What follows belongs to an exercise in optimizing a design on an open flow for small area, a short achievable clock period and few clock cycles; a production flow would make more cautious choices. At most, simulation tests tie the RTL to the original design; equivalence was not proved. Some runs may be left out. An edit can pass the tests and still lose a function that they never use. For runs 2 to 7, only the layout was checked, not whether the RTL still works. Power and IR drop assume default switching activity.

**flow/run.sh**
```bash
#!/bin/bash
# synth_recipe.tcl (not shown) runs the flow's synth.tcl, then flattens the netlist and writes it again
# the make line also repeats each setting of config.mk as NAME=value (left out here)
make -C /OpenROAD-flow-scripts/flow DESIGN_CONFIG=/design/flow/config.mk WORK_HOME=/design/flow/orfs CLKGATE_MAP_FILE= SYNTH_SCRIPT=/design/flow/synth_recipe.tcl finish
```
**flow/constraint.sdc**
```tcl
create_clock -name core_clock -period 6.0 [get_ports {Clk}]
set_input_delay 1.2000 -clock core_clock [delete_from_list [all_inputs] [get_ports {Clk}]]
set_output_delay 1.2000 -clock core_clock [all_outputs]
set_load 0.01 [all_outputs]
```
**flow/config.mk**
```make
export PLATFORM = sky130hd
export DESIGN_NAME = HW2_divider
export DESIGN_NICKNAME = HW2_divider
export VERILOG_FILES = /design/flow/design.v
export SDC_FILE = /design/flow/constraint.sdc
export NUM_CORES = 4
export LEC_CHECK = 0
export CAP_MARGIN = 20
export CORE_MARGIN = 2
export CORE_UTILIZATION = 40
export SLEW_MARGIN = 20
```
**flow/design.v**
```verilog
module HW2_divider(Clk, Rst, St, Divisor, Dividend, Quotient, Remainder, Overflow, Done );
	input Clk, Rst, St;
	input [15:0] Divisor;
	input [15:0] Dividend;
	output [15:0] Quotient;
	output [15:0] Remainder;
	output  Overflow;
	output reg Done;
	parameter Z = 0;
	reg [15:0] divisor;
	reg [15:0] dividend;
	reg [2:0] State;
	reg [3:0] count;
	reg [16:0] ACC;
	wire B;
	wire [16:0] Sum;
	wire K;
	wire o;
	assign K = (count==15)?1:0;
	assign Sum = ACC+~{1'b0, divisor}+1'b1;
	assign B = Sum[16];
	assign Overflow = (divisor == Z) ? 1'b1 : 1'b0;
	assign Quotient = dividend;
	assign Remainder = ACC[15:0];
	always @(posedge Clk)
	begin
		if (Rst)
			begin
				State<=0;
				Done<=1;
				count<=0;
			end
		else
		case(State)
			0:
				begin
					if(St==1'b1)	
						begin
							dividend<=Dividend;
							divisor<=Divisor;
							ACC<=0;
							State<=1;
							Done<=0;
						end
				end
			1:
				begin
					if(Overflow)
						begin
							State<=0;
							Done<=1;
						end
					else
					begin
						State<=2;
						ACC<={ACC[15:0], dividend[15]};
						dividend<={dividend[14:0], 1'b0};
						count<=count+1;
					end
				end
			2:
				begin
					if(B && ~K)
						begin
							ACC<={ACC[15:0], dividend[15]};
							dividend<={dividend[14:0], 1'b0};
							count<=count+1;
							State<=2;
						end
					else if(~B)
						begin			
							ACC<=Sum;
							dividend[0] = 1'b1;
							State<=2;
						end
					else if(K && B)
						begin
							ACC<={ACC[15:0], dividend[15]};
							dividend<={dividend[14:0], 1'b0};
							count<=count+1;
							State<=3;
						end
				end
			3:
				begin
					if(~B)
						begin			
							ACC<=Sum;
							dividend[0] = 1'b1;
							State<=3;
						end
					else
						begin
							Done<=1;
							State<=0;
						end
				end
		endcase
	end
endmodule
```
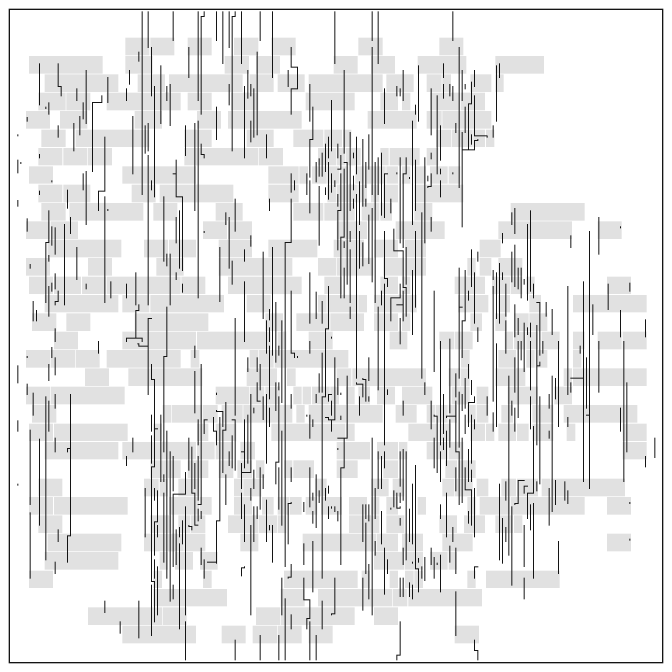
Run 1: the metal 2 layer
Cells faint in the background.
The longest straight run is 48.0 um. The layer carries 3310 um of wire.

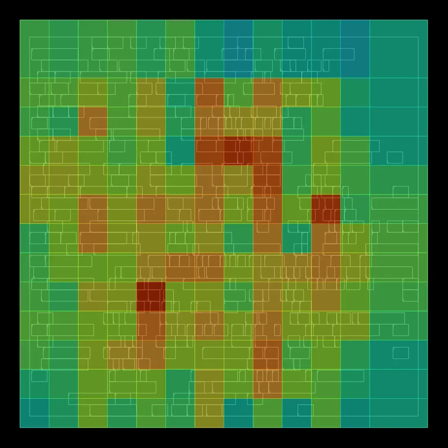
Run 1: congestion heat map
fin util: 0.510
GRT met2 Usage: 0.257

==> metrics.md, run 1 <==
| Metric | Value |
|---|---|
| Status | `finished clean` |
| Avg Inst Size Synth | `10.8 um^2` |
| CP arrival | `2.21 ns` |
| VDD IR-drop max | `141 uV` |
| Detailed Place HPWL | `5510 um` |
| Hold slack | `0.553 ns` |
| Max Cap Viol | `0` |
| Die ar. | `0.00931 mm^2` |
| Cts hold-fix bufs | `0` |
| Worst-Margin Slew | `0.852 ns` |
| Root Buffer | `clkbuf_8` |
| Height of the die | `96.5 um` |
| Iteration count of the initial detailed-routing pass | `4` |
| Part of the Yosys area used for sequential elements | `0.471` |
| Startpoint types | `flip-flop` |
| # resized after CTS | `0` |
| FF-to-FF Start | `ACC[0]$_DFFE_PP_` |
| R2R depth | `10` |
| Layout cells sized above 1 | `0.105` |
| Row Count | `33` |
| Synth warnings | `1` |
| Port-buffer cells | `68` |
| Routed WL | `7510 um` |
| Antenna-violating nets left | `0` |
| # nets final | `431` |
| Clock buffers created by TritonCTS | `5` |
| Slew Viols, Final | `0` |
| CTS tree | `yes` |
| Hold_sp | `count[1]$_SDFFE_PP0P_` |
| Global Route Usage Sum | `0.172` |
| Post-Syn Instances | `316` |
| Final setup viols | `0` |
| Initial antenna violation count | `0` |
| Clock Tree Buf Depth | `2` |
| Initial core utilization | `0.415` |
| Overflow after GRT | `0` |
| Die X | `96.5 um` |
| Most area-consuming cells after synthesis | `edfxtp_1, ha_1, mux2_2` |
| CTS sink cnt | `56` |
| Vias per Instance | `5.37` |
| Share of the synthesized area in the top cell type | `0.430` |
| Maximum clock rate | `294 MHz` |
| RD Place Congestion | `0.813` |
| Crit path kind | `reg2out` |
| Number of remaining DRC errors | `0` |
| Net Count, Synth | `376` |
| Synth area leader | `edfxtp_1` |
| Slew headroom | `0.430` |
| Worst-path maximum fanout | `3` |
| DR iter-0 viols | `192` |
| Syn Std Cell Area | `0.00342 mm^2` |
| Area growth, synth to finish | `23.0%` |
| Worst hold path depth | `2` |
| Largest net degree at the start of global routing | `21` |
| Vias in the first global route | `2518` |
| WHS Endpoint | `count[1]$_SDFFE_PP0P_` |
| Post-synth EDFFs | `49` |
| Top Ports | `69` |
| Worst-path clk slew | `0.11 ns` |
| H-Tree Level Count | `2` |
| Period minus WS final | `3.41 ns` |
| Reg-to-Reg End | `ACC[6]$_DFFE_PP_` |
| Routed len/inst | `15.8 um` |
| R2r setup slk | `2.88 ns` |
| Post-CTS Setup Repair Bufs | `0` |
| Unique masters post-synth | `52` |
| Setup TNS | `0 ns` |
| Synth cell count leaders | `edfxtp_1, nor2_1, inv_1` |
| Async set-or-reset flop fraction in the synthesized netlist | `0` |
| Count leader, synth | `edfxtp_1` |
| Core ar. | `0.00826 mm^2` |
| Primary FF master, synth | `edfxtp_1` |
| Ant. Diodes | `0` |
Testbench counts for the RTL of run 1, summed over its fixed seeds: cycles 178,698.
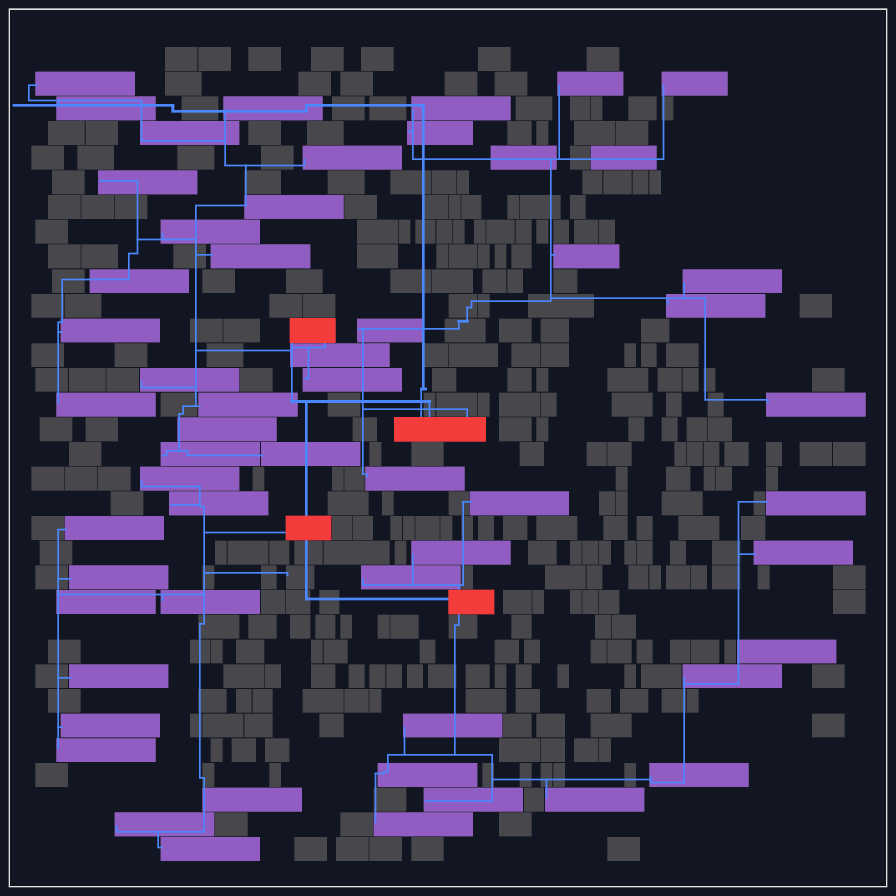
Run 1: clock network drawn from the DEF
clock wires: marked blue, length 761 um. cells driving clock nets: marked red, count 5. flip-flops: marked purple, count 56.
There are 6 routed clock nets. Position of the flops: widely spread.
clock skew: 0.00766 ns
worst-skew pair later-pin latency: 0.31 ns
Clock group: 225 uW
clock share of power: 0.158

==> run 1: cell type report <==
| class | count | area [um^2] |
|---|---|---|
| fill | 775 | 4050 |
| sequential | 56 | 1610 |
| multi-input combinational | 212 | 1570 |
| timing repair buffer | 71 | 703 |
| tap | 105 | 131 |
| inverter | 25 | 93.8 |
| clock buffer | 5 | 68.8 |
| clock inverter | 3 | 26.3 |
==> run 1: per-layer routing <==
layer	track usage	vias up	routed length (um)
met5	0	-	0
met4	0.0352	0	53
met3	0.0450	5	571
met2	0.257	83	3310
met1	0.251	1217	3590
li1	-	1256	-
==> run 1: per-stage QoR <==
stage	total power [uW]	worst slack, ns	cell area, um^2	utilization	std cells
3_3_place_gp	1210	2.92	4110	0.498	469
4_1_cts	1440	2.58	4210	0.510	477
6_report	1430	2.59	4210	0.510	477
3_5_place_dp	1210	2.90	4110	0.498	469
5_1_grt	1530	2.51	4210	0.510	477
2_1_floorplan	1020	1.11	3420	-	316
==> run 1: worst max-delay path: stages (launching register included) <==
cell and delay (ns):
edfxtp_1 0.42, nor4_1 0.52, nand4_1 0.27, inv_1 0.15, clkdlybuf4s50_1 0.54
==> run 1: cell families (layout without fill, tap and decap cells) <==
kind of cell               after synthesis  after routing  share of synthesized area
buffers and inverters                   48            104                     0.0727
muxes                                   18             18                     0.0588
xor gates and xnor gates                11             11                     0.0281
DFF                                     56             56                      0.471
adders and majority gates               25             25                     0.0936
and+or+nand+nor                         77             77                      0.112
AOI/OAI and AO/OA                       81             81                      0.164
==> run 1: power by group <==
part / switching (uW) / internal (uW) / leakage, uW
logic: 328 / 300 / 0.00104
clock network: 139 / 86.5 / 0.0000491
registers: 52.4 / 520 / 0.000523
==> run 1: flip-flops by register name, indices dropped and copies added (netlist names) <==
signal / count
ACC: 17
Done: 1
State: 2
count: 4
dividend: 16
divisor: 16
==> run 1: cells in the final DEF (no fill, tap or decap), types with 3 or more instances in the layout <==
cell type,count
clkdlybuf4s50_1,68
edfxtp_1,49
nor2_1,27
inv_1,25
ha_1,24
a21oi_1,18
mux2_2,16
nand2_1,14
o21ai_0,13
xnor2_1,10
a22oi_1,9
dfxtp_1,7
nand2b_1,7
a21o_1,7
o21a_1,5
nand3_1,5
clkbuf_8,5
a31oi_1,4
a32oi_1,4
nor4_1,4
o211ai_1,3
nor3_1,3
nand3b_1,3
buf_4,3
Run 1, cell density map:
The die is cut into 10 by 10 equal tiles; white is low, dark blue is high, 0 to 100% covered.
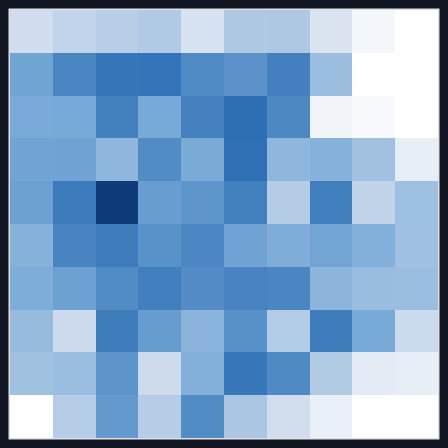

==> run 1 -> run 2 <==
==> flow/design.v (replaced) <==
module HW2_divider(Clk, Rst, St, Divisor, Dividend, Quotient, Remainder, Overflow, Done);
	input Clk, Rst, St;
	input [15:0] Divisor;
	input [15:0] Dividend;
	output [15:0] Quotient;
	output [15:0] Remainder;
	output Overflow;
	output reg Done;
	reg [15:0] R;      
	reg [15:0] B;      
	reg [15:0] Q;      
	reg [2:0] cnt;     
	reg nrm;           
	reg ovf;
	reg [2:0] e;
	always @(*) begin
		casez (Divisor)
			16'b1???????????????, 16'b01??????????????: e = 3'd0;
			16'b001?????????????, 16'b0001????????????: e = 3'd1;
			16'b00001???????????, 16'b000001??????????: e = 3'd2;
			16'b0000001?????????, 16'b00000001????????: e = 3'd3;
			16'b000000001???????, 16'b0000000001??????: e = 3'd4;
			16'b00000000001?????, 16'b000000000001????: e = 3'd5;
			16'b0000000000001???, 16'b00000000000001??: e = 3'd6;
			default: e = 3'd7;
		endcase
	end
	wire [15:0] n1 = cnt[2] ? {B[7:0], 8'b0} : B;
	wire [15:0] n2 = cnt[1] ? {n1[11:0], 4'b0} : n1;
	wire [15:0] n3 = cnt[0] ? {n2[13:0], 2'b0} : n2;
	wire [17:0] d1 = {2'b0, R} - {2'b0, B};
	wire [17:0] d2 = {2'b0, R} - {1'b0, B, 1'b0};
	wire [18:0] ca = {3'b0, R};
	wire [18:0] cb = ~{3'b0, B};
	wire [18:0] cc = ~{2'b0, B, 1'b0};
	wire [18:0] cs = ca ^ cb ^ cc;
	wire [18:0] cy = {(ca[17:0] & cb[17:0]) | (ca[17:0] & cc[17:0]) | (cb[17:0] & cc[17:0]), 1'b1};
	wire [18:0] d3 = cs + cy + 19'd1;
	wire ge1 = ~d1[17];
	wire ge2 = ~d2[17];
	wire ge3 = ~d3[18];
	assign Quotient = Q;
	assign Remainder = R;
	assign Overflow = ovf;
	always @(posedge Clk) begin
		if (Rst) begin
			Done <= 1'b1;
			nrm <= 1'b0;
		end else if (Done) begin
			B <= Divisor;
			cnt <= e;
			if (St) begin
				Done <= 1'b0;
				nrm <= 1'b1;
				R <= Dividend;
			end
		end else if (nrm) begin
			nrm <= 1'b0;
			B <= n3;
			Q <= 16'd0;
			ovf <= ~|B;
			if (~|B) Done <= 1'b1;
		end else begin
			if (ge3) R <= d3[15:0];
			else if (ge2) R <= d2[15:0];
			else if (ge1) R <= d1[15:0];
			Q <= {Q[13:0], ge2, ge3 | (ge1 & ~ge2)};
			B <= {2'b0, B[15:2]};
			cnt <= cnt - 3'd1;
			if (cnt == 3'd0) Done <= 1'b1;
		end
	end
endmodule
--- a/flow/config.mk
+++ b/flow/config.mk
@@ -5,7 +5,9 @@
 export SDC_FILE = /design/flow/constraint.sdc
 export NUM_CORES = 4
 export LEC_CHECK = 0
+export ABC_CLOCK_PERIOD_IN_PS = 2000
 export CAP_MARGIN = 20
 export CORE_MARGIN = 2
 export CORE_UTILIZATION = 40
+export SETUP_SLACK_MARGIN = 3.3
 export SLEW_MARGIN = 20
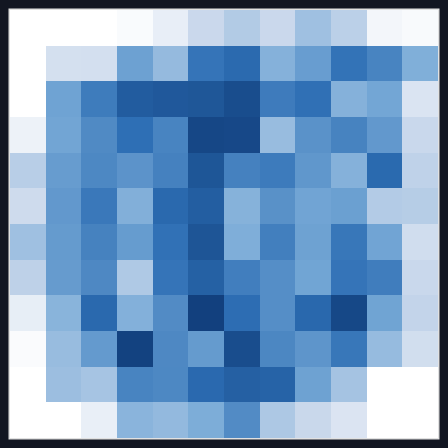
Run 2: cell density map
The die is cut into 12 by 12 equal tiles; white is low, dark blue is high, 0 to 100% covered.
The emptiest ninth of the die: north-west. The fullest tile reaches 94%. 8.3% of the tiles are nearly empty. 16% of the tiles are over 75% full.
fin util: 0.555
initial core utilization: 0.412
Core ar.: 0.0133 mm^2

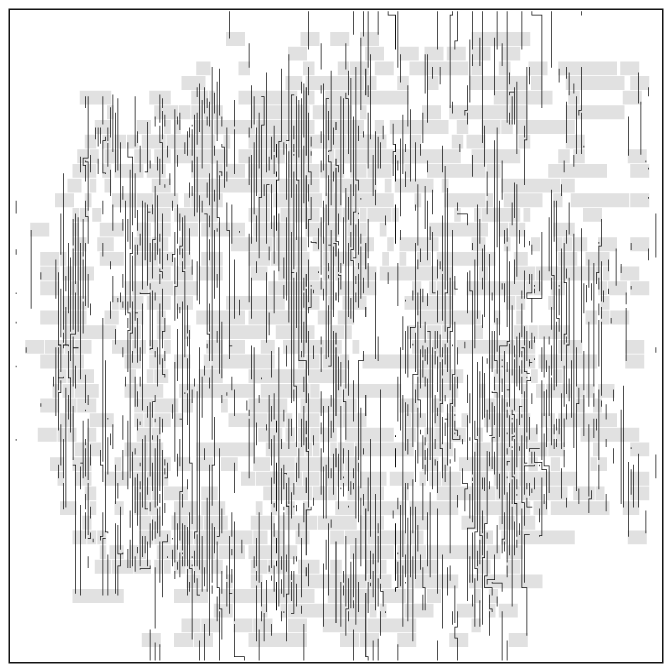
Run 2: the metal 2 layer
Cells faint in the background.
Vias: 5176
Routed WL: 17200 um
GRT met2 Usage: 0.374

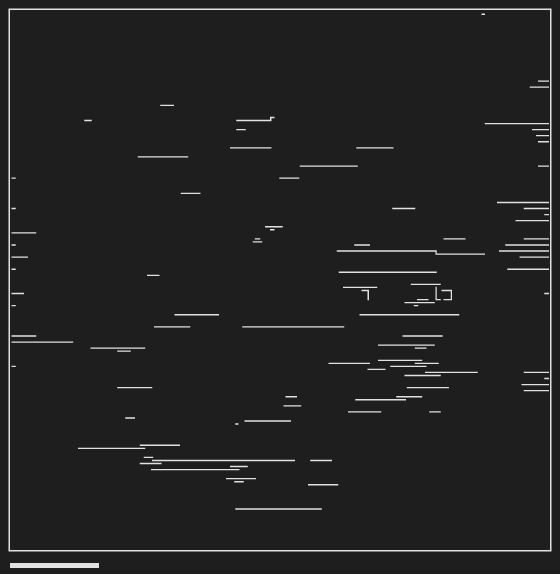
Run 2: the metal 3 layer
Bar = 20 um.
The layer holds 3.9% of the routed length. The wires run mostly horizontal.

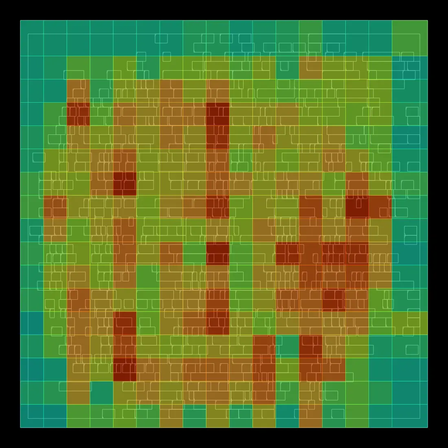
Run 2: congestion heat map
Global Route Usage Sum: 0.231
met3 Track Usage GR: 0.0258
GR Layer Usage met1: 0.332

==> run 2 against run 1 <==
Clock power grew 41%; routed wire length grew 130%; still clean; power grew 42%; count of clock-buffer cells in the layout is the same; critical path type is now reg2reg; largest power group unchanged; sequential share of layout area shrank 17 points; critical endpoint is now R[1]$_DFFE_PP_; worst hold slack gained 0.022 ns; sequential cell count shrank 2.
==> metrics.md, run 2 <==
| Metric | Value |
|---|---|
| Worst path required time | `6.06 ns` |
| Post-synth EDFFs | `52` |
| Regs by FF count | `B x16, Q x16, R x16` |
| Period minus WS final | `3.19 ns` |
| Sw Share | `0.416` |
| Setup crit end kind | `flip-flop` |
| Worst-skew pair later-pin latency | `0.31 ns` |
| Net Count, Synth | `704` |
| Largest net degree at the start of global routing | `34` |
| FF-to-FF Start | `B[1]$_DFFE_PN_` |
| R2R depth | `12` |
| Final setup viols | `0` |
| Design Area, Final | `0.00738 mm^2` |
| Synth Register Bits | `54` |
| First-pass GRT wire length | `26600 um` |
| NetSw | `843 uW` |
| Combinational power share | `0.594` |
| # nets final | `814` |
| Height of the die | `121 um` |
| Clock Tree Buf Depth | `2` |
| Hold_sp | `Q[6]$_SDFFCE_PP0P_` |
| Biggest consumer | `combinational cells` |
| Antenna-violating nets left | `0` |
| Port-buffer cells | `68` |
| Die ar. | `0.0146 mm^2` |
| CP arrival | `3.25 ns` |
| Overflow after GRT | `0` |
| Setup TNS | `0 ns` |
| Critical Path Max Stage Delay | `0.56 ns` |
| Most area-consuming cells after synthesis | `edfxtp_1, ha_1, fa_1` |
| Reg power frac | `0.250` |
| Placed Area | `0.00638 mm^2` |
| Worst-path maximum fanout | `11` |
| Layout cells sized above 1 | `0.203` |
| Post-Syn Instances | `602` |
| VDD IR-drop max | `132 uV` |
| Final worst slack | `2.81 ns` |
| Initial antenna violation count | `0` |
| Iteration count of the initial detailed-routing pass | `5` |
| Part of the Yosys area used for sequential elements | `0.293` |
| Clock group | `318 uW` |
| Reg-to-Reg End | `R[1]$_DFFE_PP_` |
| Maximum clock rate | `313 MHz` |
| Hold Crit Class | `reg2reg` |
| Async set-or-reset flop fraction in the synthesized netlist | `0` |
| Internal power | `1190 uW` |
| Total Power | `2030 uW` |
| Synth warnings | `1` |
| Avg Inst Size Synth | `9.09 um^2` |
| Vias per Instance | `5.82` |
| Multi-input logic area | `0.00400 mm^2` |
| Setup slack at placement | `2.21 ns` |
| RD Place Congestion | `0.912` |
| Hold Vio Cnt, Final | `0` |
| Synth cell count leaders | `edfxtp_1, nand2_1, nor2_1` |
| Root Buffer | `clkbuf_16` |
| Worst-path cell chain | `inv_2 -> fa_1 -> ha_1 -> nor2b_4 -> o31a_1 -> o21ai_2 -> o21a_2 -> nor3_4 -> o31ai_4 -> buf_12 -> mux2i_1 -> mux2_2` |
| Share of the synthesized area in the top cell type | `0.285` |
| Worst-Margin Slew | `0.785 ns` |
| Post-route clock period utilization | `0.532` |
| Slew headroom | `0.471` |
| Worst-path clk slew | `0.08 ns` |
| Clock skew | `0.00774 ns` |
| Status | `finished clean` |
| Cts hold-fix bufs | `0` |
| Critical path buffer and inverter count | `2` |
| Vias in the first global route | `5115` |
| Crit path kind | `reg2reg` |
| Row Count | `42` |
| Synth area leader | `edfxtp_1` |
| Syn Std Cell Area | `0.00547 mm^2` |
| Commonest non-fill, non-tap cell in the layout | `clkdlybuf4s50_1` |
| DR iter-0 viols | `480` |
| Ant. Diodes | `0` |
| Max Cap Viol | `0` |
| Combinational power | `1200 uW` |
| Clock share of power | `0.157` |
| Clock buffers created by TritonCTS | `5` |
| Register area | `0.00160 mm^2` |
| Startpoint types | `flip-flop` |
| Area growth, synth to finish | `34.9%` |
| Leak Pwr | `0.00295 uW` |
| Slowest CP cell | `fa_1` |
| Routed len/inst | `19.3 um` |
| CTS tree | `yes` |
| Unique masters post-synth | `73` |
| Most frequent cells in the layout | `clkdlybuf4s50_1, edfxtp_1, nand2_1, nor2_1, buf_4` |
| Number of remaining DRC errors | `0` |
| WHS Endpoint | `Q[8]$_SDFFCE_PP0P_` |
| Worst hold path depth | `1` |
| PD cells | `275 mW/mm^2` |
| RSZ-0062 raised after global routing | `true` |
| R2r setup slk | `2.81 ns` |
| H-Tree Level Count | `2` |
| Seq. pwr | `506 uW` |
| Die X | `121 um` |
| Delay-heaviest family, CP | `compound AO/OA/AOI/OAI gates` |
| Slew Viols, Final | `0` |
| Filler cells | `1210` |
| CTS sink cnt | `54` |
| Primary FF master, synth | `edfxtp_1` |
| Detailed Place HPWL | `12100 um` |
| Top Ports | `69` |
-- run 2: cell count changes after synthesis, sizes merged, moves of 10 or more --
cell / previous run / this run
nor2b: 2 / 21
ha: 24 / 49
a21oi: 18 / 38
buf: 19 / 6
nand2: 14 / 52
xnor2: 10 / 20
nor3: 3 / 21
nor2: 27 / 50
clkbuf: 4 / 15
inv: 25 / 41
o21ai: 14 / 36
fa: 1 / 18
mux2i: 1 / 13
-- run 2: per-stage QoR --
stage / cells / hold WS (ns)
6_report: 889 / 0.576
5_1_grt: 889 / 0.598
4_1_cts: 874 / 0.577
3_5_place_dp: 830 / 0.558
3_3_place_gp: 830 / 0.547
2_1_floorplan: 602 / 0.609
-- run 2: cell type report --
cell class	count	share of cell area
tap	176	0.0298
inverter	42	0.0224
clock buffer	5	0.0169
sequential	54	0.217
multi-input combinational	485	0.542
timing repair buffer	124	0.168
clock inverter	3	0.00390
-- run 2: worst max path at each step --
| stage | cells past startpoint | slack, ns | endpoint | from |
|---|---|---|---|---|
| floorplan | 11 | 2.76 | R[10]$_DFFE_PP_ | B[1]$_DFFE_PN_ |
| global placement | 11 | 2.30 | R[1]$_DFFE_PP_ | B[1]$_DFFE_PN_ |
| detailed placement | 11 | 2.21 | R[1]$_DFFE_PP_ | B[1]$_DFFE_PN_ |
| CTS | 12 | 2.76 | R[1]$_DFFE_PP_ | B[0]$_DFFE_PN_ |
| global route | 10 | 2.72 | R[8]$_DFFE_PP_ | B[1]$_DFFE_PN_ |
| finish | 12 | 2.81 | R[1]$_DFFE_PP_ | B[1]$_DFFE_PN_ |
-- run 2: repair_timing --
action,4_1_cts,5_1_grt
setup buffers,34,14
endpoints found under the setup margin,35,35
pin swaps,14,21
hold endpoints to repair,0,0
resized for setup,42,33
cloned,2,1
-- run 2: kinds of logic (layout without fill, tap and decap cells) --
group                    Yosys count  after routing  share of synthesized area
AO/OA/AOI/OAI                    183            183                      0.234
buffers and inverters             63            174                     0.0471
adder cells (fa/ha/maj)           67             67                      0.178
AND/OR/NAND/NOR                  186            186                      0.163
flip-flops                        54             54                      0.293
multiplexers                      21             21                     0.0402
XOR/XNOR                          28             28                     0.0448
-- run 2: layer usage --
layer | up-vias | share of wire | GRT usage
li1 | 2467 | - | -
met1 | 2529 | 0.47 | 0.332
met2 | 161 | 0.48 | 0.374
met3 | 19 | 0.039 | 0.0258
met4 | 0 | 0.013 | 0.0538
met5 | - | 0 | 0
Run 2, clock network drawn from the DEF:
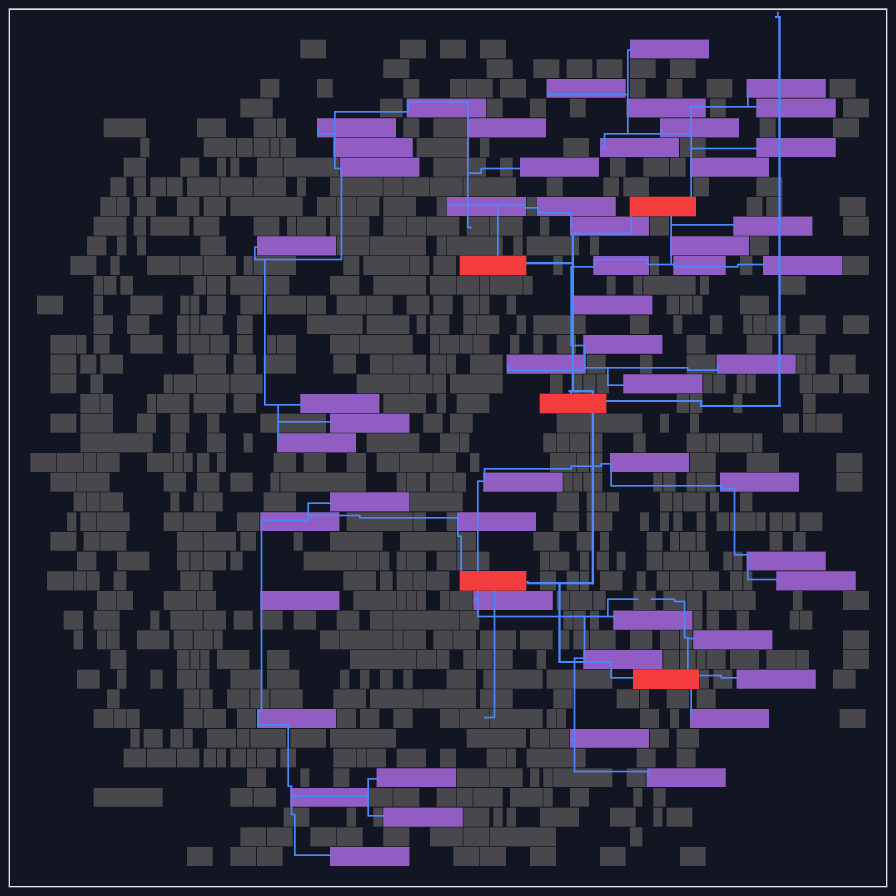

==> run 2 -> run 3 <==
--- a/flow/design.v
+++ b/flow/design.v
@@ -10,7 +10,6 @@
 	reg [15:0] B;      
 	reg [15:0] Q;      
 	reg [2:0] cnt;     
-	reg nrm;           
 	reg ovf;
 	reg [2:0] e;
 	always @(*) begin
@@ -25,9 +24,9 @@
 			default: e = 3'd7;
 		endcase
 	end
-	wire [15:0] n1 = cnt[2] ? {B[7:0], 8'b0} : B;
-	wire [15:0] n2 = cnt[1] ? {n1[11:0], 4'b0} : n1;
-	wire [15:0] n3 = cnt[0] ? {n2[13:0], 2'b0} : n2;
+	wire [15:0] n1 = e[2] ? {Divisor[7:0], 8'b0} : Divisor;
+	wire [15:0] n2 = e[1] ? {n1[11:0], 4'b0} : n1;
+	wire [15:0] n3 = e[0] ? {n2[13:0], 2'b0} : n2;
 	wire [17:0] d1 = {2'b0, R} - {2'b0, B};
 	wire [17:0] d2 = {2'b0, R} - {1'b0, B, 1'b0};
 	wire [18:0] ca = {3'b0, R};
@@ -45,21 +44,15 @@
 	always @(posedge Clk) begin
 		if (Rst) begin
 			Done <= 1'b1;
-			nrm <= 1'b0;
 		end else if (Done) begin
-			B <= Divisor;
+			B <= n3;
 			cnt <= e;
 			if (St) begin
 				Done <= 1'b0;
-				nrm <= 1'b1;
 				R <= Dividend;
+				Q <= 16'd0;
+				ovf <= ~|Divisor;
 			end
-		end else if (nrm) begin
-			nrm <= 1'b0;
-			B <= n3;
-			Q <= 16'd0;
-			ovf <= ~|B;
-			if (~|B) Done <= 1'b1;
 		end else begin
 			if (ge3) R <= d3[15:0];
 			else if (ge2) R <= d2[15:0];
@@ -67,7 +60,7 @@
 			Q <= {Q[13:0], ge2, ge3 | (ge1 & ~ge2)};
 			B <= {2'b0, B[15:2]};
 			cnt <= cnt - 3'd1;
-			if (cnt == 3'd0) Done <= 1'b1;
+			if (cnt == 3'd0 || ovf) Done <= 1'b1;
 		end
 	end
 endmodule
--- a/flow/config.mk
+++ b/flow/config.mk
@@ -9,5 +9,5 @@
 export CAP_MARGIN = 20
 export CORE_MARGIN = 2
 export CORE_UTILIZATION = 40
-export SETUP_SLACK_MARGIN = 3.3
+export SETUP_SLACK_MARGIN = 3.0
 export SLEW_MARGIN = 20
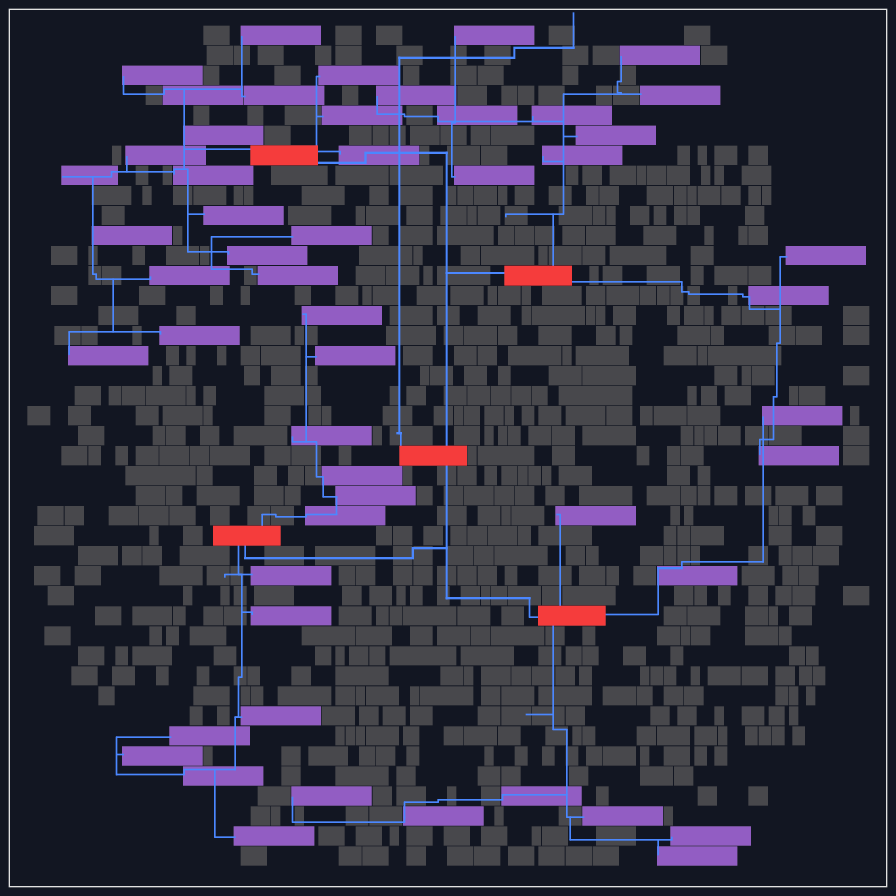
Run 3: clock network drawn from the DEF
flip-flops: marked purple, count 53. clock wires: marked blue, length 881 um. cells driving clock nets: marked red, count 5.
Position of the flops: widely spread. There are 6 routed clock nets.

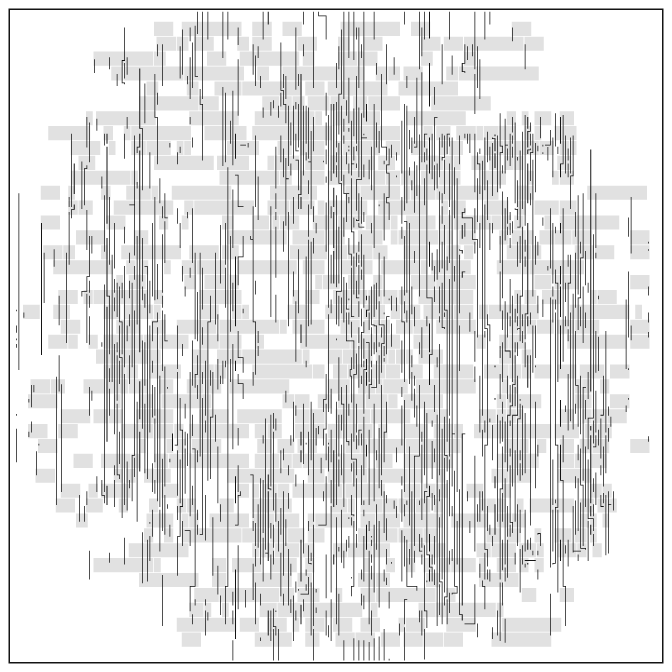
Run 3: the metal 2 layer
Cells faint in the background.
GRT met2 Usage: 0.376
Vias: 4960
Routed WL: 16100 um

==> run 3 against run 2 <==
Die area shrank 3.2%; via count decreased by 4.2%; synthesized area shrank 3.3%; combinational power about the same; sequential power fell by 4.7%; sequential share of layout area barely moved; clock power grew 2%; clock skew up 0.0013 ns; global-route usage is 0.51 points lower; critical path type unchanged; largest cell class unchanged; largest power group unchanged.
==> metrics.md, run 3 <==
| Metric | Value |
|---|---|
| Setup crit end kind | `flip-flop` |
| Port-buffer cells | `68` |
| CTS tree | `yes` |
| Max Cap Viol | `0` |
| CP arrival | `3.55 ns` |
| Most frequent cells in the layout | `clkdlybuf4s50_1, edfxtp_1, buf_4, ha_1, a21oi_1` |
| Worst-skew pair later-pin latency | `0.31 ns` |
| Antenna-violating nets left | `0` |
| VDD IR-drop max | `141 uV` |
| Hold Crit Class | `reg2reg` |
| Worst path required time | `6.14 ns` |
| Largest net degree at the start of global routing | `71` |
| Clock buffers created by TritonCTS | `5` |
| First-pass GRT wire length | `25400 um` |
| Number of remaining DRC errors | `0` |
| Post-route clock period utilization | `0.570` |
| Routed len/inst | `18.6 um` |
| Setup TNS | `0 ns` |
| Hold slack | `0.577 ns` |
| Area growth, synth to finish | `38.0%` |
| Cts hold-fix bufs | `0` |
| Initial antenna violation count | `0` |
| Maximum clock rate | `293 MHz` |
| Crit path kind | `reg2reg` |
| Top Ports | `69` |
| DR iter-0 viols | `331` |
| Regs by FF count | `B x16, Q x16, R x16` |
| Ant. Diodes | `0` |
| Root Buffer | `clkbuf_16` |
| Height of the die | `119 um` |
| Hold Vio Cnt, Final | `0` |
| Synth warnings | `1` |
| Final setup viols | `0` |
| Net Count, Synth | `666` |
| Count leader, synth | `edfxtp_1` |
| Slew Viols, Final | `0` |
| Detailed Place HPWL | `11400 um` |
| Die X | `119 um` |
| Worst-Margin Slew | `0.777 ns` |
| Worst-path maximum fanout | `5` |
| Post-synth EDFFs | `52` |
| Share of the synthesized area in the top cell type | `0.295` |
| H-Tree Level Count | `2` |
| Syn Std Cell Area | `0.00529 mm^2` |
| Synth area leader | `edfxtp_1` |
| Vias in the first global route | `4834` |
| Global Route Usage Sum | `0.226` |
| # nets final | `791` |
| Status | `finished clean` |
| Period minus WS final | `3.42 ns` |
| Async set-or-reset flop fraction in the synthesized netlist | `0` |
| Synth cell count leaders | `edfxtp_1, ha_1, a21oi_1` |
| Most area-consuming cells after synthesis | `edfxtp_1, ha_1, fa_1` |
| PD cells | `278 mW/mm^2` |
| Primary FF master, synth | `edfxtp_1` |
| Row Count | `42` |
| Overflow after GRT | `0` |
| Die ar. | `0.0142 mm^2` |
| Total Power | `2030 uW` |
| RD Place Congestion | `0.874` |
| Unique masters post-synth | `73` |
| Iteration count of the initial detailed-routing pass | `5` |
| Part of the Yosys area used for sequential elements | `0.299` |
| Worst-path clk slew | `0.08 ns` |
| Slew headroom | `0.479` |
| Post-Syn Instances | `564` |
| Avg Inst Size Synth | `9.39 um^2` |
| Startpoint types | `flip-flop` |
| RSZ-0062 raised after global routing | `true` |
| Commonest non-fill, non-tap cell in the layout | `clkdlybuf4s50_1` |
| Clock skew | `0.00901 ns` |
| Clock Tree Buf Depth | `2` |
| Vias per Instance | `5.73` |
| Synth Register Bits | `53` |
| CTS sink cnt | `53` |
| Leak Pwr | `0.00293 uW` |
| Layout cells sized above 1 | `0.249` |
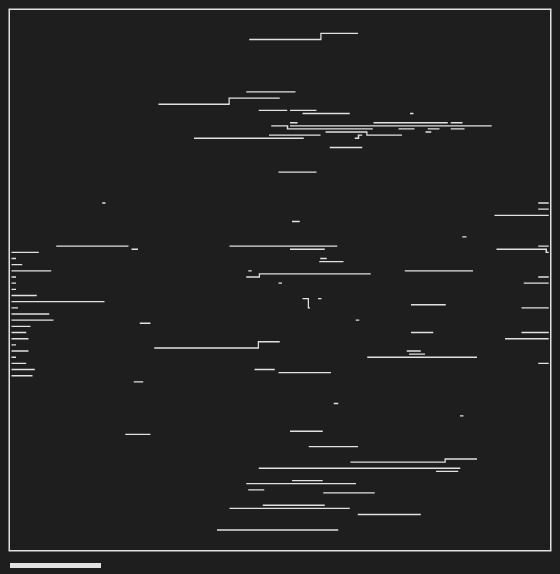
Run 3: the metal 3 layer
Bar = 20 um.
met3 Track Usage GR: 0.0292

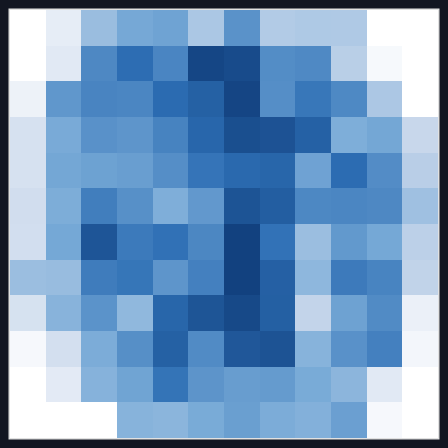
Run 3: cell density map
The die is cut into 12 by 12 equal tiles; white is low, dark blue is high, 0 to 100% covered.
Core ar.: 0.0131 mm^2
initial core utilization: 0.405
fin util: 0.558

run 3: what timing repair did:
action / 4_1_cts / 5_1_grt
setup buffers: 45 / 17
hold endpoints to repair: 0 / 0
endpoints found under the setup margin: 66 / 62
pin swaps: 35 / 25
gates resized for setup: 89 / 40
gates cloned: 1 / 0
run 3: cell type report:
type	instances	area (um^2)
Sequential cell	53	1580
Inverter	42	171
Multi-Input combinational cell	453	3850
Clock buffer	5	125
Clock inverter	3	28.8
Timing Repair Buffer	134	1320
Tap cell	176	220
Fill cell	1172	5780
run 3: per-stage QoR:
step                      cells  worst slack (ns)  area, um^2
final                       866              2.58        7310
after global routing        866              2.49        7310
after CTS                   849              2.66        6970
after detailed placement    795              1.97        6220
after global placement      795              2.00        6220
after floorplan             564              2.75        5390
run 3: worst paths after layout:
kind                 startpoint  cells past startpoint                 end  slack (ns)
min reg2reg  Q[4]$_SDFFCE_PP0P_                      1  Q[6]$_SDFFCE_PP0P_        0.58
max reg2reg      R[6]$_DFFE_PP_                     12      R[3]$_DFFE_PP_        2.58
min          Q[4]$_SDFFCE_PP0P_                      1  Q[6]$_SDFFCE_PP0P_        0.58
max              R[6]$_DFFE_PP_                     12      R[3]$_DFFE_PP_        2.58
run 3: cell families (layout without fill, tap and decap cells):
group | after synthesis | in the layout | synth area share
xor gates and xnor gates | 28 | 28 | 0.0463
buffers and inverters | 58 | 184 | 0.0461
muxes | 16 | 16 | 0.0317
adders and majority gates | 67 | 67 | 0.184
DFF | 53 | 53 | 0.299
and+or+nand+nor | 152 | 152 | 0.146
AOI/OAI and AO/OA | 190 | 190 | 0.247
run 3: routing by layer:
metal  part of all wire  vias up  global-route usage
met1               0.44     2437               0.311
met2               0.49      141               0.376
met5                  0        -                   0
met3              0.051       23              0.0292
met4              0.019        0              0.0588
li1                   -     2359                   -
run 3: worst max-delay path, cell delays in order (launching register included):
cell and delay, ns:
edfxtp_1 0.49, fa_1 0.48, ha_1 0.23, or3_4 0.39
or2_2 0.28, o311a_1 0.14, a21o_1 0.24, o21ai_4 0.22
a21bo_4 0.21, buf_12 0.13, buf_8 0.12, nor2_1 0.05
o31ai_1 0.25
run 3: power by group:
| group | internal (uW) | total (uW) | switching, uW |
|---|---|---|---|
| combinational | 589 | 1220 | 636 |
| sequential | 453 | 482 | 28.9 |
| clock | 161 | 323 | 162 |
| total | 1200 | 2030 | 827 |
Run 3, congestion heat map:
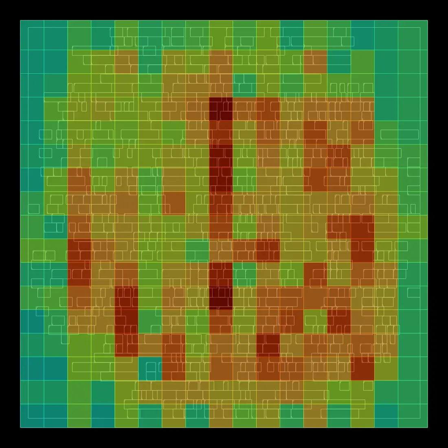

==> run 3 -> run 4 <==
--- a/flow/config.mk
+++ b/flow/config.mk
@@ -9,5 +9,5 @@
 export CAP_MARGIN = 20
 export CORE_MARGIN = 2
 export CORE_UTILIZATION = 40
-export SETUP_SLACK_MARGIN = 3.0
+export SETUP_SLACK_MARGIN = 0
 export SLEW_MARGIN = 20
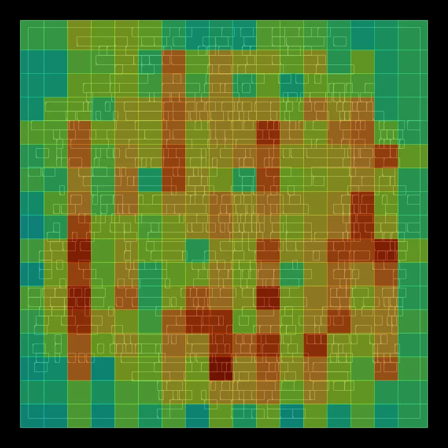
Run 4: congestion heat map
fin util: 0.480
GR Layer Usage met1: 0.281
met3 Track Usage GR: 0.0283

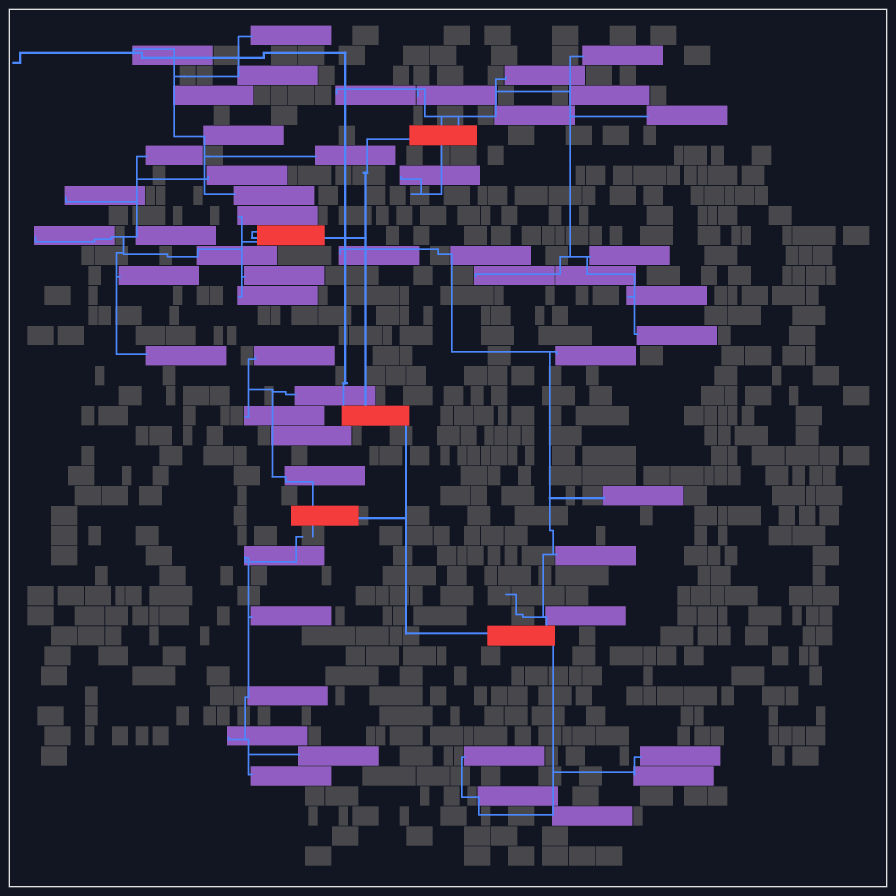
Run 4: clock network drawn from the DEF
clock wires: marked blue, length 800 um. cells driving clock nets: marked red, count 5. flip-flops: marked purple, count 53.
There are 6 routed clock nets.

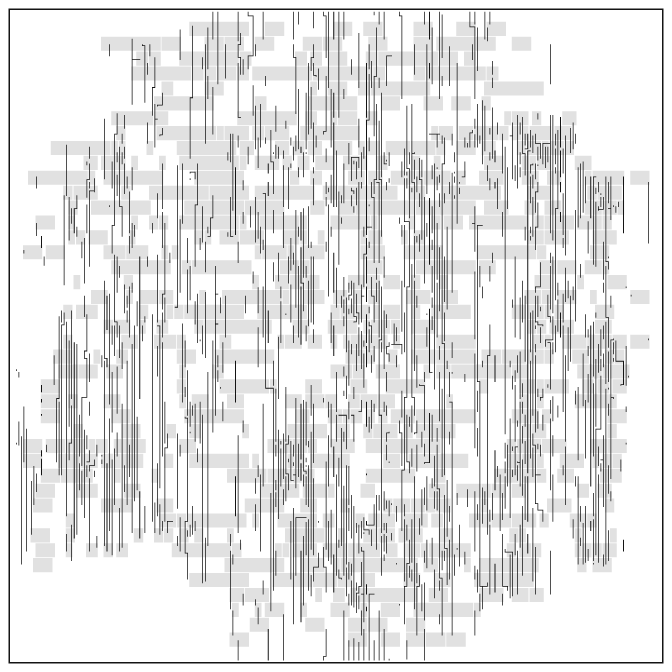
Run 4: the metal 2 layer
Cells faint in the background.
634 nets have wire on it. The wires run mostly vertical. The layer carries 6890 um of wire. The longest straight run is 58.8 um. The layer holds 46% of the routed length.
Routed WL: 14800 um
Vias: 4594

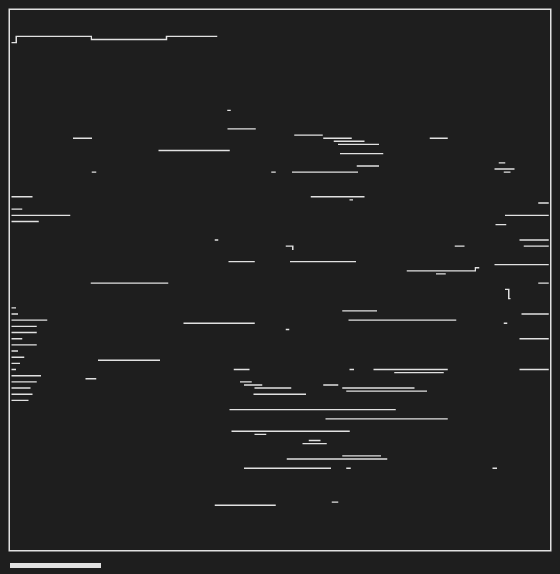
Run 4: the metal 3 layer
Bar = 20 um.
The longest straight run is 36.3 um. The layer holds 4.5% of the routed length. The wires run mostly horizontal. The layer carries 669 um of wire. 71 nets have wire on it.

==> run 4 against run 3 <==
Still clean; synthesized area unchanged; sequential power about the same; routed wire length decreased by 8.0%; combinational power decreased by 23%; largest power group unchanged.
==> metrics.md, run 4 <==
| Metric | Value |
|---|---|
| Critical Path Max Stage Delay | `0.70 ns` |
| Share of the synthesized area in the top cell type | `0.295` |
| Worst-path cell chain | `inv_1 -> fa_1 -> ha_1 -> nor2b_1 -> o31a_1 -> o311a_1 -> a21o_1 -> o21ai_2 -> a21boi_1 -> nor2_4 -> a31oi_1 -> buf_4` |
| H-Tree Level Count | `2` |
| Synth Register Bits | `53` |
| Part of the Yosys area used for sequential elements | `0.299` |
| CP arrival | `3.94 ns` |
| Setup crit end kind | `flip-flop` |
| Leak Pwr | `0.00248 uW` |
| Sw Share | `0.407` |
| # nets final | `728` |
| CTS sink cnt | `53` |
| Height of the die | `119 um` |
| Layout cells sized above 1 | `0.0574` |
| Hold Vio Cnt, Final | `0` |
| Die ar. | `0.0142 mm^2` |
| DR iter-0 viols | `393` |
| Initial core utilization | `0.405` |
| Setup TNS | `0 ns` |
| Worst path required time | `6.00 ns` |
| Delay-heaviest family, CP | `compound AO/OA/AOI/OAI gates` |
| Slew headroom | `0.331` |
| Vias in the first global route | `4479` |
| Avg Inst Size Synth | `9.39 um^2` |
| Slowest CP cell | `a21boi_1` |
| Startpoint types | `flip-flop` |
| Net Count, Synth | `666` |
| Combinational power share | `0.545` |
| Reg power frac | `0.279` |
| Clock buffers created by TritonCTS | `5` |
| Worst-Margin Slew | `1.00 ns` |
| Initial antenna violation count | `0` |
| Number of remaining DRC errors | `0` |
| First-pass GRT wire length | `23400 um` |
| Ant. Diodes | `0` |
| Detailed Place HPWL | `11800 um` |
| VDD IR-drop max | `129 uV` |
| Top Ports | `69` |
| Synth area leader | `edfxtp_1` |
| Overflow after GRT | `0` |
| NetSw | `703 uW` |
| Clock skew | `0.0108 ns` |
| Post-CTS Setup Repair Bufs | `0` |
| Async set-or-reset flop fraction in the synthesized netlist | `0` |
| Most frequent cells in the layout | `clkdlybuf4s50_1, edfxtp_1, ha_1, a21oi_1` |
| Crit path kind | `reg2reg` |
| # resized after CTS | `0` |
| Global Route Usage Sum | `0.209` |
| Post-route clock period utilization | `0.658` |
| Routed len/inst | `18.5 um` |
| Port-buffer cells | `68` |
| Critical path buffer and inverter count | `2` |
| Root Buffer | `clkbuf_16` |
| RD Place Congestion | `0.909` |
| Count leader, synth | `edfxtp_1` |
| Slew Viols, Final | `0` |
| Most area-consuming cells after synthesis | `edfxtp_1, ha_1, fa_1` |
| Regs by FF count | `B x16, Q x16, R x16` |
| Die X | `119 um` |
| Internal power | `1030 uW` |
| Status | `finished clean` |
| Cts hold-fix bufs | `0` |
| Antenna-violating nets left | `0` |
| Hold Crit Class | `reg2reg` |
| Syn Std Cell Area | `0.00529 mm^2` |
| CTS tree | `yes` |
| Row Count | `42` |
| PD cells | `275 mW/mm^2` |
| Maximum clock rate | `253 MHz` |
| Largest net degree at the start of global routing | `71` |
| Worst-path maximum fanout | `15` |
| Iteration count of the initial detailed-routing pass | `6` |
| Period minus WS final | `3.95 ns` |
| Synth warnings | `1` |
| RSZ-0062 raised after global routing | `false` |
| Vias per Instance | `5.72` |
| Post-synth EDFFs | `52` |
| Unique masters post-synth | `73` |
| Clock Tree Buf Depth | `2` |
| Final setup viols | `0` |
| Worst-path clk slew | `0.07 ns` |
| Worst-skew pair later-pin latency | `0.30 ns` |
| Design Area, Final | `0.00628 mm^2` |
| Placed Area | `0.00613 mm^2` |
| Synth cell count leaders | `edfxtp_1, ha_1, a21oi_1` |
| Area growth, synth to finish | `18.7%` |
| Commonest non-fill, non-tap cell in the layout | `clkdlybuf4s50_1` |
| Max Cap Viol | `0` |
| Primary FF master, synth | `edfxtp_1` |
| Clock share of power | `0.176` |
| Post-Syn Instances | `564` |
| Core ar. | `0.0131 mm^2` |
run 4: routing by layer:
layer  GRT usage  wire length (um)
met4      0.0818               461
met5           0                 0
met2       0.340              6890
met1       0.281              6830
met3      0.0283               668
run 4: power by group through the flow:
stage | sequential, uW | clock (uW) | combinational (uW)
2_1_floorplan | 492 | 0 | 681
3_3_place_gp | 491 | 0 | 914
3_5_place_dp | 491 | 0 | 928
4_1_cts | 483 | 310 | 935
5_1_grt | 487 | 321 | 1040
6_report | 483 | 305 | 942
run 4: cell families after synthesis:
kind of cell    synth area share
buf+inv                   0.0461
xor+xnor                  0.0463
compound gates             0.247
simple gates               0.146
flops                      0.299
fa+ha+maj                  0.184
mux                       0.0317
run 4: worst reg2reg max path: cells and delay by family (launching register included):
| kind | cells | cell delay, ns |
|---|---|---|
| AO/OA/AOI/OAI | 6 | 1.58 |
| adder cells (fa/ha/maj) | 2 | 0.84 |
| flip-flops | 1 | 0.47 |
| buffers and inverters | 2 | 0.42 |
| AND/OR/NAND/NOR | 2 | 0.32 |
run 4: final timing paths:
kind / start / end / slack (ns) / cells past startpoint
worst max-delay path: B[1]$_DFFE_PN_ / R[11]$_DFFE_PP_ / 2.05 / 12
worst min register to register: Q[9]$_SDFFCE_PP0P_ / Q[11]$_SDFFCE_PP0P_ / 0.56 / 1
worst max register to register: B[1]$_DFFE_PN_ / R[11]$_DFFE_PP_ / 2.05 / 12
worst min-delay path: Q[9]$_SDFFCE_PP0P_ / Q[11]$_SDFFCE_PP0P_ / 0.56 / 1
run 4: area by class of cell:
class / count / area, um^2
clock buffer: 5 / 125
fill: 1233 / 6800
sequential: 53 / 1580
inverter: 42 / 158
multi-input combinational: 453 / 3470
timing repair buffer: 71 / 703
clock inverter: 3 / 25.0
tap: 176 / 220
run 4: through the flow:
stage	util	hold WS (ns)	cells	worst slack [ns]	total power [uW]
final	0.480	0.565	803	2.05	1730
after detailed placement	0.469	0.552	795	1.95	1420
after floorplan	-	0.549	564	2.11	1170
after global routing	0.480	0.594	803	1.86	1850
after CTS	0.480	0.569	803	2.05	1730
after global placement	0.469	0.543	795	1.98	1410
Run 4, cell density map:
The die is cut into 12 by 12 equal tiles; white is low, dark blue is high, 0 to 100% covered.
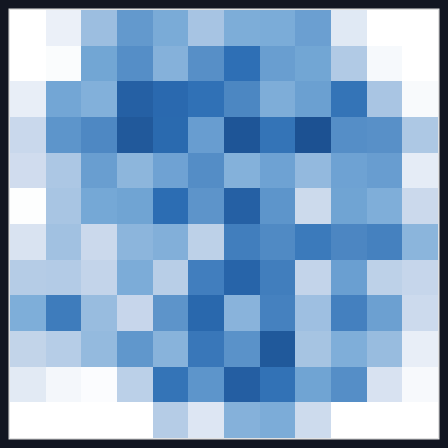

==> run 4 -> run 5 <==
--- a/flow/config.mk
+++ b/flow/config.mk
@@ -9,5 +9,5 @@
 export CAP_MARGIN = 20
 export CORE_MARGIN = 2
 export CORE_UTILIZATION = 40
-export SETUP_SLACK_MARGIN = 0
+export SETUP_SLACK_MARGIN = 2
 export SLEW_MARGIN = 20
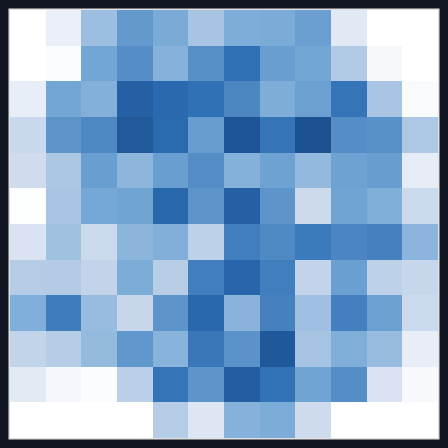
Run 5: cell density map
The die is cut into 12 by 12 equal tiles; white is low, dark blue is high, 0 to 100% covered.
The emptiest ninth of the die: south-west. The mean over all tiles is 43%. 8.3% of the tiles are over 75% full. 9.7% of the tiles are nearly empty. The fullest tile reaches 87%.

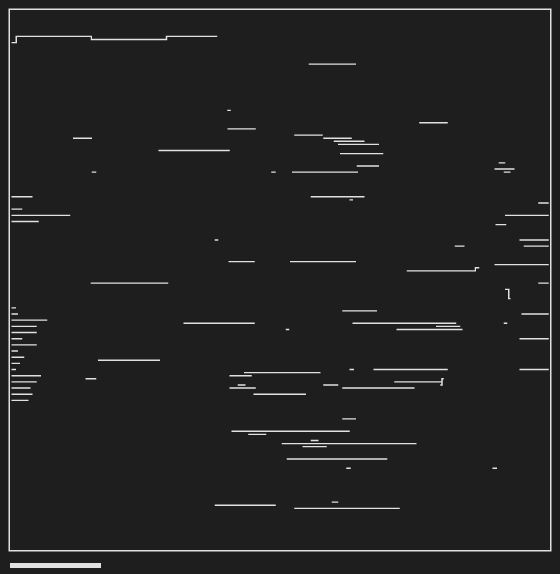
Run 5: the metal 3 layer
Bar = 20 um.
The wires run mostly horizontal. The layer carries 656 um of wire.

==> run 5 against run 4 <==
Count of clock-buffer cells in the layout is the same; critical path type unchanged; cell count stayed put; routed wire length about the same; maximum frequency is 3.7% higher; utilization is essentially flat; synthesized area unchanged; setup slack improved by 0.14 ns; critical path depth shrank 1; combinational power about the same; die area is the same; register-to-register slack improved by 0.14 ns; sequential cell count unchanged.
==> metrics.md, run 5 <==
| Metric | Value |
|---|---|
| Placed Area | `0.00613 mm^2` |
| Startpoint types | `flip-flop` |
| Primary FF master, synth | `edfxtp_1` |
| Worst-path maximum fanout | `18` |
| Avg Inst Size Synth | `9.39 um^2` |
| Count leader, synth | `edfxtp_1` |
| CP arrival | `3.84 ns` |
| Die X | `119 um` |
| Net Count, Synth | `666` |
| DR iter-0 viols | `393` |
| Most frequent cells in the layout | `clkdlybuf4s50_1, edfxtp_1, ha_1, a21oi_1` |
| Row Count | `42` |
| Routed WL | `14900 um` |
| Crit path kind | `reg2reg` |
| Critical Path Max Stage Delay | `0.61 ns` |
| Setup crit end kind | `flip-flop` |
| Area growth, synth to finish | `18.7%` |
| RSZ-0062 raised after global routing | `true` |
| Core ar. | `0.0131 mm^2` |
| Synth warnings | `1` |
| Design Area, Final | `0.00629 mm^2` |
| Final setup viols | `0` |
| Clock buffers created by TritonCTS | `5` |
| Max Cap Viol | `0` |
| Commonest non-fill, non-tap cell in the layout | `clkdlybuf4s50_1` |
| Ant. Diodes | `0` |
| Largest net degree at the start of global routing | `71` |
| CTS tree | `yes` |
| CTS sink cnt | `53` |
| Top Ports | `69` |
| Die ar. | `0.0142 mm^2` |
| Synth cell count leaders | `edfxtp_1, ha_1, a21oi_1` |
| Worst-path cell chain | `inv_1 -> fa_1 -> ha_1 -> nor2b_1 -> o31a_1 -> o311a_1 -> a21o_1 -> o21ai_2 -> a21bo_1 -> o311a_1 -> o31ai_2` |
| Setup TNS | `0 ns` |
| Slew Viols, Final | `0` |
| Initial antenna violation count | `0` |
| Hold Vio Cnt, Final | `0` |
| PD cells | `276 mW/mm^2` |
| Worst-Margin Slew | `1.03 ns` |
| Slew headroom | `0.316` |
| Maximum clock rate | `263 MHz` |
| Syn Std Cell Area | `0.00529 mm^2` |
| Antenna-violating nets left | `0` |
| Worst-path clk slew | `0.08 ns` |
| Synth Register Bits | `53` |
| Overflow after GRT | `0` |
| Vias per Instance | `5.73` |
| Post-synth EDFFs | `52` |
| Most area-consuming cells after synthesis | `edfxtp_1, ha_1, fa_1` |
| Post-CTS Setup Repair Bufs | `0` |
| Period minus WS final | `3.81 ns` |
| First-pass GRT wire length | `23400 um` |
| # nets final | `728` |
| Regs by FF count | `B x16, Q x16, R x16` |
| Hold Crit Class | `reg2reg` |
| Leak Pwr | `0.00248 uW` |
| Async set-or-reset flop fraction in the synthesized netlist | `0` |
| Port-buffer cells | `68` |
| Cell mode on critical path | `o311a_1` |
| Global Route Usage Sum | `0.209` |
| VDD IR-drop max | `129 uV` |
| Fin util | `0.480` |
| Height of the die | `119 um` |
| Layout cells sized above 1 | `0.0590` |
| Detailed Place HPWL | `11800 um` |
| H-Tree Level Count | `2` |
| Share of the synthesized area in the top cell type | `0.295` |
| Iteration count of the initial detailed-routing pass | `7` |
| Unique masters post-synth | `73` |
| Routed len/inst | `18.5 um` |
| Vias in the first global route | `4479` |
| Post-route clock period utilization | `0.635` |
| Root Buffer | `clkbuf_16` |
| Synth area leader | `edfxtp_1` |
| Post-Syn Instances | `564` |
| Worst path required time | `6.04 ns` |
| Initial core utilization | `0.405` |
| Status | `finished clean` |
| RD Place Congestion | `0.909` |
| Clock Tree Buf Depth | `2` |
| Vias | `4600` |
| Total Power | `1730 uW` |
| Slowest CP cell | `fa_1` |
| Number of remaining DRC errors | `0` |
| Part of the Yosys area used for sequential elements | `0.299` |
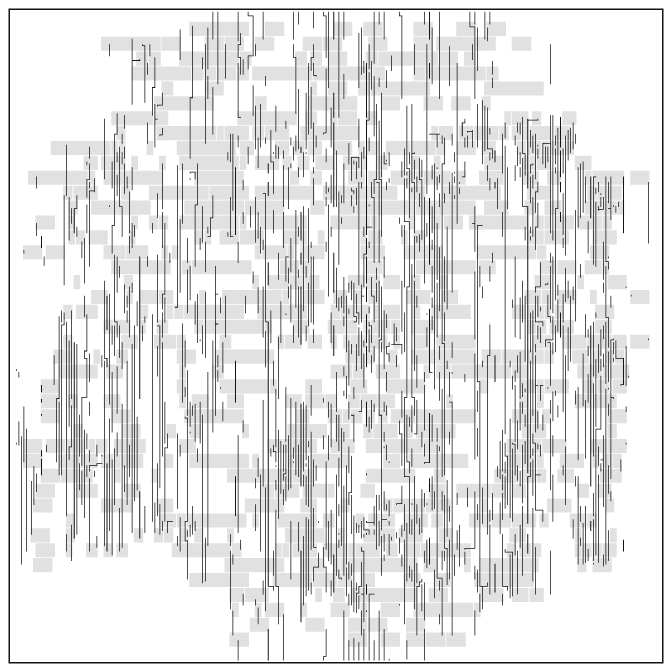
Run 5: the metal 2 layer
Cells faint in the background.
The layer carries 6890 um of wire. The wires run mostly vertical. The layer holds 46% of the routed length.

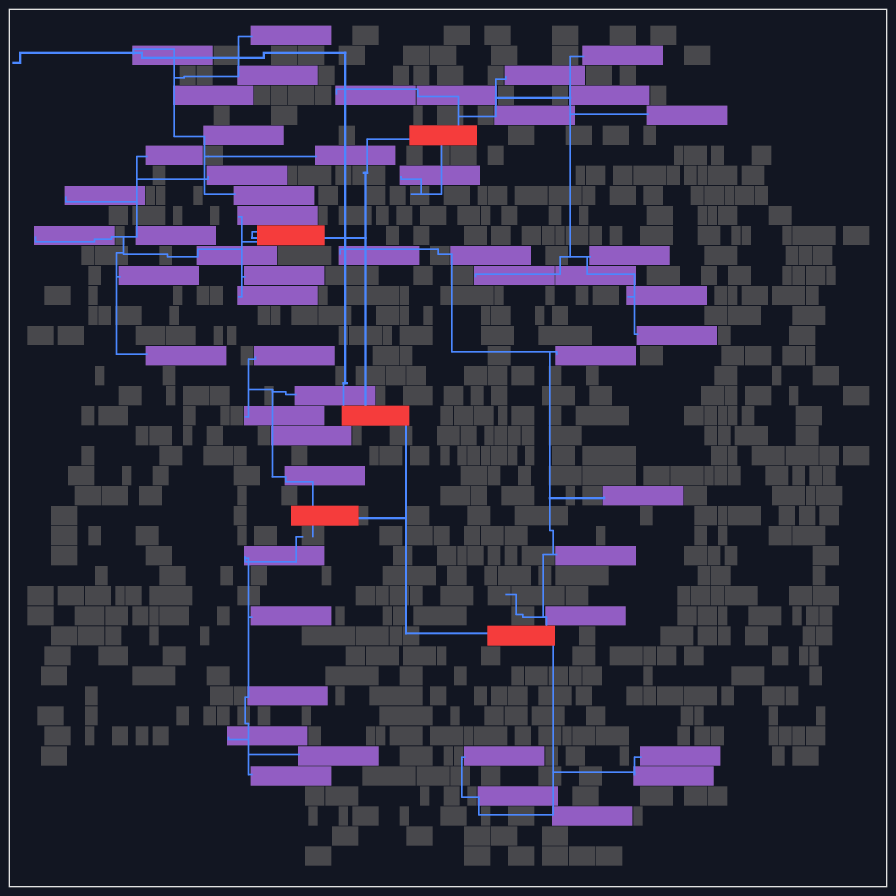
Run 5: clock network drawn from the DEF
clock wires: marked blue, length 798 um. cells driving clock nets: marked red, count 5. flip-flops: marked purple, count 53.
There are 6 routed clock nets.
clock share of power: 0.176
worst-skew pair later-pin latency: 0.30 ns
clock skew: 0.0104 ns
Clock group: 305 uW

## run 5: repair_timing
action | CTS | global route
hold buffers | 0 | 0
gates resized for setup | 0 | 1
setup endpoints to repair | 0 | 16
## run 5: final timing paths
kind | from | depth (start not counted) | endpoint | slack, ns
max | B[1]$_DFFE_PN_ | 11 | R[5]$_DFFE_PP_ | 2.19
min | Q[9]$_SDFFCE_PP0P_ | 1 | Q[11]$_SDFFCE_PP0P_ | 0.56
max reg2reg | B[1]$_DFFE_PN_ | 11 | R[5]$_DFFE_PP_ | 2.19
min reg2reg | Q[9]$_SDFFCE_PP0P_ | 1 | Q[11]$_SDFFCE_PP0P_ | 0.56
## run 5: report_power, final
group | switching (uW) | internal, uW | leakage (uW)
logic | 528 | 416 | 0.00190
registers | 30.2 | 453 | 0.000514
clock network | 146 | 158 | 0.0000708
total | 705 | 1030 | 0.00248
## run 5: routing by layer
metal	share of wire	track usage	wire [um]
met1	0.46	0.281	6840
met5	0	0	0
met2	0.46	0.340	6890
met4	0.031	0.0818	461
met3	0.044	0.0283	656
## run 5: critical path, delay by kind of cell, from the launching register on
family,cells,cell delay [ns]
buffers and inverters,1,0.15
flip-flops,1,0.47
AND/OR/NAND/NOR,1,0.14
adder cells (fa/ha/maj),2,0.85
AO/OA/AOI/OAI,7,1.94
## run 5: kinds of logic after synthesis
family / Yosys count / share of synthesized area
adders and majority gates: 67 / 0.184
and+or+nand+nor: 152 / 0.146
DFF: 53 / 0.299
muxes: 16 / 0.0317
buffers and inverters: 58 / 0.0461
AOI/OAI and AO/OA: 190 / 0.247
xor gates and xnor gates: 28 / 0.0463
## run 5: area by class of cell
class	instances	area (um^2)
inverter	42	158
fill	1233	6800
clock inverter	3	25.0
tap	176	220
clock buffer	5	125
timing repair buffer	71	703
sequential	53	1580
multi-input combinational	453	3470
## run 5: metrics by stage
step	instances	hold slack [ns]	setup WS, ns
2_1_floorplan	564	0.549	2.11
3_3_place_gp	795	0.543	1.98
3_5_place_dp	795	0.552	1.95
4_1_cts	803	0.569	2.05
5_1_grt	803	0.594	1.99
6_report	803	0.565	2.19
Run 5, congestion heat map:
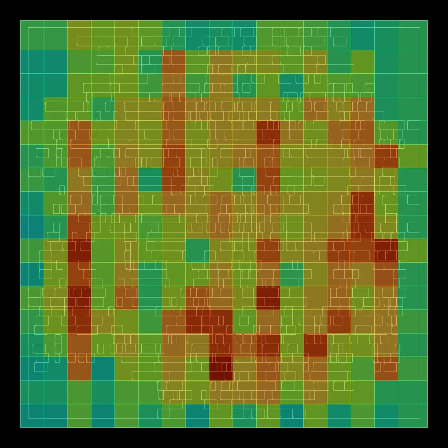

==> run 5 -> run 6 <==
==> flow/flow/run.sh (new file) <==
#!/bin/bash
# The standard layout, with each port buffered by a small buffer instead of
# the delay cell that buffer_ports picks by default.
set -euo pipefail
bash standard.sh "BUFFER_PORTS_ARGS=-buffer_cell sky130_fd_sc_hd__buf_2" finish > standard.log 2>&1
==> flow/standard.sh (new file) <==
#!/bin/bash
# synth_recipe.tcl (not shown) runs the flow's synth.tcl, then flattens the netlist and writes it again
# the make line also repeats each setting of config.mk as NAME=value (left out here)
make -C /OpenROAD-flow-scripts/flow DESIGN_CONFIG=/design/flow/config.mk WORK_HOME=/design/flow/orfs CLKGATE_MAP_FILE= SYNTH_SCRIPT=/design/flow/synth_recipe.tcl "${@:-finish}"
--- a/flow/config.mk
+++ b/flow/config.mk
@@ -9,5 +9,5 @@
 export CAP_MARGIN = 20
 export CORE_MARGIN = 2
 export CORE_UTILIZATION = 40
-export SETUP_SLACK_MARGIN = 2
+export SETUP_SLACK_MARGIN = 3.0
 export SLEW_MARGIN = 20
removed: flow/run.sh
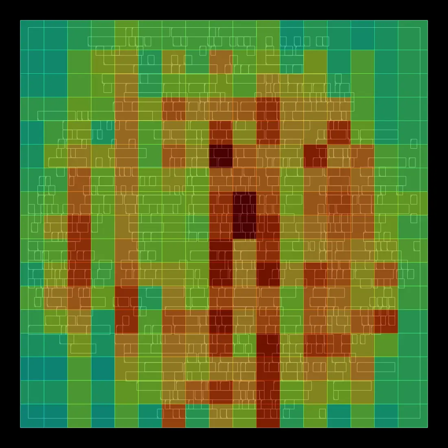
Run 6: congestion heat map
GRT busiest layer: met2
met3 Track Usage GR: 0.0369

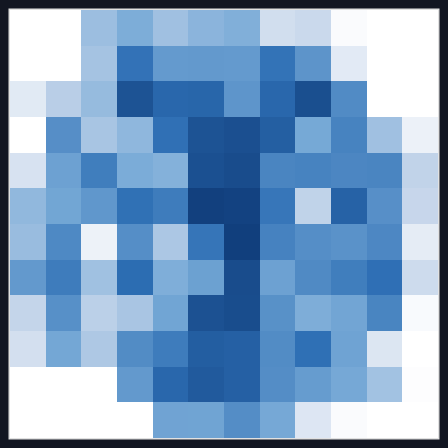
Run 6: cell density map
The die is cut into 12 by 12 equal tiles; white is low, dark blue is high, 0 to 100% covered.
fin util: 0.519

==> run 6 against run 5 <==
Count of clock-buffer cells in the layout unchanged; setup slack better by 0.42 ns; maximum frequency up 12%; worst hold slack better by 0.0037 ns; cell count up 6.1%; clock skew up 0.00082 ns; synthesized cell count unchanged; register-to-register slack better by 0.42 ns; utilization up 3.9 points; combinational power up 21%; critical path depth up 2; global-route usage up 2.2 points.
==> metrics.md, run 6 <==
| Metric | Value |
|---|---|
| Regs by FF count | `B x16, Q x16, R x16` |
| Routed len/inst | `18.9 um` |
| CTS sink cnt | `53` |
| Cts hold-fix bufs | `0` |
| H-Tree Level Count | `2` |
| Setup crit end kind | `flip-flop` |
| Top sig layer | `met4` |
| Area growth, synth to finish | `28.4%` |
| Leak Pwr | `0.00283 uW` |
| Max Cap Viol | `0` |
| Primary FF master, synth | `edfxtp_1` |
| Hold Crit Class | `reg2reg` |
| Placed Area | `0.00587 mm^2` |
| GR Layer Usage met1 | `0.311` |
| Syn Std Cell Area | `0.00529 mm^2` |
| Metal-1 WL | `7040 um` |
| Vias | `4938` |
| Worst-path clk slew | `0.08 ns` |
| Most frequent cells in the layout | `buf_2, edfxtp_1, ha_1, a21oi_1, nor2_1` |
| CTS tree | `yes` |
| Number of remaining DRC errors | `0` |
| Post-synth EDFFs | `52` |
| Most area-consuming cells after synthesis | `edfxtp_1, ha_1, fa_1` |
| Status | `finished clean` |
| Initial antenna violation count | `0` |
| Routed wl met3 | `969 um` |
| Overflow after GRT | `0` |
| Unique masters post-synth | `73` |
| Avg Inst Size Synth | `9.39 um^2` |
| Global Route Usage Sum | `0.231` |
| Design Area, Final | `0.00680 mm^2` |
| Clock buffers created by TritonCTS | `5` |
| Core ar. | `0.0131 mm^2` |
| Iteration count of the initial detailed-routing pass | `5` |
| Synth warnings | `1` |
| Filler cells | `1175` |
| VDD IR-drop max | `142 uV` |
| Slew headroom | `0.394` |
| Worst path required time | `6.07 ns` |
| Commonest non-fill, non-tap cell in the layout | `buf_2` |
| Synth cell count leaders | `edfxtp_1, ha_1, a21oi_1` |
| Post-route clock period utilization | `0.565` |
| Routed WL | `16100 um` |
| Count leader, synth | `edfxtp_1` |
| Vias in the first global route | `4950` |
| Maximum clock rate | `295 MHz` |
| Height of the die | `119 um` |
| RSZ-0062 raised after global routing | `true` |
| Synth Register Bits | `53` |
| Worst-path maximum fanout | `7` |
| Share of the synthesized area in the top cell type | `0.295` |
| Synth area leader | `edfxtp_1` |
| Worst-Margin Slew | `0.900 ns` |
| CP arrival | `3.46 ns` |
| Slew Viols, Final | `0` |
| DR iter-0 viols | `402` |
| Async set-or-reset flop fraction in the synthesized netlist | `0` |
| Cell Count, Final, Fillers Out | `852` |
| Antenna-violating nets left | `0` |
| Detailed Place HPWL | `11500 um` |
| Port-buffer cells | `68` |
| PD cells | `287 mW/mm^2` |
| Initial core utilization | `0.405` |
| Net Count, Synth | `666` |
| Ant. Diodes | `0` |
| Vias per Instance | `5.80` |
| Post-Syn Instances | `564` |
| RD Place Congestion | `0.873` |
| Period minus WS final | `3.39 ns` |
| Setup TNS | `0 ns` |
| Part of the Yosys area used for sequential elements | `0.299` |
| Layout cells sized above 1 | `0.305` |
| Final setup viols | `0` |
| Placed insts | `794` |
| Startpoint types | `flip-flop` |
| First-pass GRT wire length | `26100 um` |
| # nets final | `777` |
| Clock Tree Buf Depth | `2` |
| GRT met2 Usage | `0.377` |
| Die X | `119 um` |
| Crit path kind | `reg2reg` |
| Hold Vio Cnt, Final | `0` |
| Row Count | `42` |
| WL met2 | `7630 um` |
| Largest net degree at the start of global routing | `71` |
| Die ar. | `0.0142 mm^2` |
| Top Ports | `69` |
| Root Buffer | `clkbuf_16` |
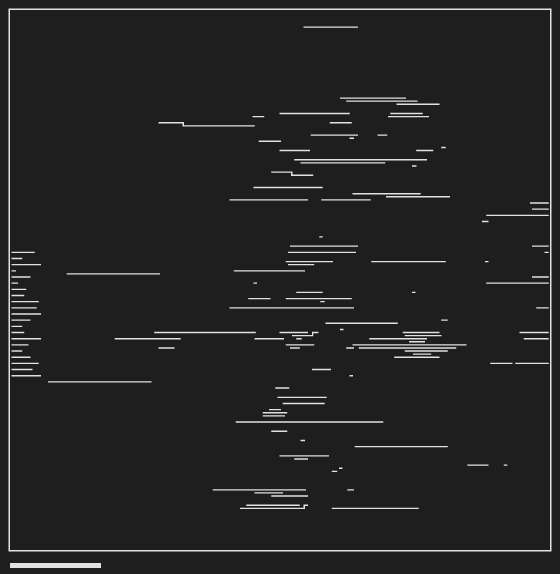
Run 6: the metal 3 layer
Bar = 20 um.
The layer holds 6.0% of the routed length. 96 nets have wire on it. The longest straight run is 32.2 um. The layer carries 969 um of wire. The wires run mostly horizontal.

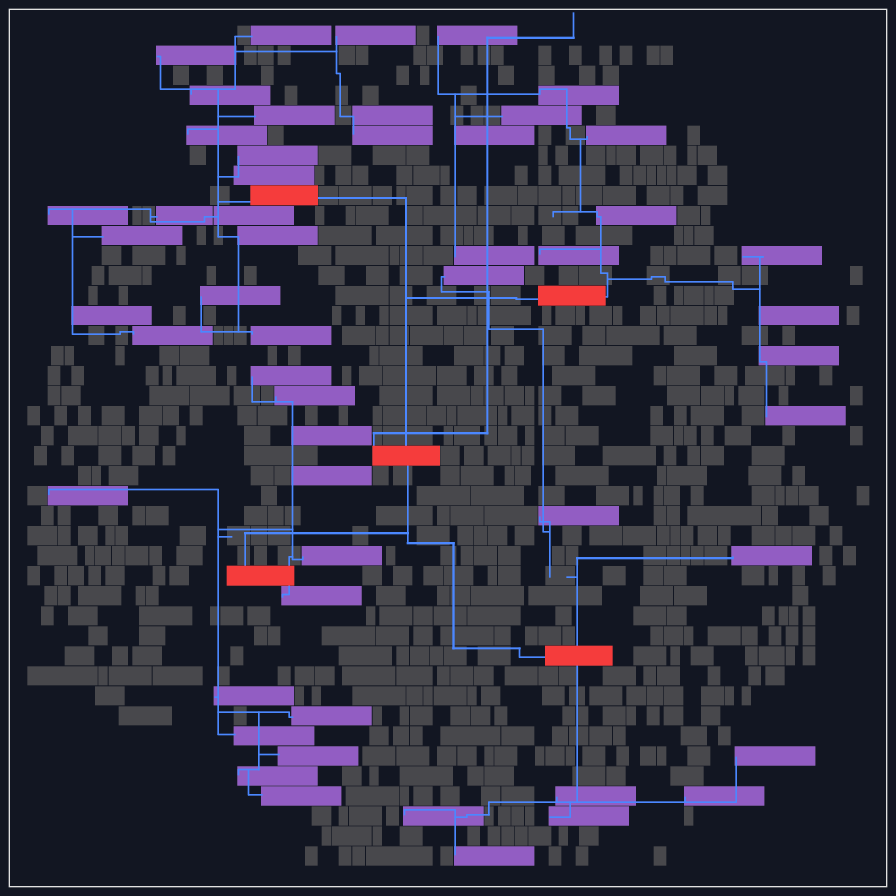
Run 6: clock network drawn from the DEF
clock share of power: 0.167
Clock group: 325 uW
worst-skew pair later-pin latency: 0.32 ns
clock skew: 0.0112 ns

run 6: cell counts after synthesis:
Identical to the previous run, type by type.
run 6: cells by family (layout without fill, tap and decap cells):
kind of cell	after synthesis	after routing	synth area share
AND/OR/NAND/NOR	152	152	0.146
AO/OA/AOI/OAI	190	190	0.247
XOR/XNOR	28	28	0.0463
multiplexers	16	16	0.0317
flip-flops	53	53	0.299
buffers and inverters	58	170	0.0461
adder cells (fa/ha/maj)	67	67	0.184
run 6: repair_timing:
item / 4_1_cts / 5_1_grt
pin swaps: 23 / 10
setup endpoints to repair: 63 / 63
gates resized for setup: 56 / 22
gates cloned: 2 / 0
setup buffers: 38 / 9
run 6: critical path, stage by stage, from the launching register on:
cell and delay, ns:
edfxtp_1 0.45, buf_6 0.15, fa_1 0.54, ha_4 0.18
buf_12 0.10, nor2b_4 0.03, o31a_1 0.29, o311a_4 0.37
a21o_1 0.19, o21ai_4 0.19, a21bo_4 0.19, buf_12 0.13
nor3_4 0.04, a221o_1 0.28
run 6: where the power goes:
| part | leakage (uW) | switching [uW] | internal (uW) |
|---|---|---|---|
| sequential | 0.000514 | 29.6 | 453 |
| clock | 0.0000763 | 164 | 161 |
| combinational | 0.00224 | 622 | 522 |
run 6: path summary, 6_finish.rpt:
kind,startpoint,endpoint,slack (ns),cells past startpoint
worst max register to register,B[1]$_DFFE_PN_,R[11]$_DFFE_PP_,2.61,13
worst min-delay path,Q[10]$_SDFFCE_PP0P_,Q[12]$_SDFFCE_PP0P_,0.57,1
worst max-delay path,B[1]$_DFFE_PN_,R[11]$_DFFE_PP_,2.61,13
worst min register to register,Q[10]$_SDFFCE_PP0P_,Q[12]$_SDFFCE_PP0P_,0.57,1
run 6: layout make-up:
cell class,count,area [um^2],area share
Clock buffer,5,125,0.0184
Inverter,42,166,0.0245
Timing Repair Buffer,120,911,0.134
Multi-Input combinational cell,453,3760,0.553
Sequential cell,53,1580,0.233
Clock inverter,3,28.8,0.00423
Tap cell,176,220,0.0324
run 6: per-stage QoR:
stage	setup WS, ns	total power (uW)	hold WS, ns	util
after floorplan	2.75	1190	0.549	-
after global placement	2.20	1390	0.534	0.449
after detailed placement	2.10	1410	0.552	0.449
after CTS	2.64	1880	0.572	0.505
after global routing	2.49	2070	0.582	0.519
final	2.61	1950	0.568	0.519
Run 6, the metal 2 layer:
Cells faint in the background.
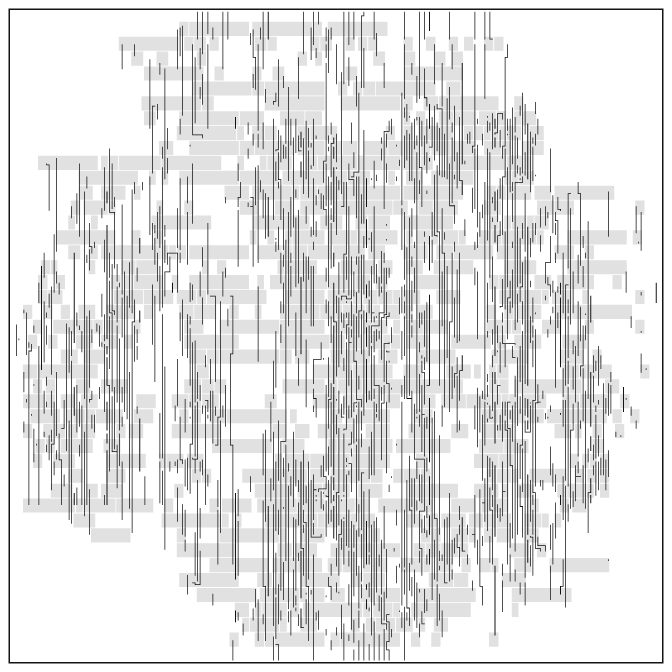

==> run 6 -> run 7 <==
==> flow/flow/run.sh (replaced) <==
#!/bin/bash
# The standard layout, with two changes: each port is buffered by a small
# buffer instead of the delay cell that buffer_ports picks by default, and
# synthesis leaves adders to abc instead of mapping them to fa/ha cells.
set -euo pipefail
bash standard.sh "BUFFER_PORTS_ARGS=-buffer_cell sky130_fd_sc_hd__buf_2" "ADDER_MAP_FILE=" finish > standard.log 2>&1
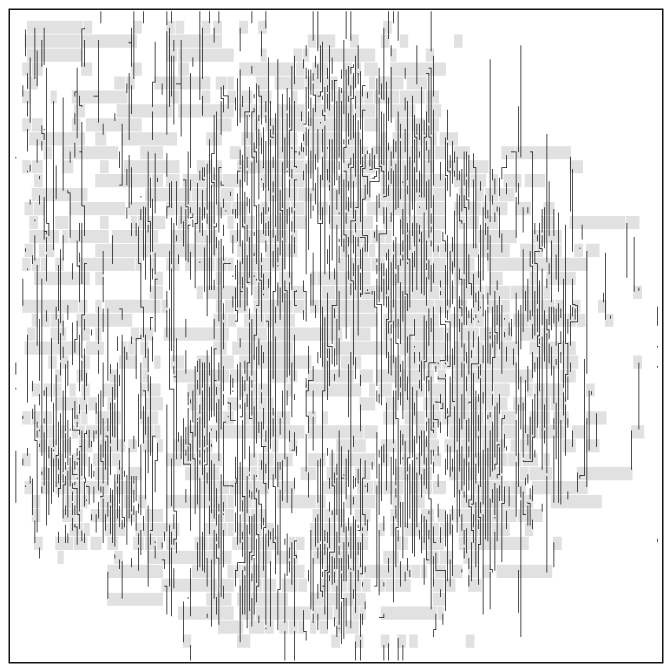
Run 7: the metal 2 layer
Cells faint in the background.
The layer holds 47% of the routed length. The layer carries 9780 um of wire.
Vias: 6571
Routed WL: 20800 um
GRT met2 Usage: 0.406

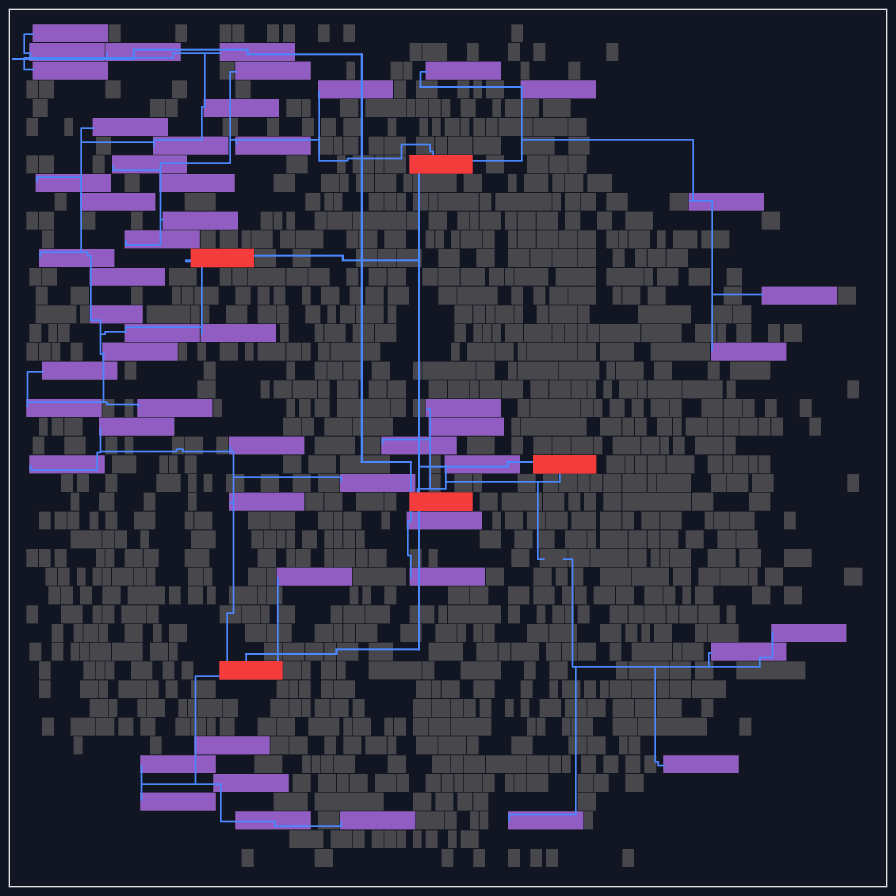
Run 7: clock network drawn from the DEF
Clock group: 334 uW
clock skew: 0.00720 ns

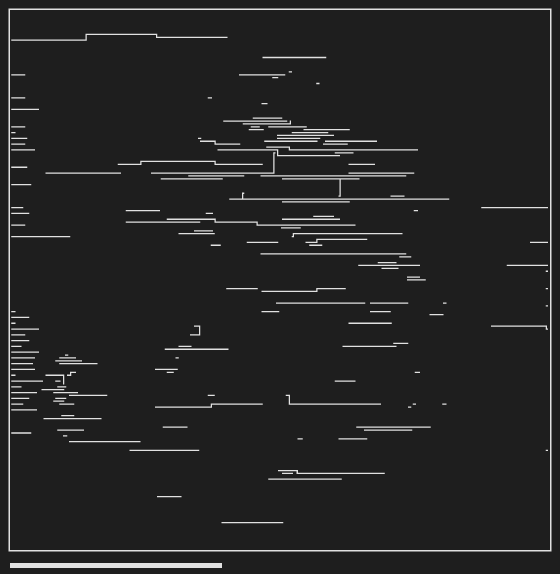
Run 7: the metal 3 layer
Bar = 50 um.
123 nets have wire on it. The wires run mostly horizontal.
met3 Track Usage GR: 0.0440

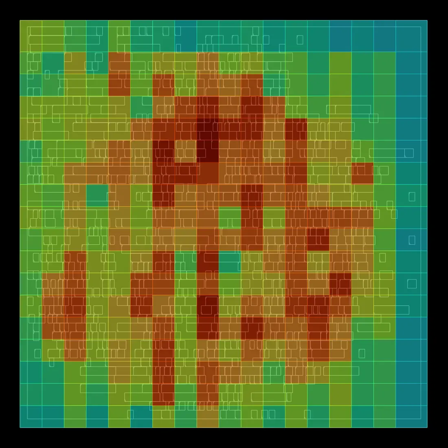
Run 7: congestion heat map
fin util: 0.535
routed len/inst: 18.8 um
Global Route Usage Sum: 0.251

==> run 7 against run 6 <==
Clock skew down 0.0040 ns; still clean on timing, DRC and antenna; highest routed layer unchanged; cell count up 30%; global-route usage up 2.1 points.
==> metrics.md, run 7 <==
| Metric | Value |
|---|---|
| Clock share of power | `0.168` |
| CTS tree | `yes` |
| RD Place Congestion | `0.909` |
| Unique masters post-synth | `79` |
| Critical path buffer and inverter count | `1` |
| Iteration count of the initial detailed-routing pass | `7` |
| Worst-path cell chain | `buf_6 -> nor2b_4 -> maj3_2 -> o21ai_4 -> a31oi_4 -> or3_4 -> nand4_1 -> a222oi_1 -> a2111o_1 -> and3b_2 -> o31a_4` |
| Net Count, Synth | `819` |
| Most area-consuming cells after synthesis | `edfxtp_1, xnor2_1, nand2_1` |
| Reg power frac | `0.248` |
| Most frequent cells in the layout | `buf_4, nand2_1, buf_2, nor2_1, a21oi_1` |
| RSZ-0062 raised after global routing | `true` |
| Worst path required time | `6.05 ns` |
| Slew Viols, Final | `0` |
| Die X | `127 um` |
| Post-Syn Instances | `784` |
| Die ar. | `0.0162 mm^2` |
| Hold slack | `0.528 ns` |
| Internal power | `1140 uW` |
| VDD IR-drop max | `124 uV` |
| Ant. Diodes | `0` |
| Worst-path maximum fanout | `8` |
| Top Ports | `69` |
| Clock buffers created by TritonCTS | `5` |
| Crit path kind | `reg2reg` |
| Cell Count, Final, Fillers Out | `1108` |
| Vias in the first global route | `6116` |
| DR iter-0 viols | `569` |
| Setup slack at placement | `1.76 ns` |
| GRT busiest layer | `met2` |
| Async set-or-reset flop fraction in the synthesized netlist | `0` |
| Design Area, Final | `0.00804 mm^2` |
| Synth Register Bits | `53` |
| Count leader, synth | `nand2_1` |
| Max Cap Viol | `0` |
| Delay-heaviest family, CP | `compound AO/OA/AOI/OAI gates` |
| Initial core utilization | `0.403` |
| Syn Std Cell Area | `0.00606 mm^2` |
| Final worst slack | `2.59 ns` |
| H-Tree Level Count | `2` |
| Primary FF master, synth | `edfxtp_1` |
| Share of the synthesized area in the top cell type | `0.258` |
| Period minus WS final | `3.41 ns` |
| PD cells | `248 mW/mm^2` |
| Core ar. | `0.0150 mm^2` |
| Startpoint types | `flip-flop` |
| Synth area leader | `edfxtp_1` |
| Post-synth EDFFs | `52` |
| Worst-skew pair later-pin latency | `0.32 ns` |
| Row Count | `45` |
| Detailed Place HPWL | `12700 um` |
| Largest net degree at the start of global routing | `58` |
| Avg Inst Size Synth | `7.73 um^2` |
| Setup TNS | `0 ns` |
| Hold Crit Class | `reg2reg` |
| Port-buffer cells | `68` |
| # nets final | `954` |
| Leak Pwr | `0.00314 uW` |
| CP arrival | `3.46 ns` |
| Cts hold-fix bufs | `0` |
| NetSw | `855 uW` |
| Slew headroom | `0.352` |
| Initial antenna violation count | `0` |
| Clock Tree Buf Depth | `2` |
| Synth warnings | `1` |
| Layout cells sized above 1 | `0.328` |
| Height of the die | `127 um` |
| Total Power | `1990 uW` |
| Area growth, synth to finish | `32.6%` |
| Hold Vio Cnt, Final | `0` |
| Worst-Margin Slew | `0.970 ns` |
| Final setup viols | `0` |
| Commonest non-fill, non-tap cell in the layout | `buf_4` |
| Placed insts | `985` |
| Critical Path Max Stage Delay | `0.46 ns` |
| GR Layer Usage met1 | `0.340` |
| Placed Area | `0.00645 mm^2` |
| Synth cell count leaders | `nand2_1, nor2_1, a21oi_1` |
| Part of the Yosys area used for sequential elements | `0.261` |
| First-pass GRT wire length | `32200 um` |
| Sw Share | `0.430` |
| Antenna-violating nets left | `0` |
| Setup crit end kind | `flip-flop` |
| Regs by FF count | `B x16, Q x16, R x16` |
| Combinational power share | `0.585` |
| Number of remaining DRC errors | `0` |
| Post-route clock period utilization | `0.569` |
| Maximum clock rate | `293 MHz` |
| Root Buffer | `clkbuf_16` |
| Slowest CP cell | `edfxtp_1` |
| Overflow after GRT | `0` |
| Worst-path clk slew | `0.09 ns` |
| CTS sink cnt | `53` |
| Vias per Instance | `5.93` |
| Status | `finished clean` |
## run 7: cell count changes after synthesis, moves of 16 or more
cell | before | now
ha_1 | 49 | 0
nand2b_1 | 8 | 25
nand2_1 | 28 | 88
o21ai_0 | 35 | 58
a21oi_1 | 47 | 63
clkbuf_1 | 8 | 30
fa_1 | 18 | 0
xnor2_1 | 20 | 45
buf_2 | 3 | 20
nor2_1 | 41 | 66
## run 7: path summary, 6_finish.rpt
path | from | cells past startpoint | slack (ns) | end
worst min-delay path | ovf$_DFFE_PP_ | 2 | 0.53 | Done$_SDFF_PP1_
worst max register to register | R[6]$_DFFE_PP_ | 11 | 2.59 | R[1]$_DFFE_PP_
worst min register to register | ovf$_DFFE_PP_ | 2 | 0.53 | Done$_SDFF_PP1_
worst max-delay path | R[6]$_DFFE_PP_ | 11 | 2.59 | R[1]$_DFFE_PP_
## run 7: metal layers
metal	part of all wire	up-vias
met3	0.065	35
met4	0.024	0
met5	0	-
met1	0.44	3134
met2	0.47	258
li1	-	3144
## run 7: cells by family (layout without fill, tap and decap cells)
family | Yosys count | count (layout) | synth area share
AND/OR/NAND/NOR | 277 | 277 | 0.222
AO/OA/AOI/OAI | 258 | 260 | 0.284
buffers and inverters | 89 | 223 | 0.0629
XOR/XNOR | 68 | 68 | 0.102
flip-flops | 53 | 53 | 0.261
multiplexers | 29 | 29 | 0.0510
adder cells (fa/ha/maj) | 10 | 10 | 0.0167
## run 7: power by group through the flow
stage | clock network, uW | registers (uW) | logic (uW)
after floorplan | 0 | 486 | 683
after global routing | 351 | 499 | 1250
after CTS | 340 | 497 | 1080
after global placement | 0 | 549 | 808
after detailed placement | 0 | 549 | 803
final | 334 | 493 | 1160
## run 7: cell type report
type / instances / area (um^2)
clock buffer: 5 / 125
clock inverter: 3 / 28.8
fill: 1370 / 6990
inverter: 32 / 126
multi-input combinational: 644 / 4680
sequential: 53 / 1580
tap: 188 / 235
timing repair buffer: 183 / 1260
## run 7: repair_timing
| item | 4_1_cts | 5_1_grt |
|---|---|---|
| setup endpoints to repair | 37 | 39 |
| cloned | 2 | 0 |
| buffers inserted | 97 | 16 |
| gates resized for setup | 80 | 32 |
| pin swaps | 24 | 25 |
Run 7, cell density map:
The die is cut into 13 by 13 equal tiles; white is low, dark blue is high, 0 to 100% covered.
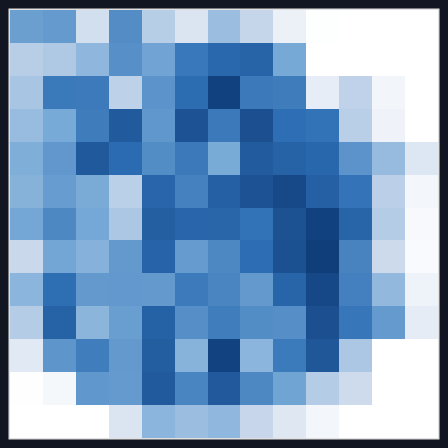

==> run 7 -> run 8 <==
--- a/flow/design.v
+++ b/flow/design.v
@@ -38,29 +38,37 @@
 	wire ge1 = ~d1[17];
 	wire ge2 = ~d2[17];
 	wire ge3 = ~d3[18];
+	wire s3 = ge3;
+	wire s2 = ge2 & ~ge3;
+	wire s1 = ge1 & ~ge2;
+	wire s0 = ~ge1;
+	wire [15:0] rn = ({16{s3}} & d3[15:0]) | ({16{s2}} & d2[15:0]) |
+	                 ({16{s1}} & d1[15:0]) | ({16{s0}} & R);
 	assign Quotient = Q;
 	assign Remainder = R;
 	assign Overflow = ovf;
 	always @(posedge Clk) begin
-		if (Rst) begin
+		if (Rst)
 			Done <= 1'b1;
-		end else if (Done) begin
+		else if (Done)
+			Done <= ~St;
+		else if (cnt == 3'd0 || ovf)
+			Done <= 1'b1;
+	end
+	always @(posedge Clk) begin
+		if (Done) begin
 			B <= n3;
 			cnt <= e;
 			if (St) begin
-				Done <= 1'b0;
 				R <= Dividend;
 				Q <= 16'd0;
 				ovf <= ~|Divisor;
 			end
 		end else begin
-			if (ge3) R <= d3[15:0];
-			else if (ge2) R <= d2[15:0];
-			else if (ge1) R <= d1[15:0];
+			R <= rn;
 			Q <= {Q[13:0], ge2, ge3 | (ge1 & ~ge2)};
 			B <= {2'b0, B[15:2]};
 			cnt <= cnt - 3'd1;
-			if (cnt == 3'd0 || ovf) Done <= 1'b1;
 		end
 	end
 endmodule
==> flow/flow/run.sh (replaced) <==
#!/bin/bash
# The standard layout, with each port buffered by a small buffer instead of
# the delay cell that buffer_ports picks by default.
set -euo pipefail
bash standard.sh "BUFFER_PORTS_ARGS=-buffer_cell sky130_fd_sc_hd__buf_2" finish > standard.log 2>&1
--- a/flow/config.mk
+++ b/flow/config.mk
@@ -8,6 +8,6 @@
 export ABC_CLOCK_PERIOD_IN_PS = 2000
 export CAP_MARGIN = 20
 export CORE_MARGIN = 2
-export CORE_UTILIZATION = 40
-export SETUP_SLACK_MARGIN = 3.0
+export CORE_UTILIZATION = 60
+export SETUP_SLACK_MARGIN = 3
 export SLEW_MARGIN = 20
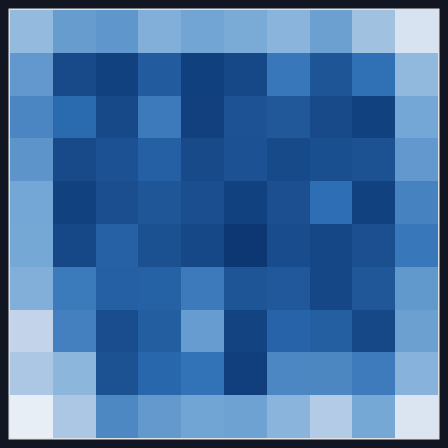
Run 8: cell density map
The die is cut into 10 by 10 equal tiles; white is low, dark blue is high, 0 to 100% covered.
fin util: 0.806
initial core utilization: 0.618

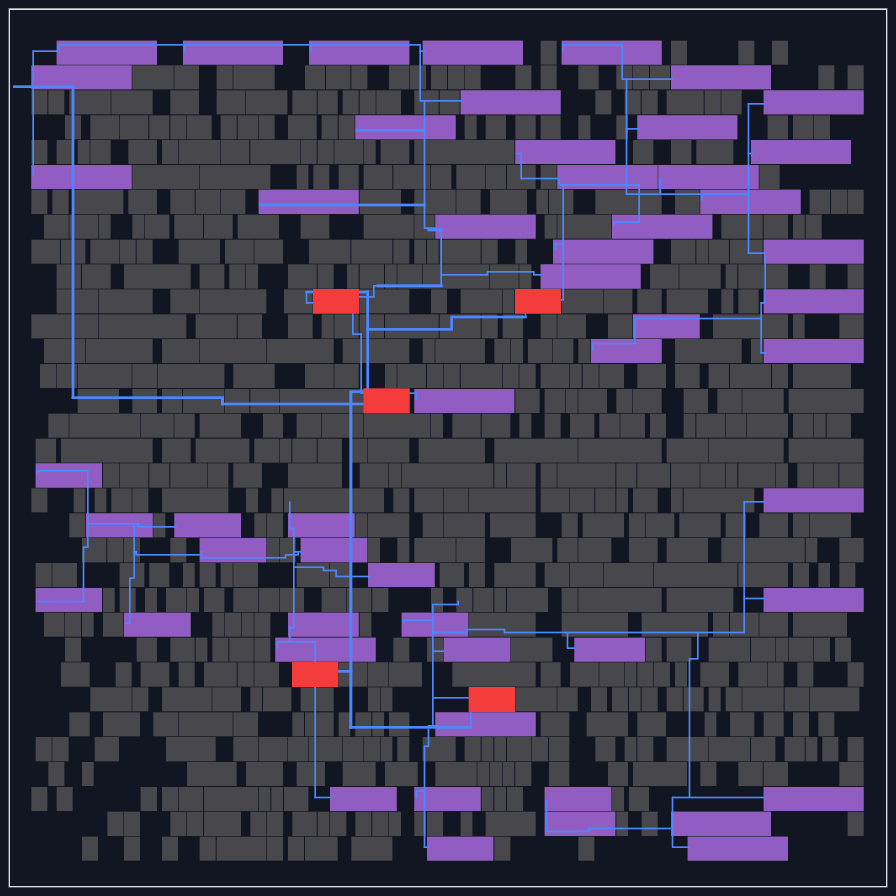
Run 8: clock network drawn from the DEF
clock wires: marked blue, length 754 um. cells driving clock nets: marked red, count 5. flip-flops: marked purple, count 53.
Position of the flops: widely spread. There are 6 routed clock nets.
clock share of power: 0.116
Clock group: 301 uW
clock skew: 0.0125 ns
worst-skew pair later-pin latency: 0.33 ns

==> run 8 against run 7 <==
Sequential cell count is the same; worst hold slack got worse by 0.069 ns; synthesized cell count shrank 28%; first-iteration DRC count is 29% lower; count of clock-buffer cells in the layout is the same; power grew 31%; register-to-register slack improved by 0.06 ns; maximum frequency rose by 1.8%; routed wire length down 23%; largest cell class unchanged; largest power group unchanged.
==> metrics.md, run 8 <==
| Metric | Value |
|---|---|
| Status | `finished clean` |
| Vias per Instance | `6.48` |
| Maximum clock rate | `299 MHz` |
| CTS tree | `yes` |
| Most frequent cells in the layout | `buf_2, ha_1, buf_4, a21oi_1, nor2_1` |
| Number of remaining DRC errors | `0` |
| VDD IR-drop max | `329 uV` |
| Largest net degree at the start of global routing | `62` |
| Ant. Diodes | `0` |
| Crit path kind | `reg2reg` |
| Placed Area | `0.00556 mm^2` |
| Port-buffer cells | `68` |
| Die X | `95.8 um` |
| Synth Register Bits | `53` |
| Post-Syn Instances | `562` |
| Cell Count, Final, Fillers Out | `779` |
| Row Count | `33` |
| FF-to-FF Start | `R[1]$_DFFE_PP_` |
| First-pass GRT wire length | `23300 um` |
| Routed WL | `16000 um` |
| Vias in the first global route | `4674` |
| Critical Path Max Stage Delay | `0.48 ns` |
| RD Place Congestion | `0.983` |
| Root Buffer | `clkbuf_8` |
| DR iter-0 viols | `403` |
| CTS sink cnt | `53` |
| Max Cap Viol | `0` |
| Detailed Place HPWL | `10300 um` |
| Leak Pwr | `0.00280 uW` |
| Placed insts | `720` |
| H-Tree Level Count | `2` |
| Worst-Margin Slew | `1.07 ns` |
| Iteration count of the initial detailed-routing pass | `7` |
| Critical path buffer and inverter count | `2` |
| Net Count, Synth | `664` |
| Worst path required time | `6.08 ns` |
| Final setup viols | `0` |
| Internal power | `1430 uW` |
| Synth warnings | `1` |
| Worst-path maximum fanout | `2` |
| Post-route clock period utilization | `0.558` |
| Hold Crit Class | `reg2reg` |
| Avg Inst Size Synth | `8.99 um^2` |
| Clock buffers created by TritonCTS | `5` |
| Setup slack at placement | `2.18 ns` |
| Worst-path clk slew | `0.11 ns` |
| Setup TNS | `0 ns` |
| Top Ports | `69` |
| Combinational power share | `0.700` |
| Part of the Yosys area used for sequential elements | `0.275` |
| Initial antenna violation count | `0` |
| Syn Std Cell Area | `0.00505 mm^2` |
| Slew headroom | `0.285` |
| Setup crit end kind | `flip-flop` |
| R2r setup slk | `2.65 ns` |
| Period minus WS final | `3.35 ns` |
| Core ar. | `0.00818 mm^2` |
| Global Route Usage Sum | `0.331` |
| Startpoint types | `flip-flop` |
| PD cells | `395 mW/mm^2` |
| Hold Vio Cnt, Final | `0` |
| Clock Tree Buf Depth | `2` |
| Vias | `5046` |
| Multi-input logic area | `0.00394 mm^2` |
| # nets final | `775` |
| Count leader, synth | `ha_1` |
| Register area | `0.00140 mm^2` |
| Die ar. | `0.00917 mm^2` |
| Overflow after GRT | `0` |
| Primary FF master, synth | `edfxtp_1` |
| Unique masters post-synth | `63` |
| Worst-path cell chain | `inv_2 -> fa_1 -> ha_1 -> inv_1 -> fa_2 -> a21o_1 -> a2111oi_4 -> o31ai_2 -> a41oi_2 -> mux2i_1 -> a21oi_2 -> a21oi_1 -> a2bb2oi_1` |
| Async set-or-reset flop fraction in the synthesized netlist | `0` |
| Critical Path Source | `R[1]$_DFFE_PP_` |
| Slowest CP cell | `fa_1` |
| Post-synth EDFFs | `33` |
| Share of the synthesized area in the top cell type | `0.196` |
| Antenna-violating nets left | `0` |
| CP arrival | `3.43 ns` |
| Cts hold-fix bufs | `0` |
| Routed len/inst | `20.5 um` |
| Slew Viols, Final | `0` |
| Reg power frac | `0.184` |
| Synth cell count leaders | `ha_1, a21oi_1, nor2_1` |
| Design Area, Final | `0.00659 mm^2` |
| Sw Share | `0.451` |
| Filler cells | `510` |
| RSZ-0062 raised after global routing | `true` |
| Delay-heaviest family, CP | `compound AO/OA/AOI/OAI gates` |
| Layout cells sized above 1 | `0.328` |
| Synth area leader | `edfxtp_1` |
| Final worst slack | `2.65 ns` |
| Hold slack | `0.459 ns` |
| Height of the die | `95.8 um` |
| Commonest non-fill, non-tap cell in the layout | `buf_2` |
| NetSw | `1170 uW` |
| Most area-consuming cells after synthesis | `edfxtp_1, ha_1, dfxtp_1` |
| Area growth, synth to finish | `30.4%` |
| Hold_sp | `cnt[0]$_DFF_P_` |
| Total Power | `2600 uW` |
| Regs by FF count | `B x16, Q x16, R x16` |
Testbench counts for the RTL of run 8, summed over its fixed seeds: cycles 47,499.
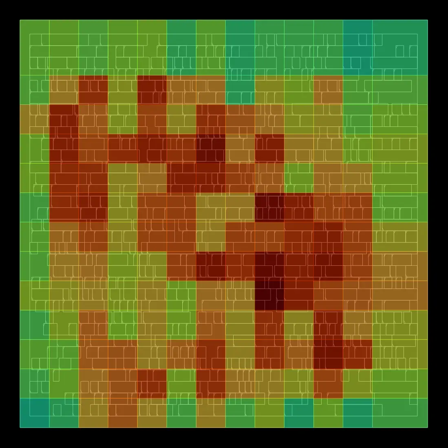
Run 8: congestion heat map
met3 Track Usage GR: 0.0431
GRT met2 Usage: 0.564

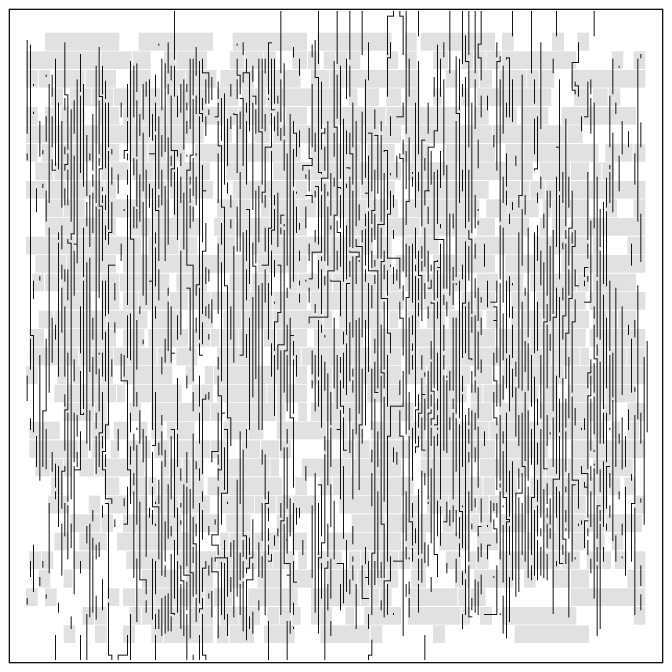
Run 8: the metal 2 layer
Cells faint in the background.
The longest straight run is 42.7 um. The layer holds 49% of the routed length. The wires run mostly vertical. The layer carries 7770 um of wire.

-- run 8: changes by cell type after synthesis, sizes merged, moves of 18 or more --
cell	delta
buf	-19
nor2	-25
xnor2	-21
dfxtp	+19
ha	+49
clkbuf	-19
nand2	-54
o21ai	-35
fa	+18
a21oi	-18
edfxtp	-19
-- run 8: logic make-up after synthesis --
group	count (synthesis)	synth area share
xor+xnor	35	0.0607
mux	13	0.0257
flops	53	0.275
fa+ha+maj	67	0.193
buf+inv	50	0.0401
compound gates	183	0.244
simple gates	161	0.161
-- run 8: cell type report --
cell class	instances	share of cell area
Multi-Input combinational cell	459	0.597
Clock inverter	3	0.00988
Timing Repair Buffer	123	0.132
Clock buffer	5	0.0104
Sequential cell	53	0.212
Tap cell	105	0.0199
Inverter	31	0.0184
-- run 8: timing repair --
| item | CTS | global route |
|---|---|---|
| setup buffers | 25 | 24 |
| gates cloned | 0 | 2 |
| pin swaps | 15 | 32 |
| resized for setup | 35 | 60 |
| setup endpoints to repair | 20 | 24 |
-- run 8: power by group through the flow --
| stage | clock [uW] | combinational, uW | sequential (uW) |
|---|---|---|---|
| 6_report | 301 | 1820 | 479 |
| 2_1_floorplan | 0 | 1020 | 493 |
| 4_1_cts | 295 | 1510 | 475 |
| 5_1_grt | 316 | 1960 | 484 |
| 3_3_place_gp | 0 | 1280 | 490 |
| 3_5_place_dp | 0 | 1310 | 491 |
-- run 8: final timing paths --
path,endpoint,cells after the start
worst min-delay path,cnt[0]$_DFF_P_,1
worst min register to register,cnt[0]$_DFF_P_,1
worst max register to register,R[15]$_DFFE_PP_,13
worst max-delay path,R[15]$_DFFE_PP_,13
-- run 8: worst reg2reg max path: stages, from the launching register on --
cell and delay [ns]:
edfxtp_1 0.38, inv_2 0.05, fa_1 0.48, ha_1 0.15, inv_1 0.05, fa_2 0.34, a21o_1 0.22, a2111oi_4 0.40
o31ai_2 0.13, a41oi_2 0.22, mux2i_1 0.31, a21oi_2 0.12, a21oi_1 0.16, a2bb2oi_1 0.09
-- run 8: metal layers --
metal,wire (um),track usage,up-vias,share of wire
met5,0,0,-,0
met4,708,0.138,0,0.044
met3,1250,0.0431,63,0.078
met2,7770,0.564,251,0.49
met1,6270,0.424,2425,0.39
li1,-,-,2307,-
Run 8, the metal 3 layer:
Bar = 20 um.
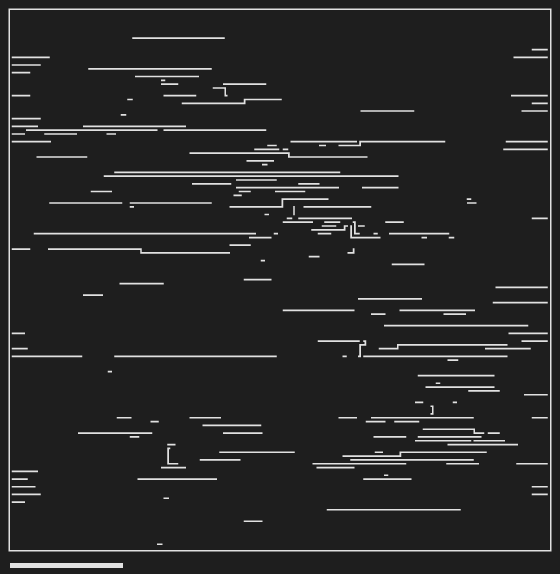

==> run 8 -> run 9 <==
--- a/flow/config.mk
+++ b/flow/config.mk
@@ -8,6 +8,6 @@
 export ABC_CLOCK_PERIOD_IN_PS = 2000
 export CAP_MARGIN = 20
 export CORE_MARGIN = 2
-export CORE_UTILIZATION = 60
-export SETUP_SLACK_MARGIN = 3
+export CORE_UTILIZATION = 40
+export SETUP_SLACK_MARGIN = 2
 export SLEW_MARGIN = 20
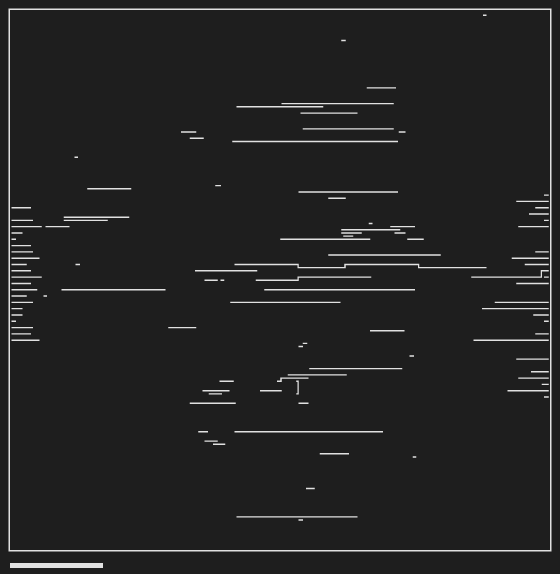
Run 9: the metal 3 layer
Bar = 20 um.
Routed WL: 14100 um
Vias: 4533
met3 Track Usage GR: 0.0358

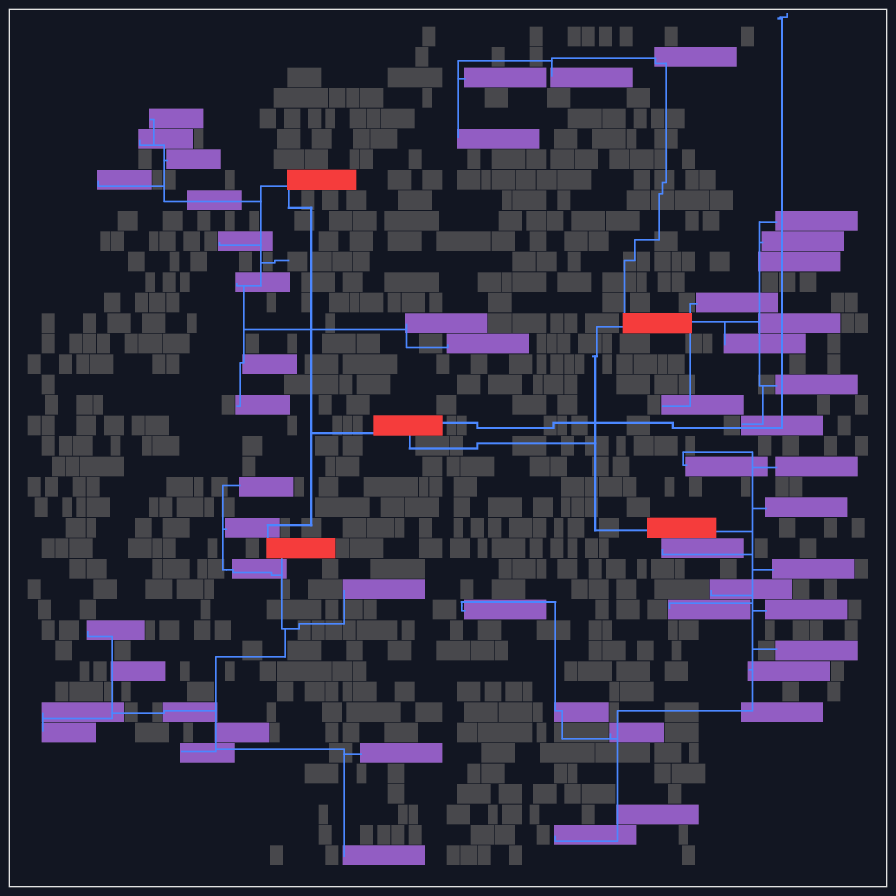
Run 9: clock network drawn from the DEF
flip-flops: marked purple, count 53. clock wires: marked blue, length 862 um. cells driving clock nets: marked red, count 5.
Position of the flops: widely spread. There are 6 routed clock nets.
Clock group: 295 uW
clock share of power: 0.143
clock skew: 0.00762 ns
worst-skew pair later-pin latency: 0.30 ns

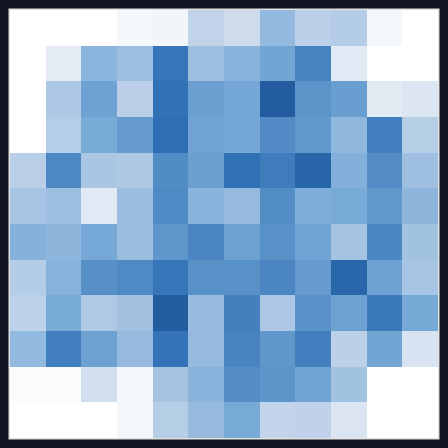
Run 9: cell density map
The die is cut into 12 by 12 equal tiles; white is low, dark blue is high, 0 to 100% covered.
Core ar.: 0.0125 mm^2
initial core utilization: 0.405
fin util: 0.459

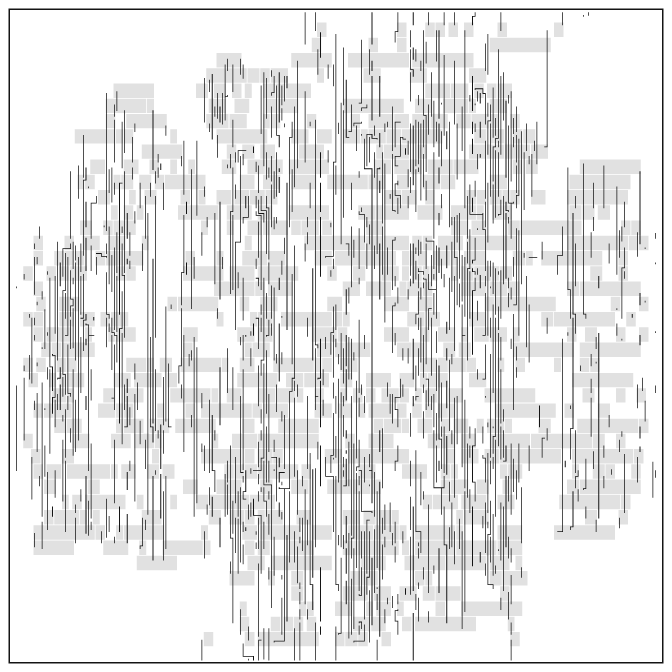
Run 9: the metal 2 layer
Cells faint in the background.
The layer holds 46% of the routed length. 613 nets have wire on it. The layer carries 6430 um of wire. The wires run mostly vertical.

==> run 9 against run 8 <==
Maximum frequency shrank 13%; synthesized area is the same; clock power shrank 2%; global-route usage shrank 11 points; power shrank 21%; routed wire length shrank 12%; first-iteration DRC count shrank 25%; non-clock buffer count shrank 49; sequential cell count is the same; largest cell class unchanged.
==> metrics.md, run 9 <==
| Metric | Value |
|---|---|
| Avg Inst Size Synth | `8.99 um^2` |
| Largest net degree at the start of global routing | `62` |
| Max Cap Viol | `0` |
| # nets final | `726` |
| Share of the synthesized area in the top cell type | `0.196` |
| Hold Vio Cnt, Final | `0` |
| VDD IR-drop max | `142 uV` |
| Cell Count, Final, Fillers Out | `797` |
| Routed len/inst | `17.7 um` |
| Period minus WS final | `3.85 ns` |
| H-Tree Level Count | `2` |
| Detailed Place HPWL | `10800 um` |
| Setup TNS | `0 ns` |
| Regs by FF count | `B x16, Q x16, R x16` |
| Synth Register Bits | `53` |
| Die X | `116 um` |
| DR iter-0 viols | `304` |
| Slowest CP cell | `a2111oi_2` |
| Worst-path maximum fanout | `6` |
| Placed insts | `789` |
| R2R depth | `13` |
| Clock buffers created by TritonCTS | `5` |
| Filler cells | `1232` |
| Reg power frac | `0.235` |
| Part of the Yosys area used for sequential elements | `0.275` |
| CTS sink cnt | `53` |
| Number of remaining DRC errors | `0` |
| Layout cells sized above 1 | `0.152` |
| Critical Path Max Stage Delay | `0.51 ns` |
| Count leader, synth | `ha_1` |
| Most area-consuming cells after synthesis | `edfxtp_1, ha_1, dfxtp_1` |
| Cts hold-fix bufs | `0` |
| Antenna-violating nets left | `0` |
| Commonest non-fill, non-tap cell in the layout | `buf_2` |
| Ant. Diodes | `0` |
| CP arrival | `3.90 ns` |
| Primary FF master, synth | `edfxtp_1` |
| Total Power | `2070 uW` |
| Worst hold path depth | `1` |
| Async set-or-reset flop fraction in the synthesized netlist | `0` |
| GRT busiest layer | `met2` |
| CTS tree | `yes` |
| Iteration count of the initial detailed-routing pass | `4` |
| Worst-path clk slew | `0.08 ns` |
| Vias in the first global route | `4541` |
| Root Buffer | `clkbuf_16` |
| Row Count | `41` |
| Port-buffer cells | `68` |
| Top Ports | `69` |
| Crit path kind | `reg2reg` |
| Hold slack | `0.443 ns` |
| Slew headroom | `0.385` |
| Maximum clock rate | `260 MHz` |
| RD Place Congestion | `0.956` |
| RSZ-0062 raised after global routing | `true` |
| Area growth, synth to finish | `13.2%` |
| Hold_sp | `cnt[0]$_DFF_P_` |
| Worst-Margin Slew | `0.919 ns` |
| Status | `finished clean` |
| Global Route Usage Sum | `0.217` |
| Hold Crit Class | `reg2reg` |
| Syn Std Cell Area | `0.00505 mm^2` |
| Final setup viols | `0` |
| PD cells | `361 mW/mm^2` |
| Synth area leader | `edfxtp_1` |
| Sw Share | `0.448` |
| Leak Pwr | `0.00246 uW` |
| Startpoint types | `flip-flop` |
| Vias per Instance | `5.69` |
| Combinational power share | `0.623` |
| NetSw | `927 uW` |
| Post-Syn Instances | `562` |
| Synth cell count leaders | `ha_1, a21oi_1, nor2_1` |
| Overflow after GRT | `0` |
| Height of the die | `116 um` |
| Post-route clock period utilization | `0.642` |
| Worst path required time | `6.05 ns` |
| Internal power | `1140 uW` |
| Setup crit end kind | `flip-flop` |
| Initial antenna violation count | `0` |
| FF-to-FF Start | `R[1]$_DFFE_PP_` |
| Worst-path cell chain | `inv_1 -> fa_1 -> ha_1 -> inv_1 -> fa_1 -> a21o_1 -> a2111oi_2 -> o31ai_1 -> a41oi_1 -> mux2i_1 -> a21oi_1 -> a21oi_1 -> a2bb2oi_1` |
| GRT met2 Usage | `0.352` |
run 9: cell types whose count changed in the layout (fill, tap and decap cells not counted), moves of 5 or more:
cell	change
buf_12	-5
a221oi_2	-5
inv_1	+13
ha_1	+5
buf_4	-38
clkbuf_8	-5
a221oi_1	+6
inv_2	-11
a41oi_1	+5
ha_4	-5
run 9: routing by layer:
metal  vias up  routed length, um
met4         0                395
met1      2150               6470
met5         -                  0
li1       2211                  -
met3        28                806
met2       144               6430
run 9: kinds of logic (layout without fill, tap and decap cells):
family / count (synthesis) / count (layout) / synth area share
AOI/OAI and AO/OA: 183 / 183 / 0.244
and+or+nand+nor: 161 / 161 / 0.161
adders and majority gates: 67 / 67 / 0.193
DFF: 53 / 53 / 0.275
buffers and inverters: 50 / 113 / 0.0401
xor gates and xnor gates: 35 / 35 / 0.0607
muxes: 13 / 13 / 0.0257
run 9: repair_timing:
action                                  in CTS  in global routing
gates resized for setup                      1                  2
endpoints found under the setup margin       1                  4
buffers inserted                             0                  0
endpoints found under the hold margin        0                  0
run 9: path summary, 6_finish.rpt:
path                                        end  slack [ns]
worst min register to register   cnt[0]$_DFF_P_        0.44
worst max register to register  R[15]$_DFFE_PP_        2.15
worst max-delay path            R[15]$_DFFE_PP_        2.15
worst min-delay path             cnt[0]$_DFF_P_        0.44
run 9: final cells by class:
cell class,instances,area (um^2),area share
Clock inverter,3,17.5,0.00306
Sequential cell,53,1390,0.243
Timing Repair Buffer,74,385,0.0674
Clock buffer,5,125,0.0219
Inverter,31,116,0.0203
Tap cell,172,215,0.0376
Multi-Input combinational cell,459,3470,0.606
run 9: metrics by stage:
step           instance area [um^2]  setup WS [ns]
2_1_floorplan                  5050           2.51
3_3_place_gp                   5570           2.09
3_5_place_dp                   5570           1.99
4_1_cts                        5710           2.07
5_1_grt                        5720           1.85
6_report                       5720           2.15
run 9: power by group through the flow:
stage / clock (uW) / sequential [uW] / combinational [uW]
floorplan: 0 / 493 / 955
global placement: 0 / 492 / 1240
global route: 311 / 492 / 1440
finish: 295 / 485 / 1290
CTS: 301 / 485 / 1270
detailed placement: 0 / 493 / 1260
run 9: critical path, delay by kind of cell, from the launching register on:
family                   cells  cell delay [ns]
flip-flops                   1             0.49
multiplexers                 1             0.22
buffers and inverters        2             0.18
AO/OA/AOI/OAI                7             1.62
adder cells (fa/ha/maj)      3             1.08

-- port drivers added, routing unchanged --
The flow's constraints put no driver on any port. The routed layouts listed below were extracted and timed again, unchanged, in two steps. Step 1: set_driving_cell puts a clkbuf_16 on Clk and a buf_2 on each other input, an assumption about the parent block. Step 2 also shifts input and output timing later by t, the mid clock arrival at the registers, as if the neighbouring blocks saw the same clock. Slacks: ideal / step 1 / step 2; pairs: ideal / step 1.
run	t, ns	slack for setup (ns)	slew at the worst register clock pin (ns)	cell pins on the clock port's net
run 1	0.344	2.593 / 2.561 / 2.878	0.11 / 0.11	1
run 2	0.342	2.807 / 2.807 / 2.573	0.08 / 0.08	1
run 3	0.347	2.582 / 2.582 / 2.582	0.08 / 0.08	1
run 4	0.337	2.052 / 2.052 / 1.931	0.08 / 0.08	1
run 5	0.336	2.192 / 2.192 / 1.933	0.08 / 0.08	1
run 6	0.348	2.608 / 2.608 / 2.571	0.09 / 0.09	1
run 7	0.361	2.588 / 2.588 / 2.588	0.09 / 0.09	1
run 8	0.351	2.650 / 2.650 / 2.650	0.11 / 0.11	1
run 9	0.342	2.149 / 2.149 / 2.149	0.08 / 0.08	1
After both steps every run listed still meets setup and hold. For run 5, which loses most, drivers alone change the setup slack by 0.000 ns; drivers and shift together by -0.259 ns.
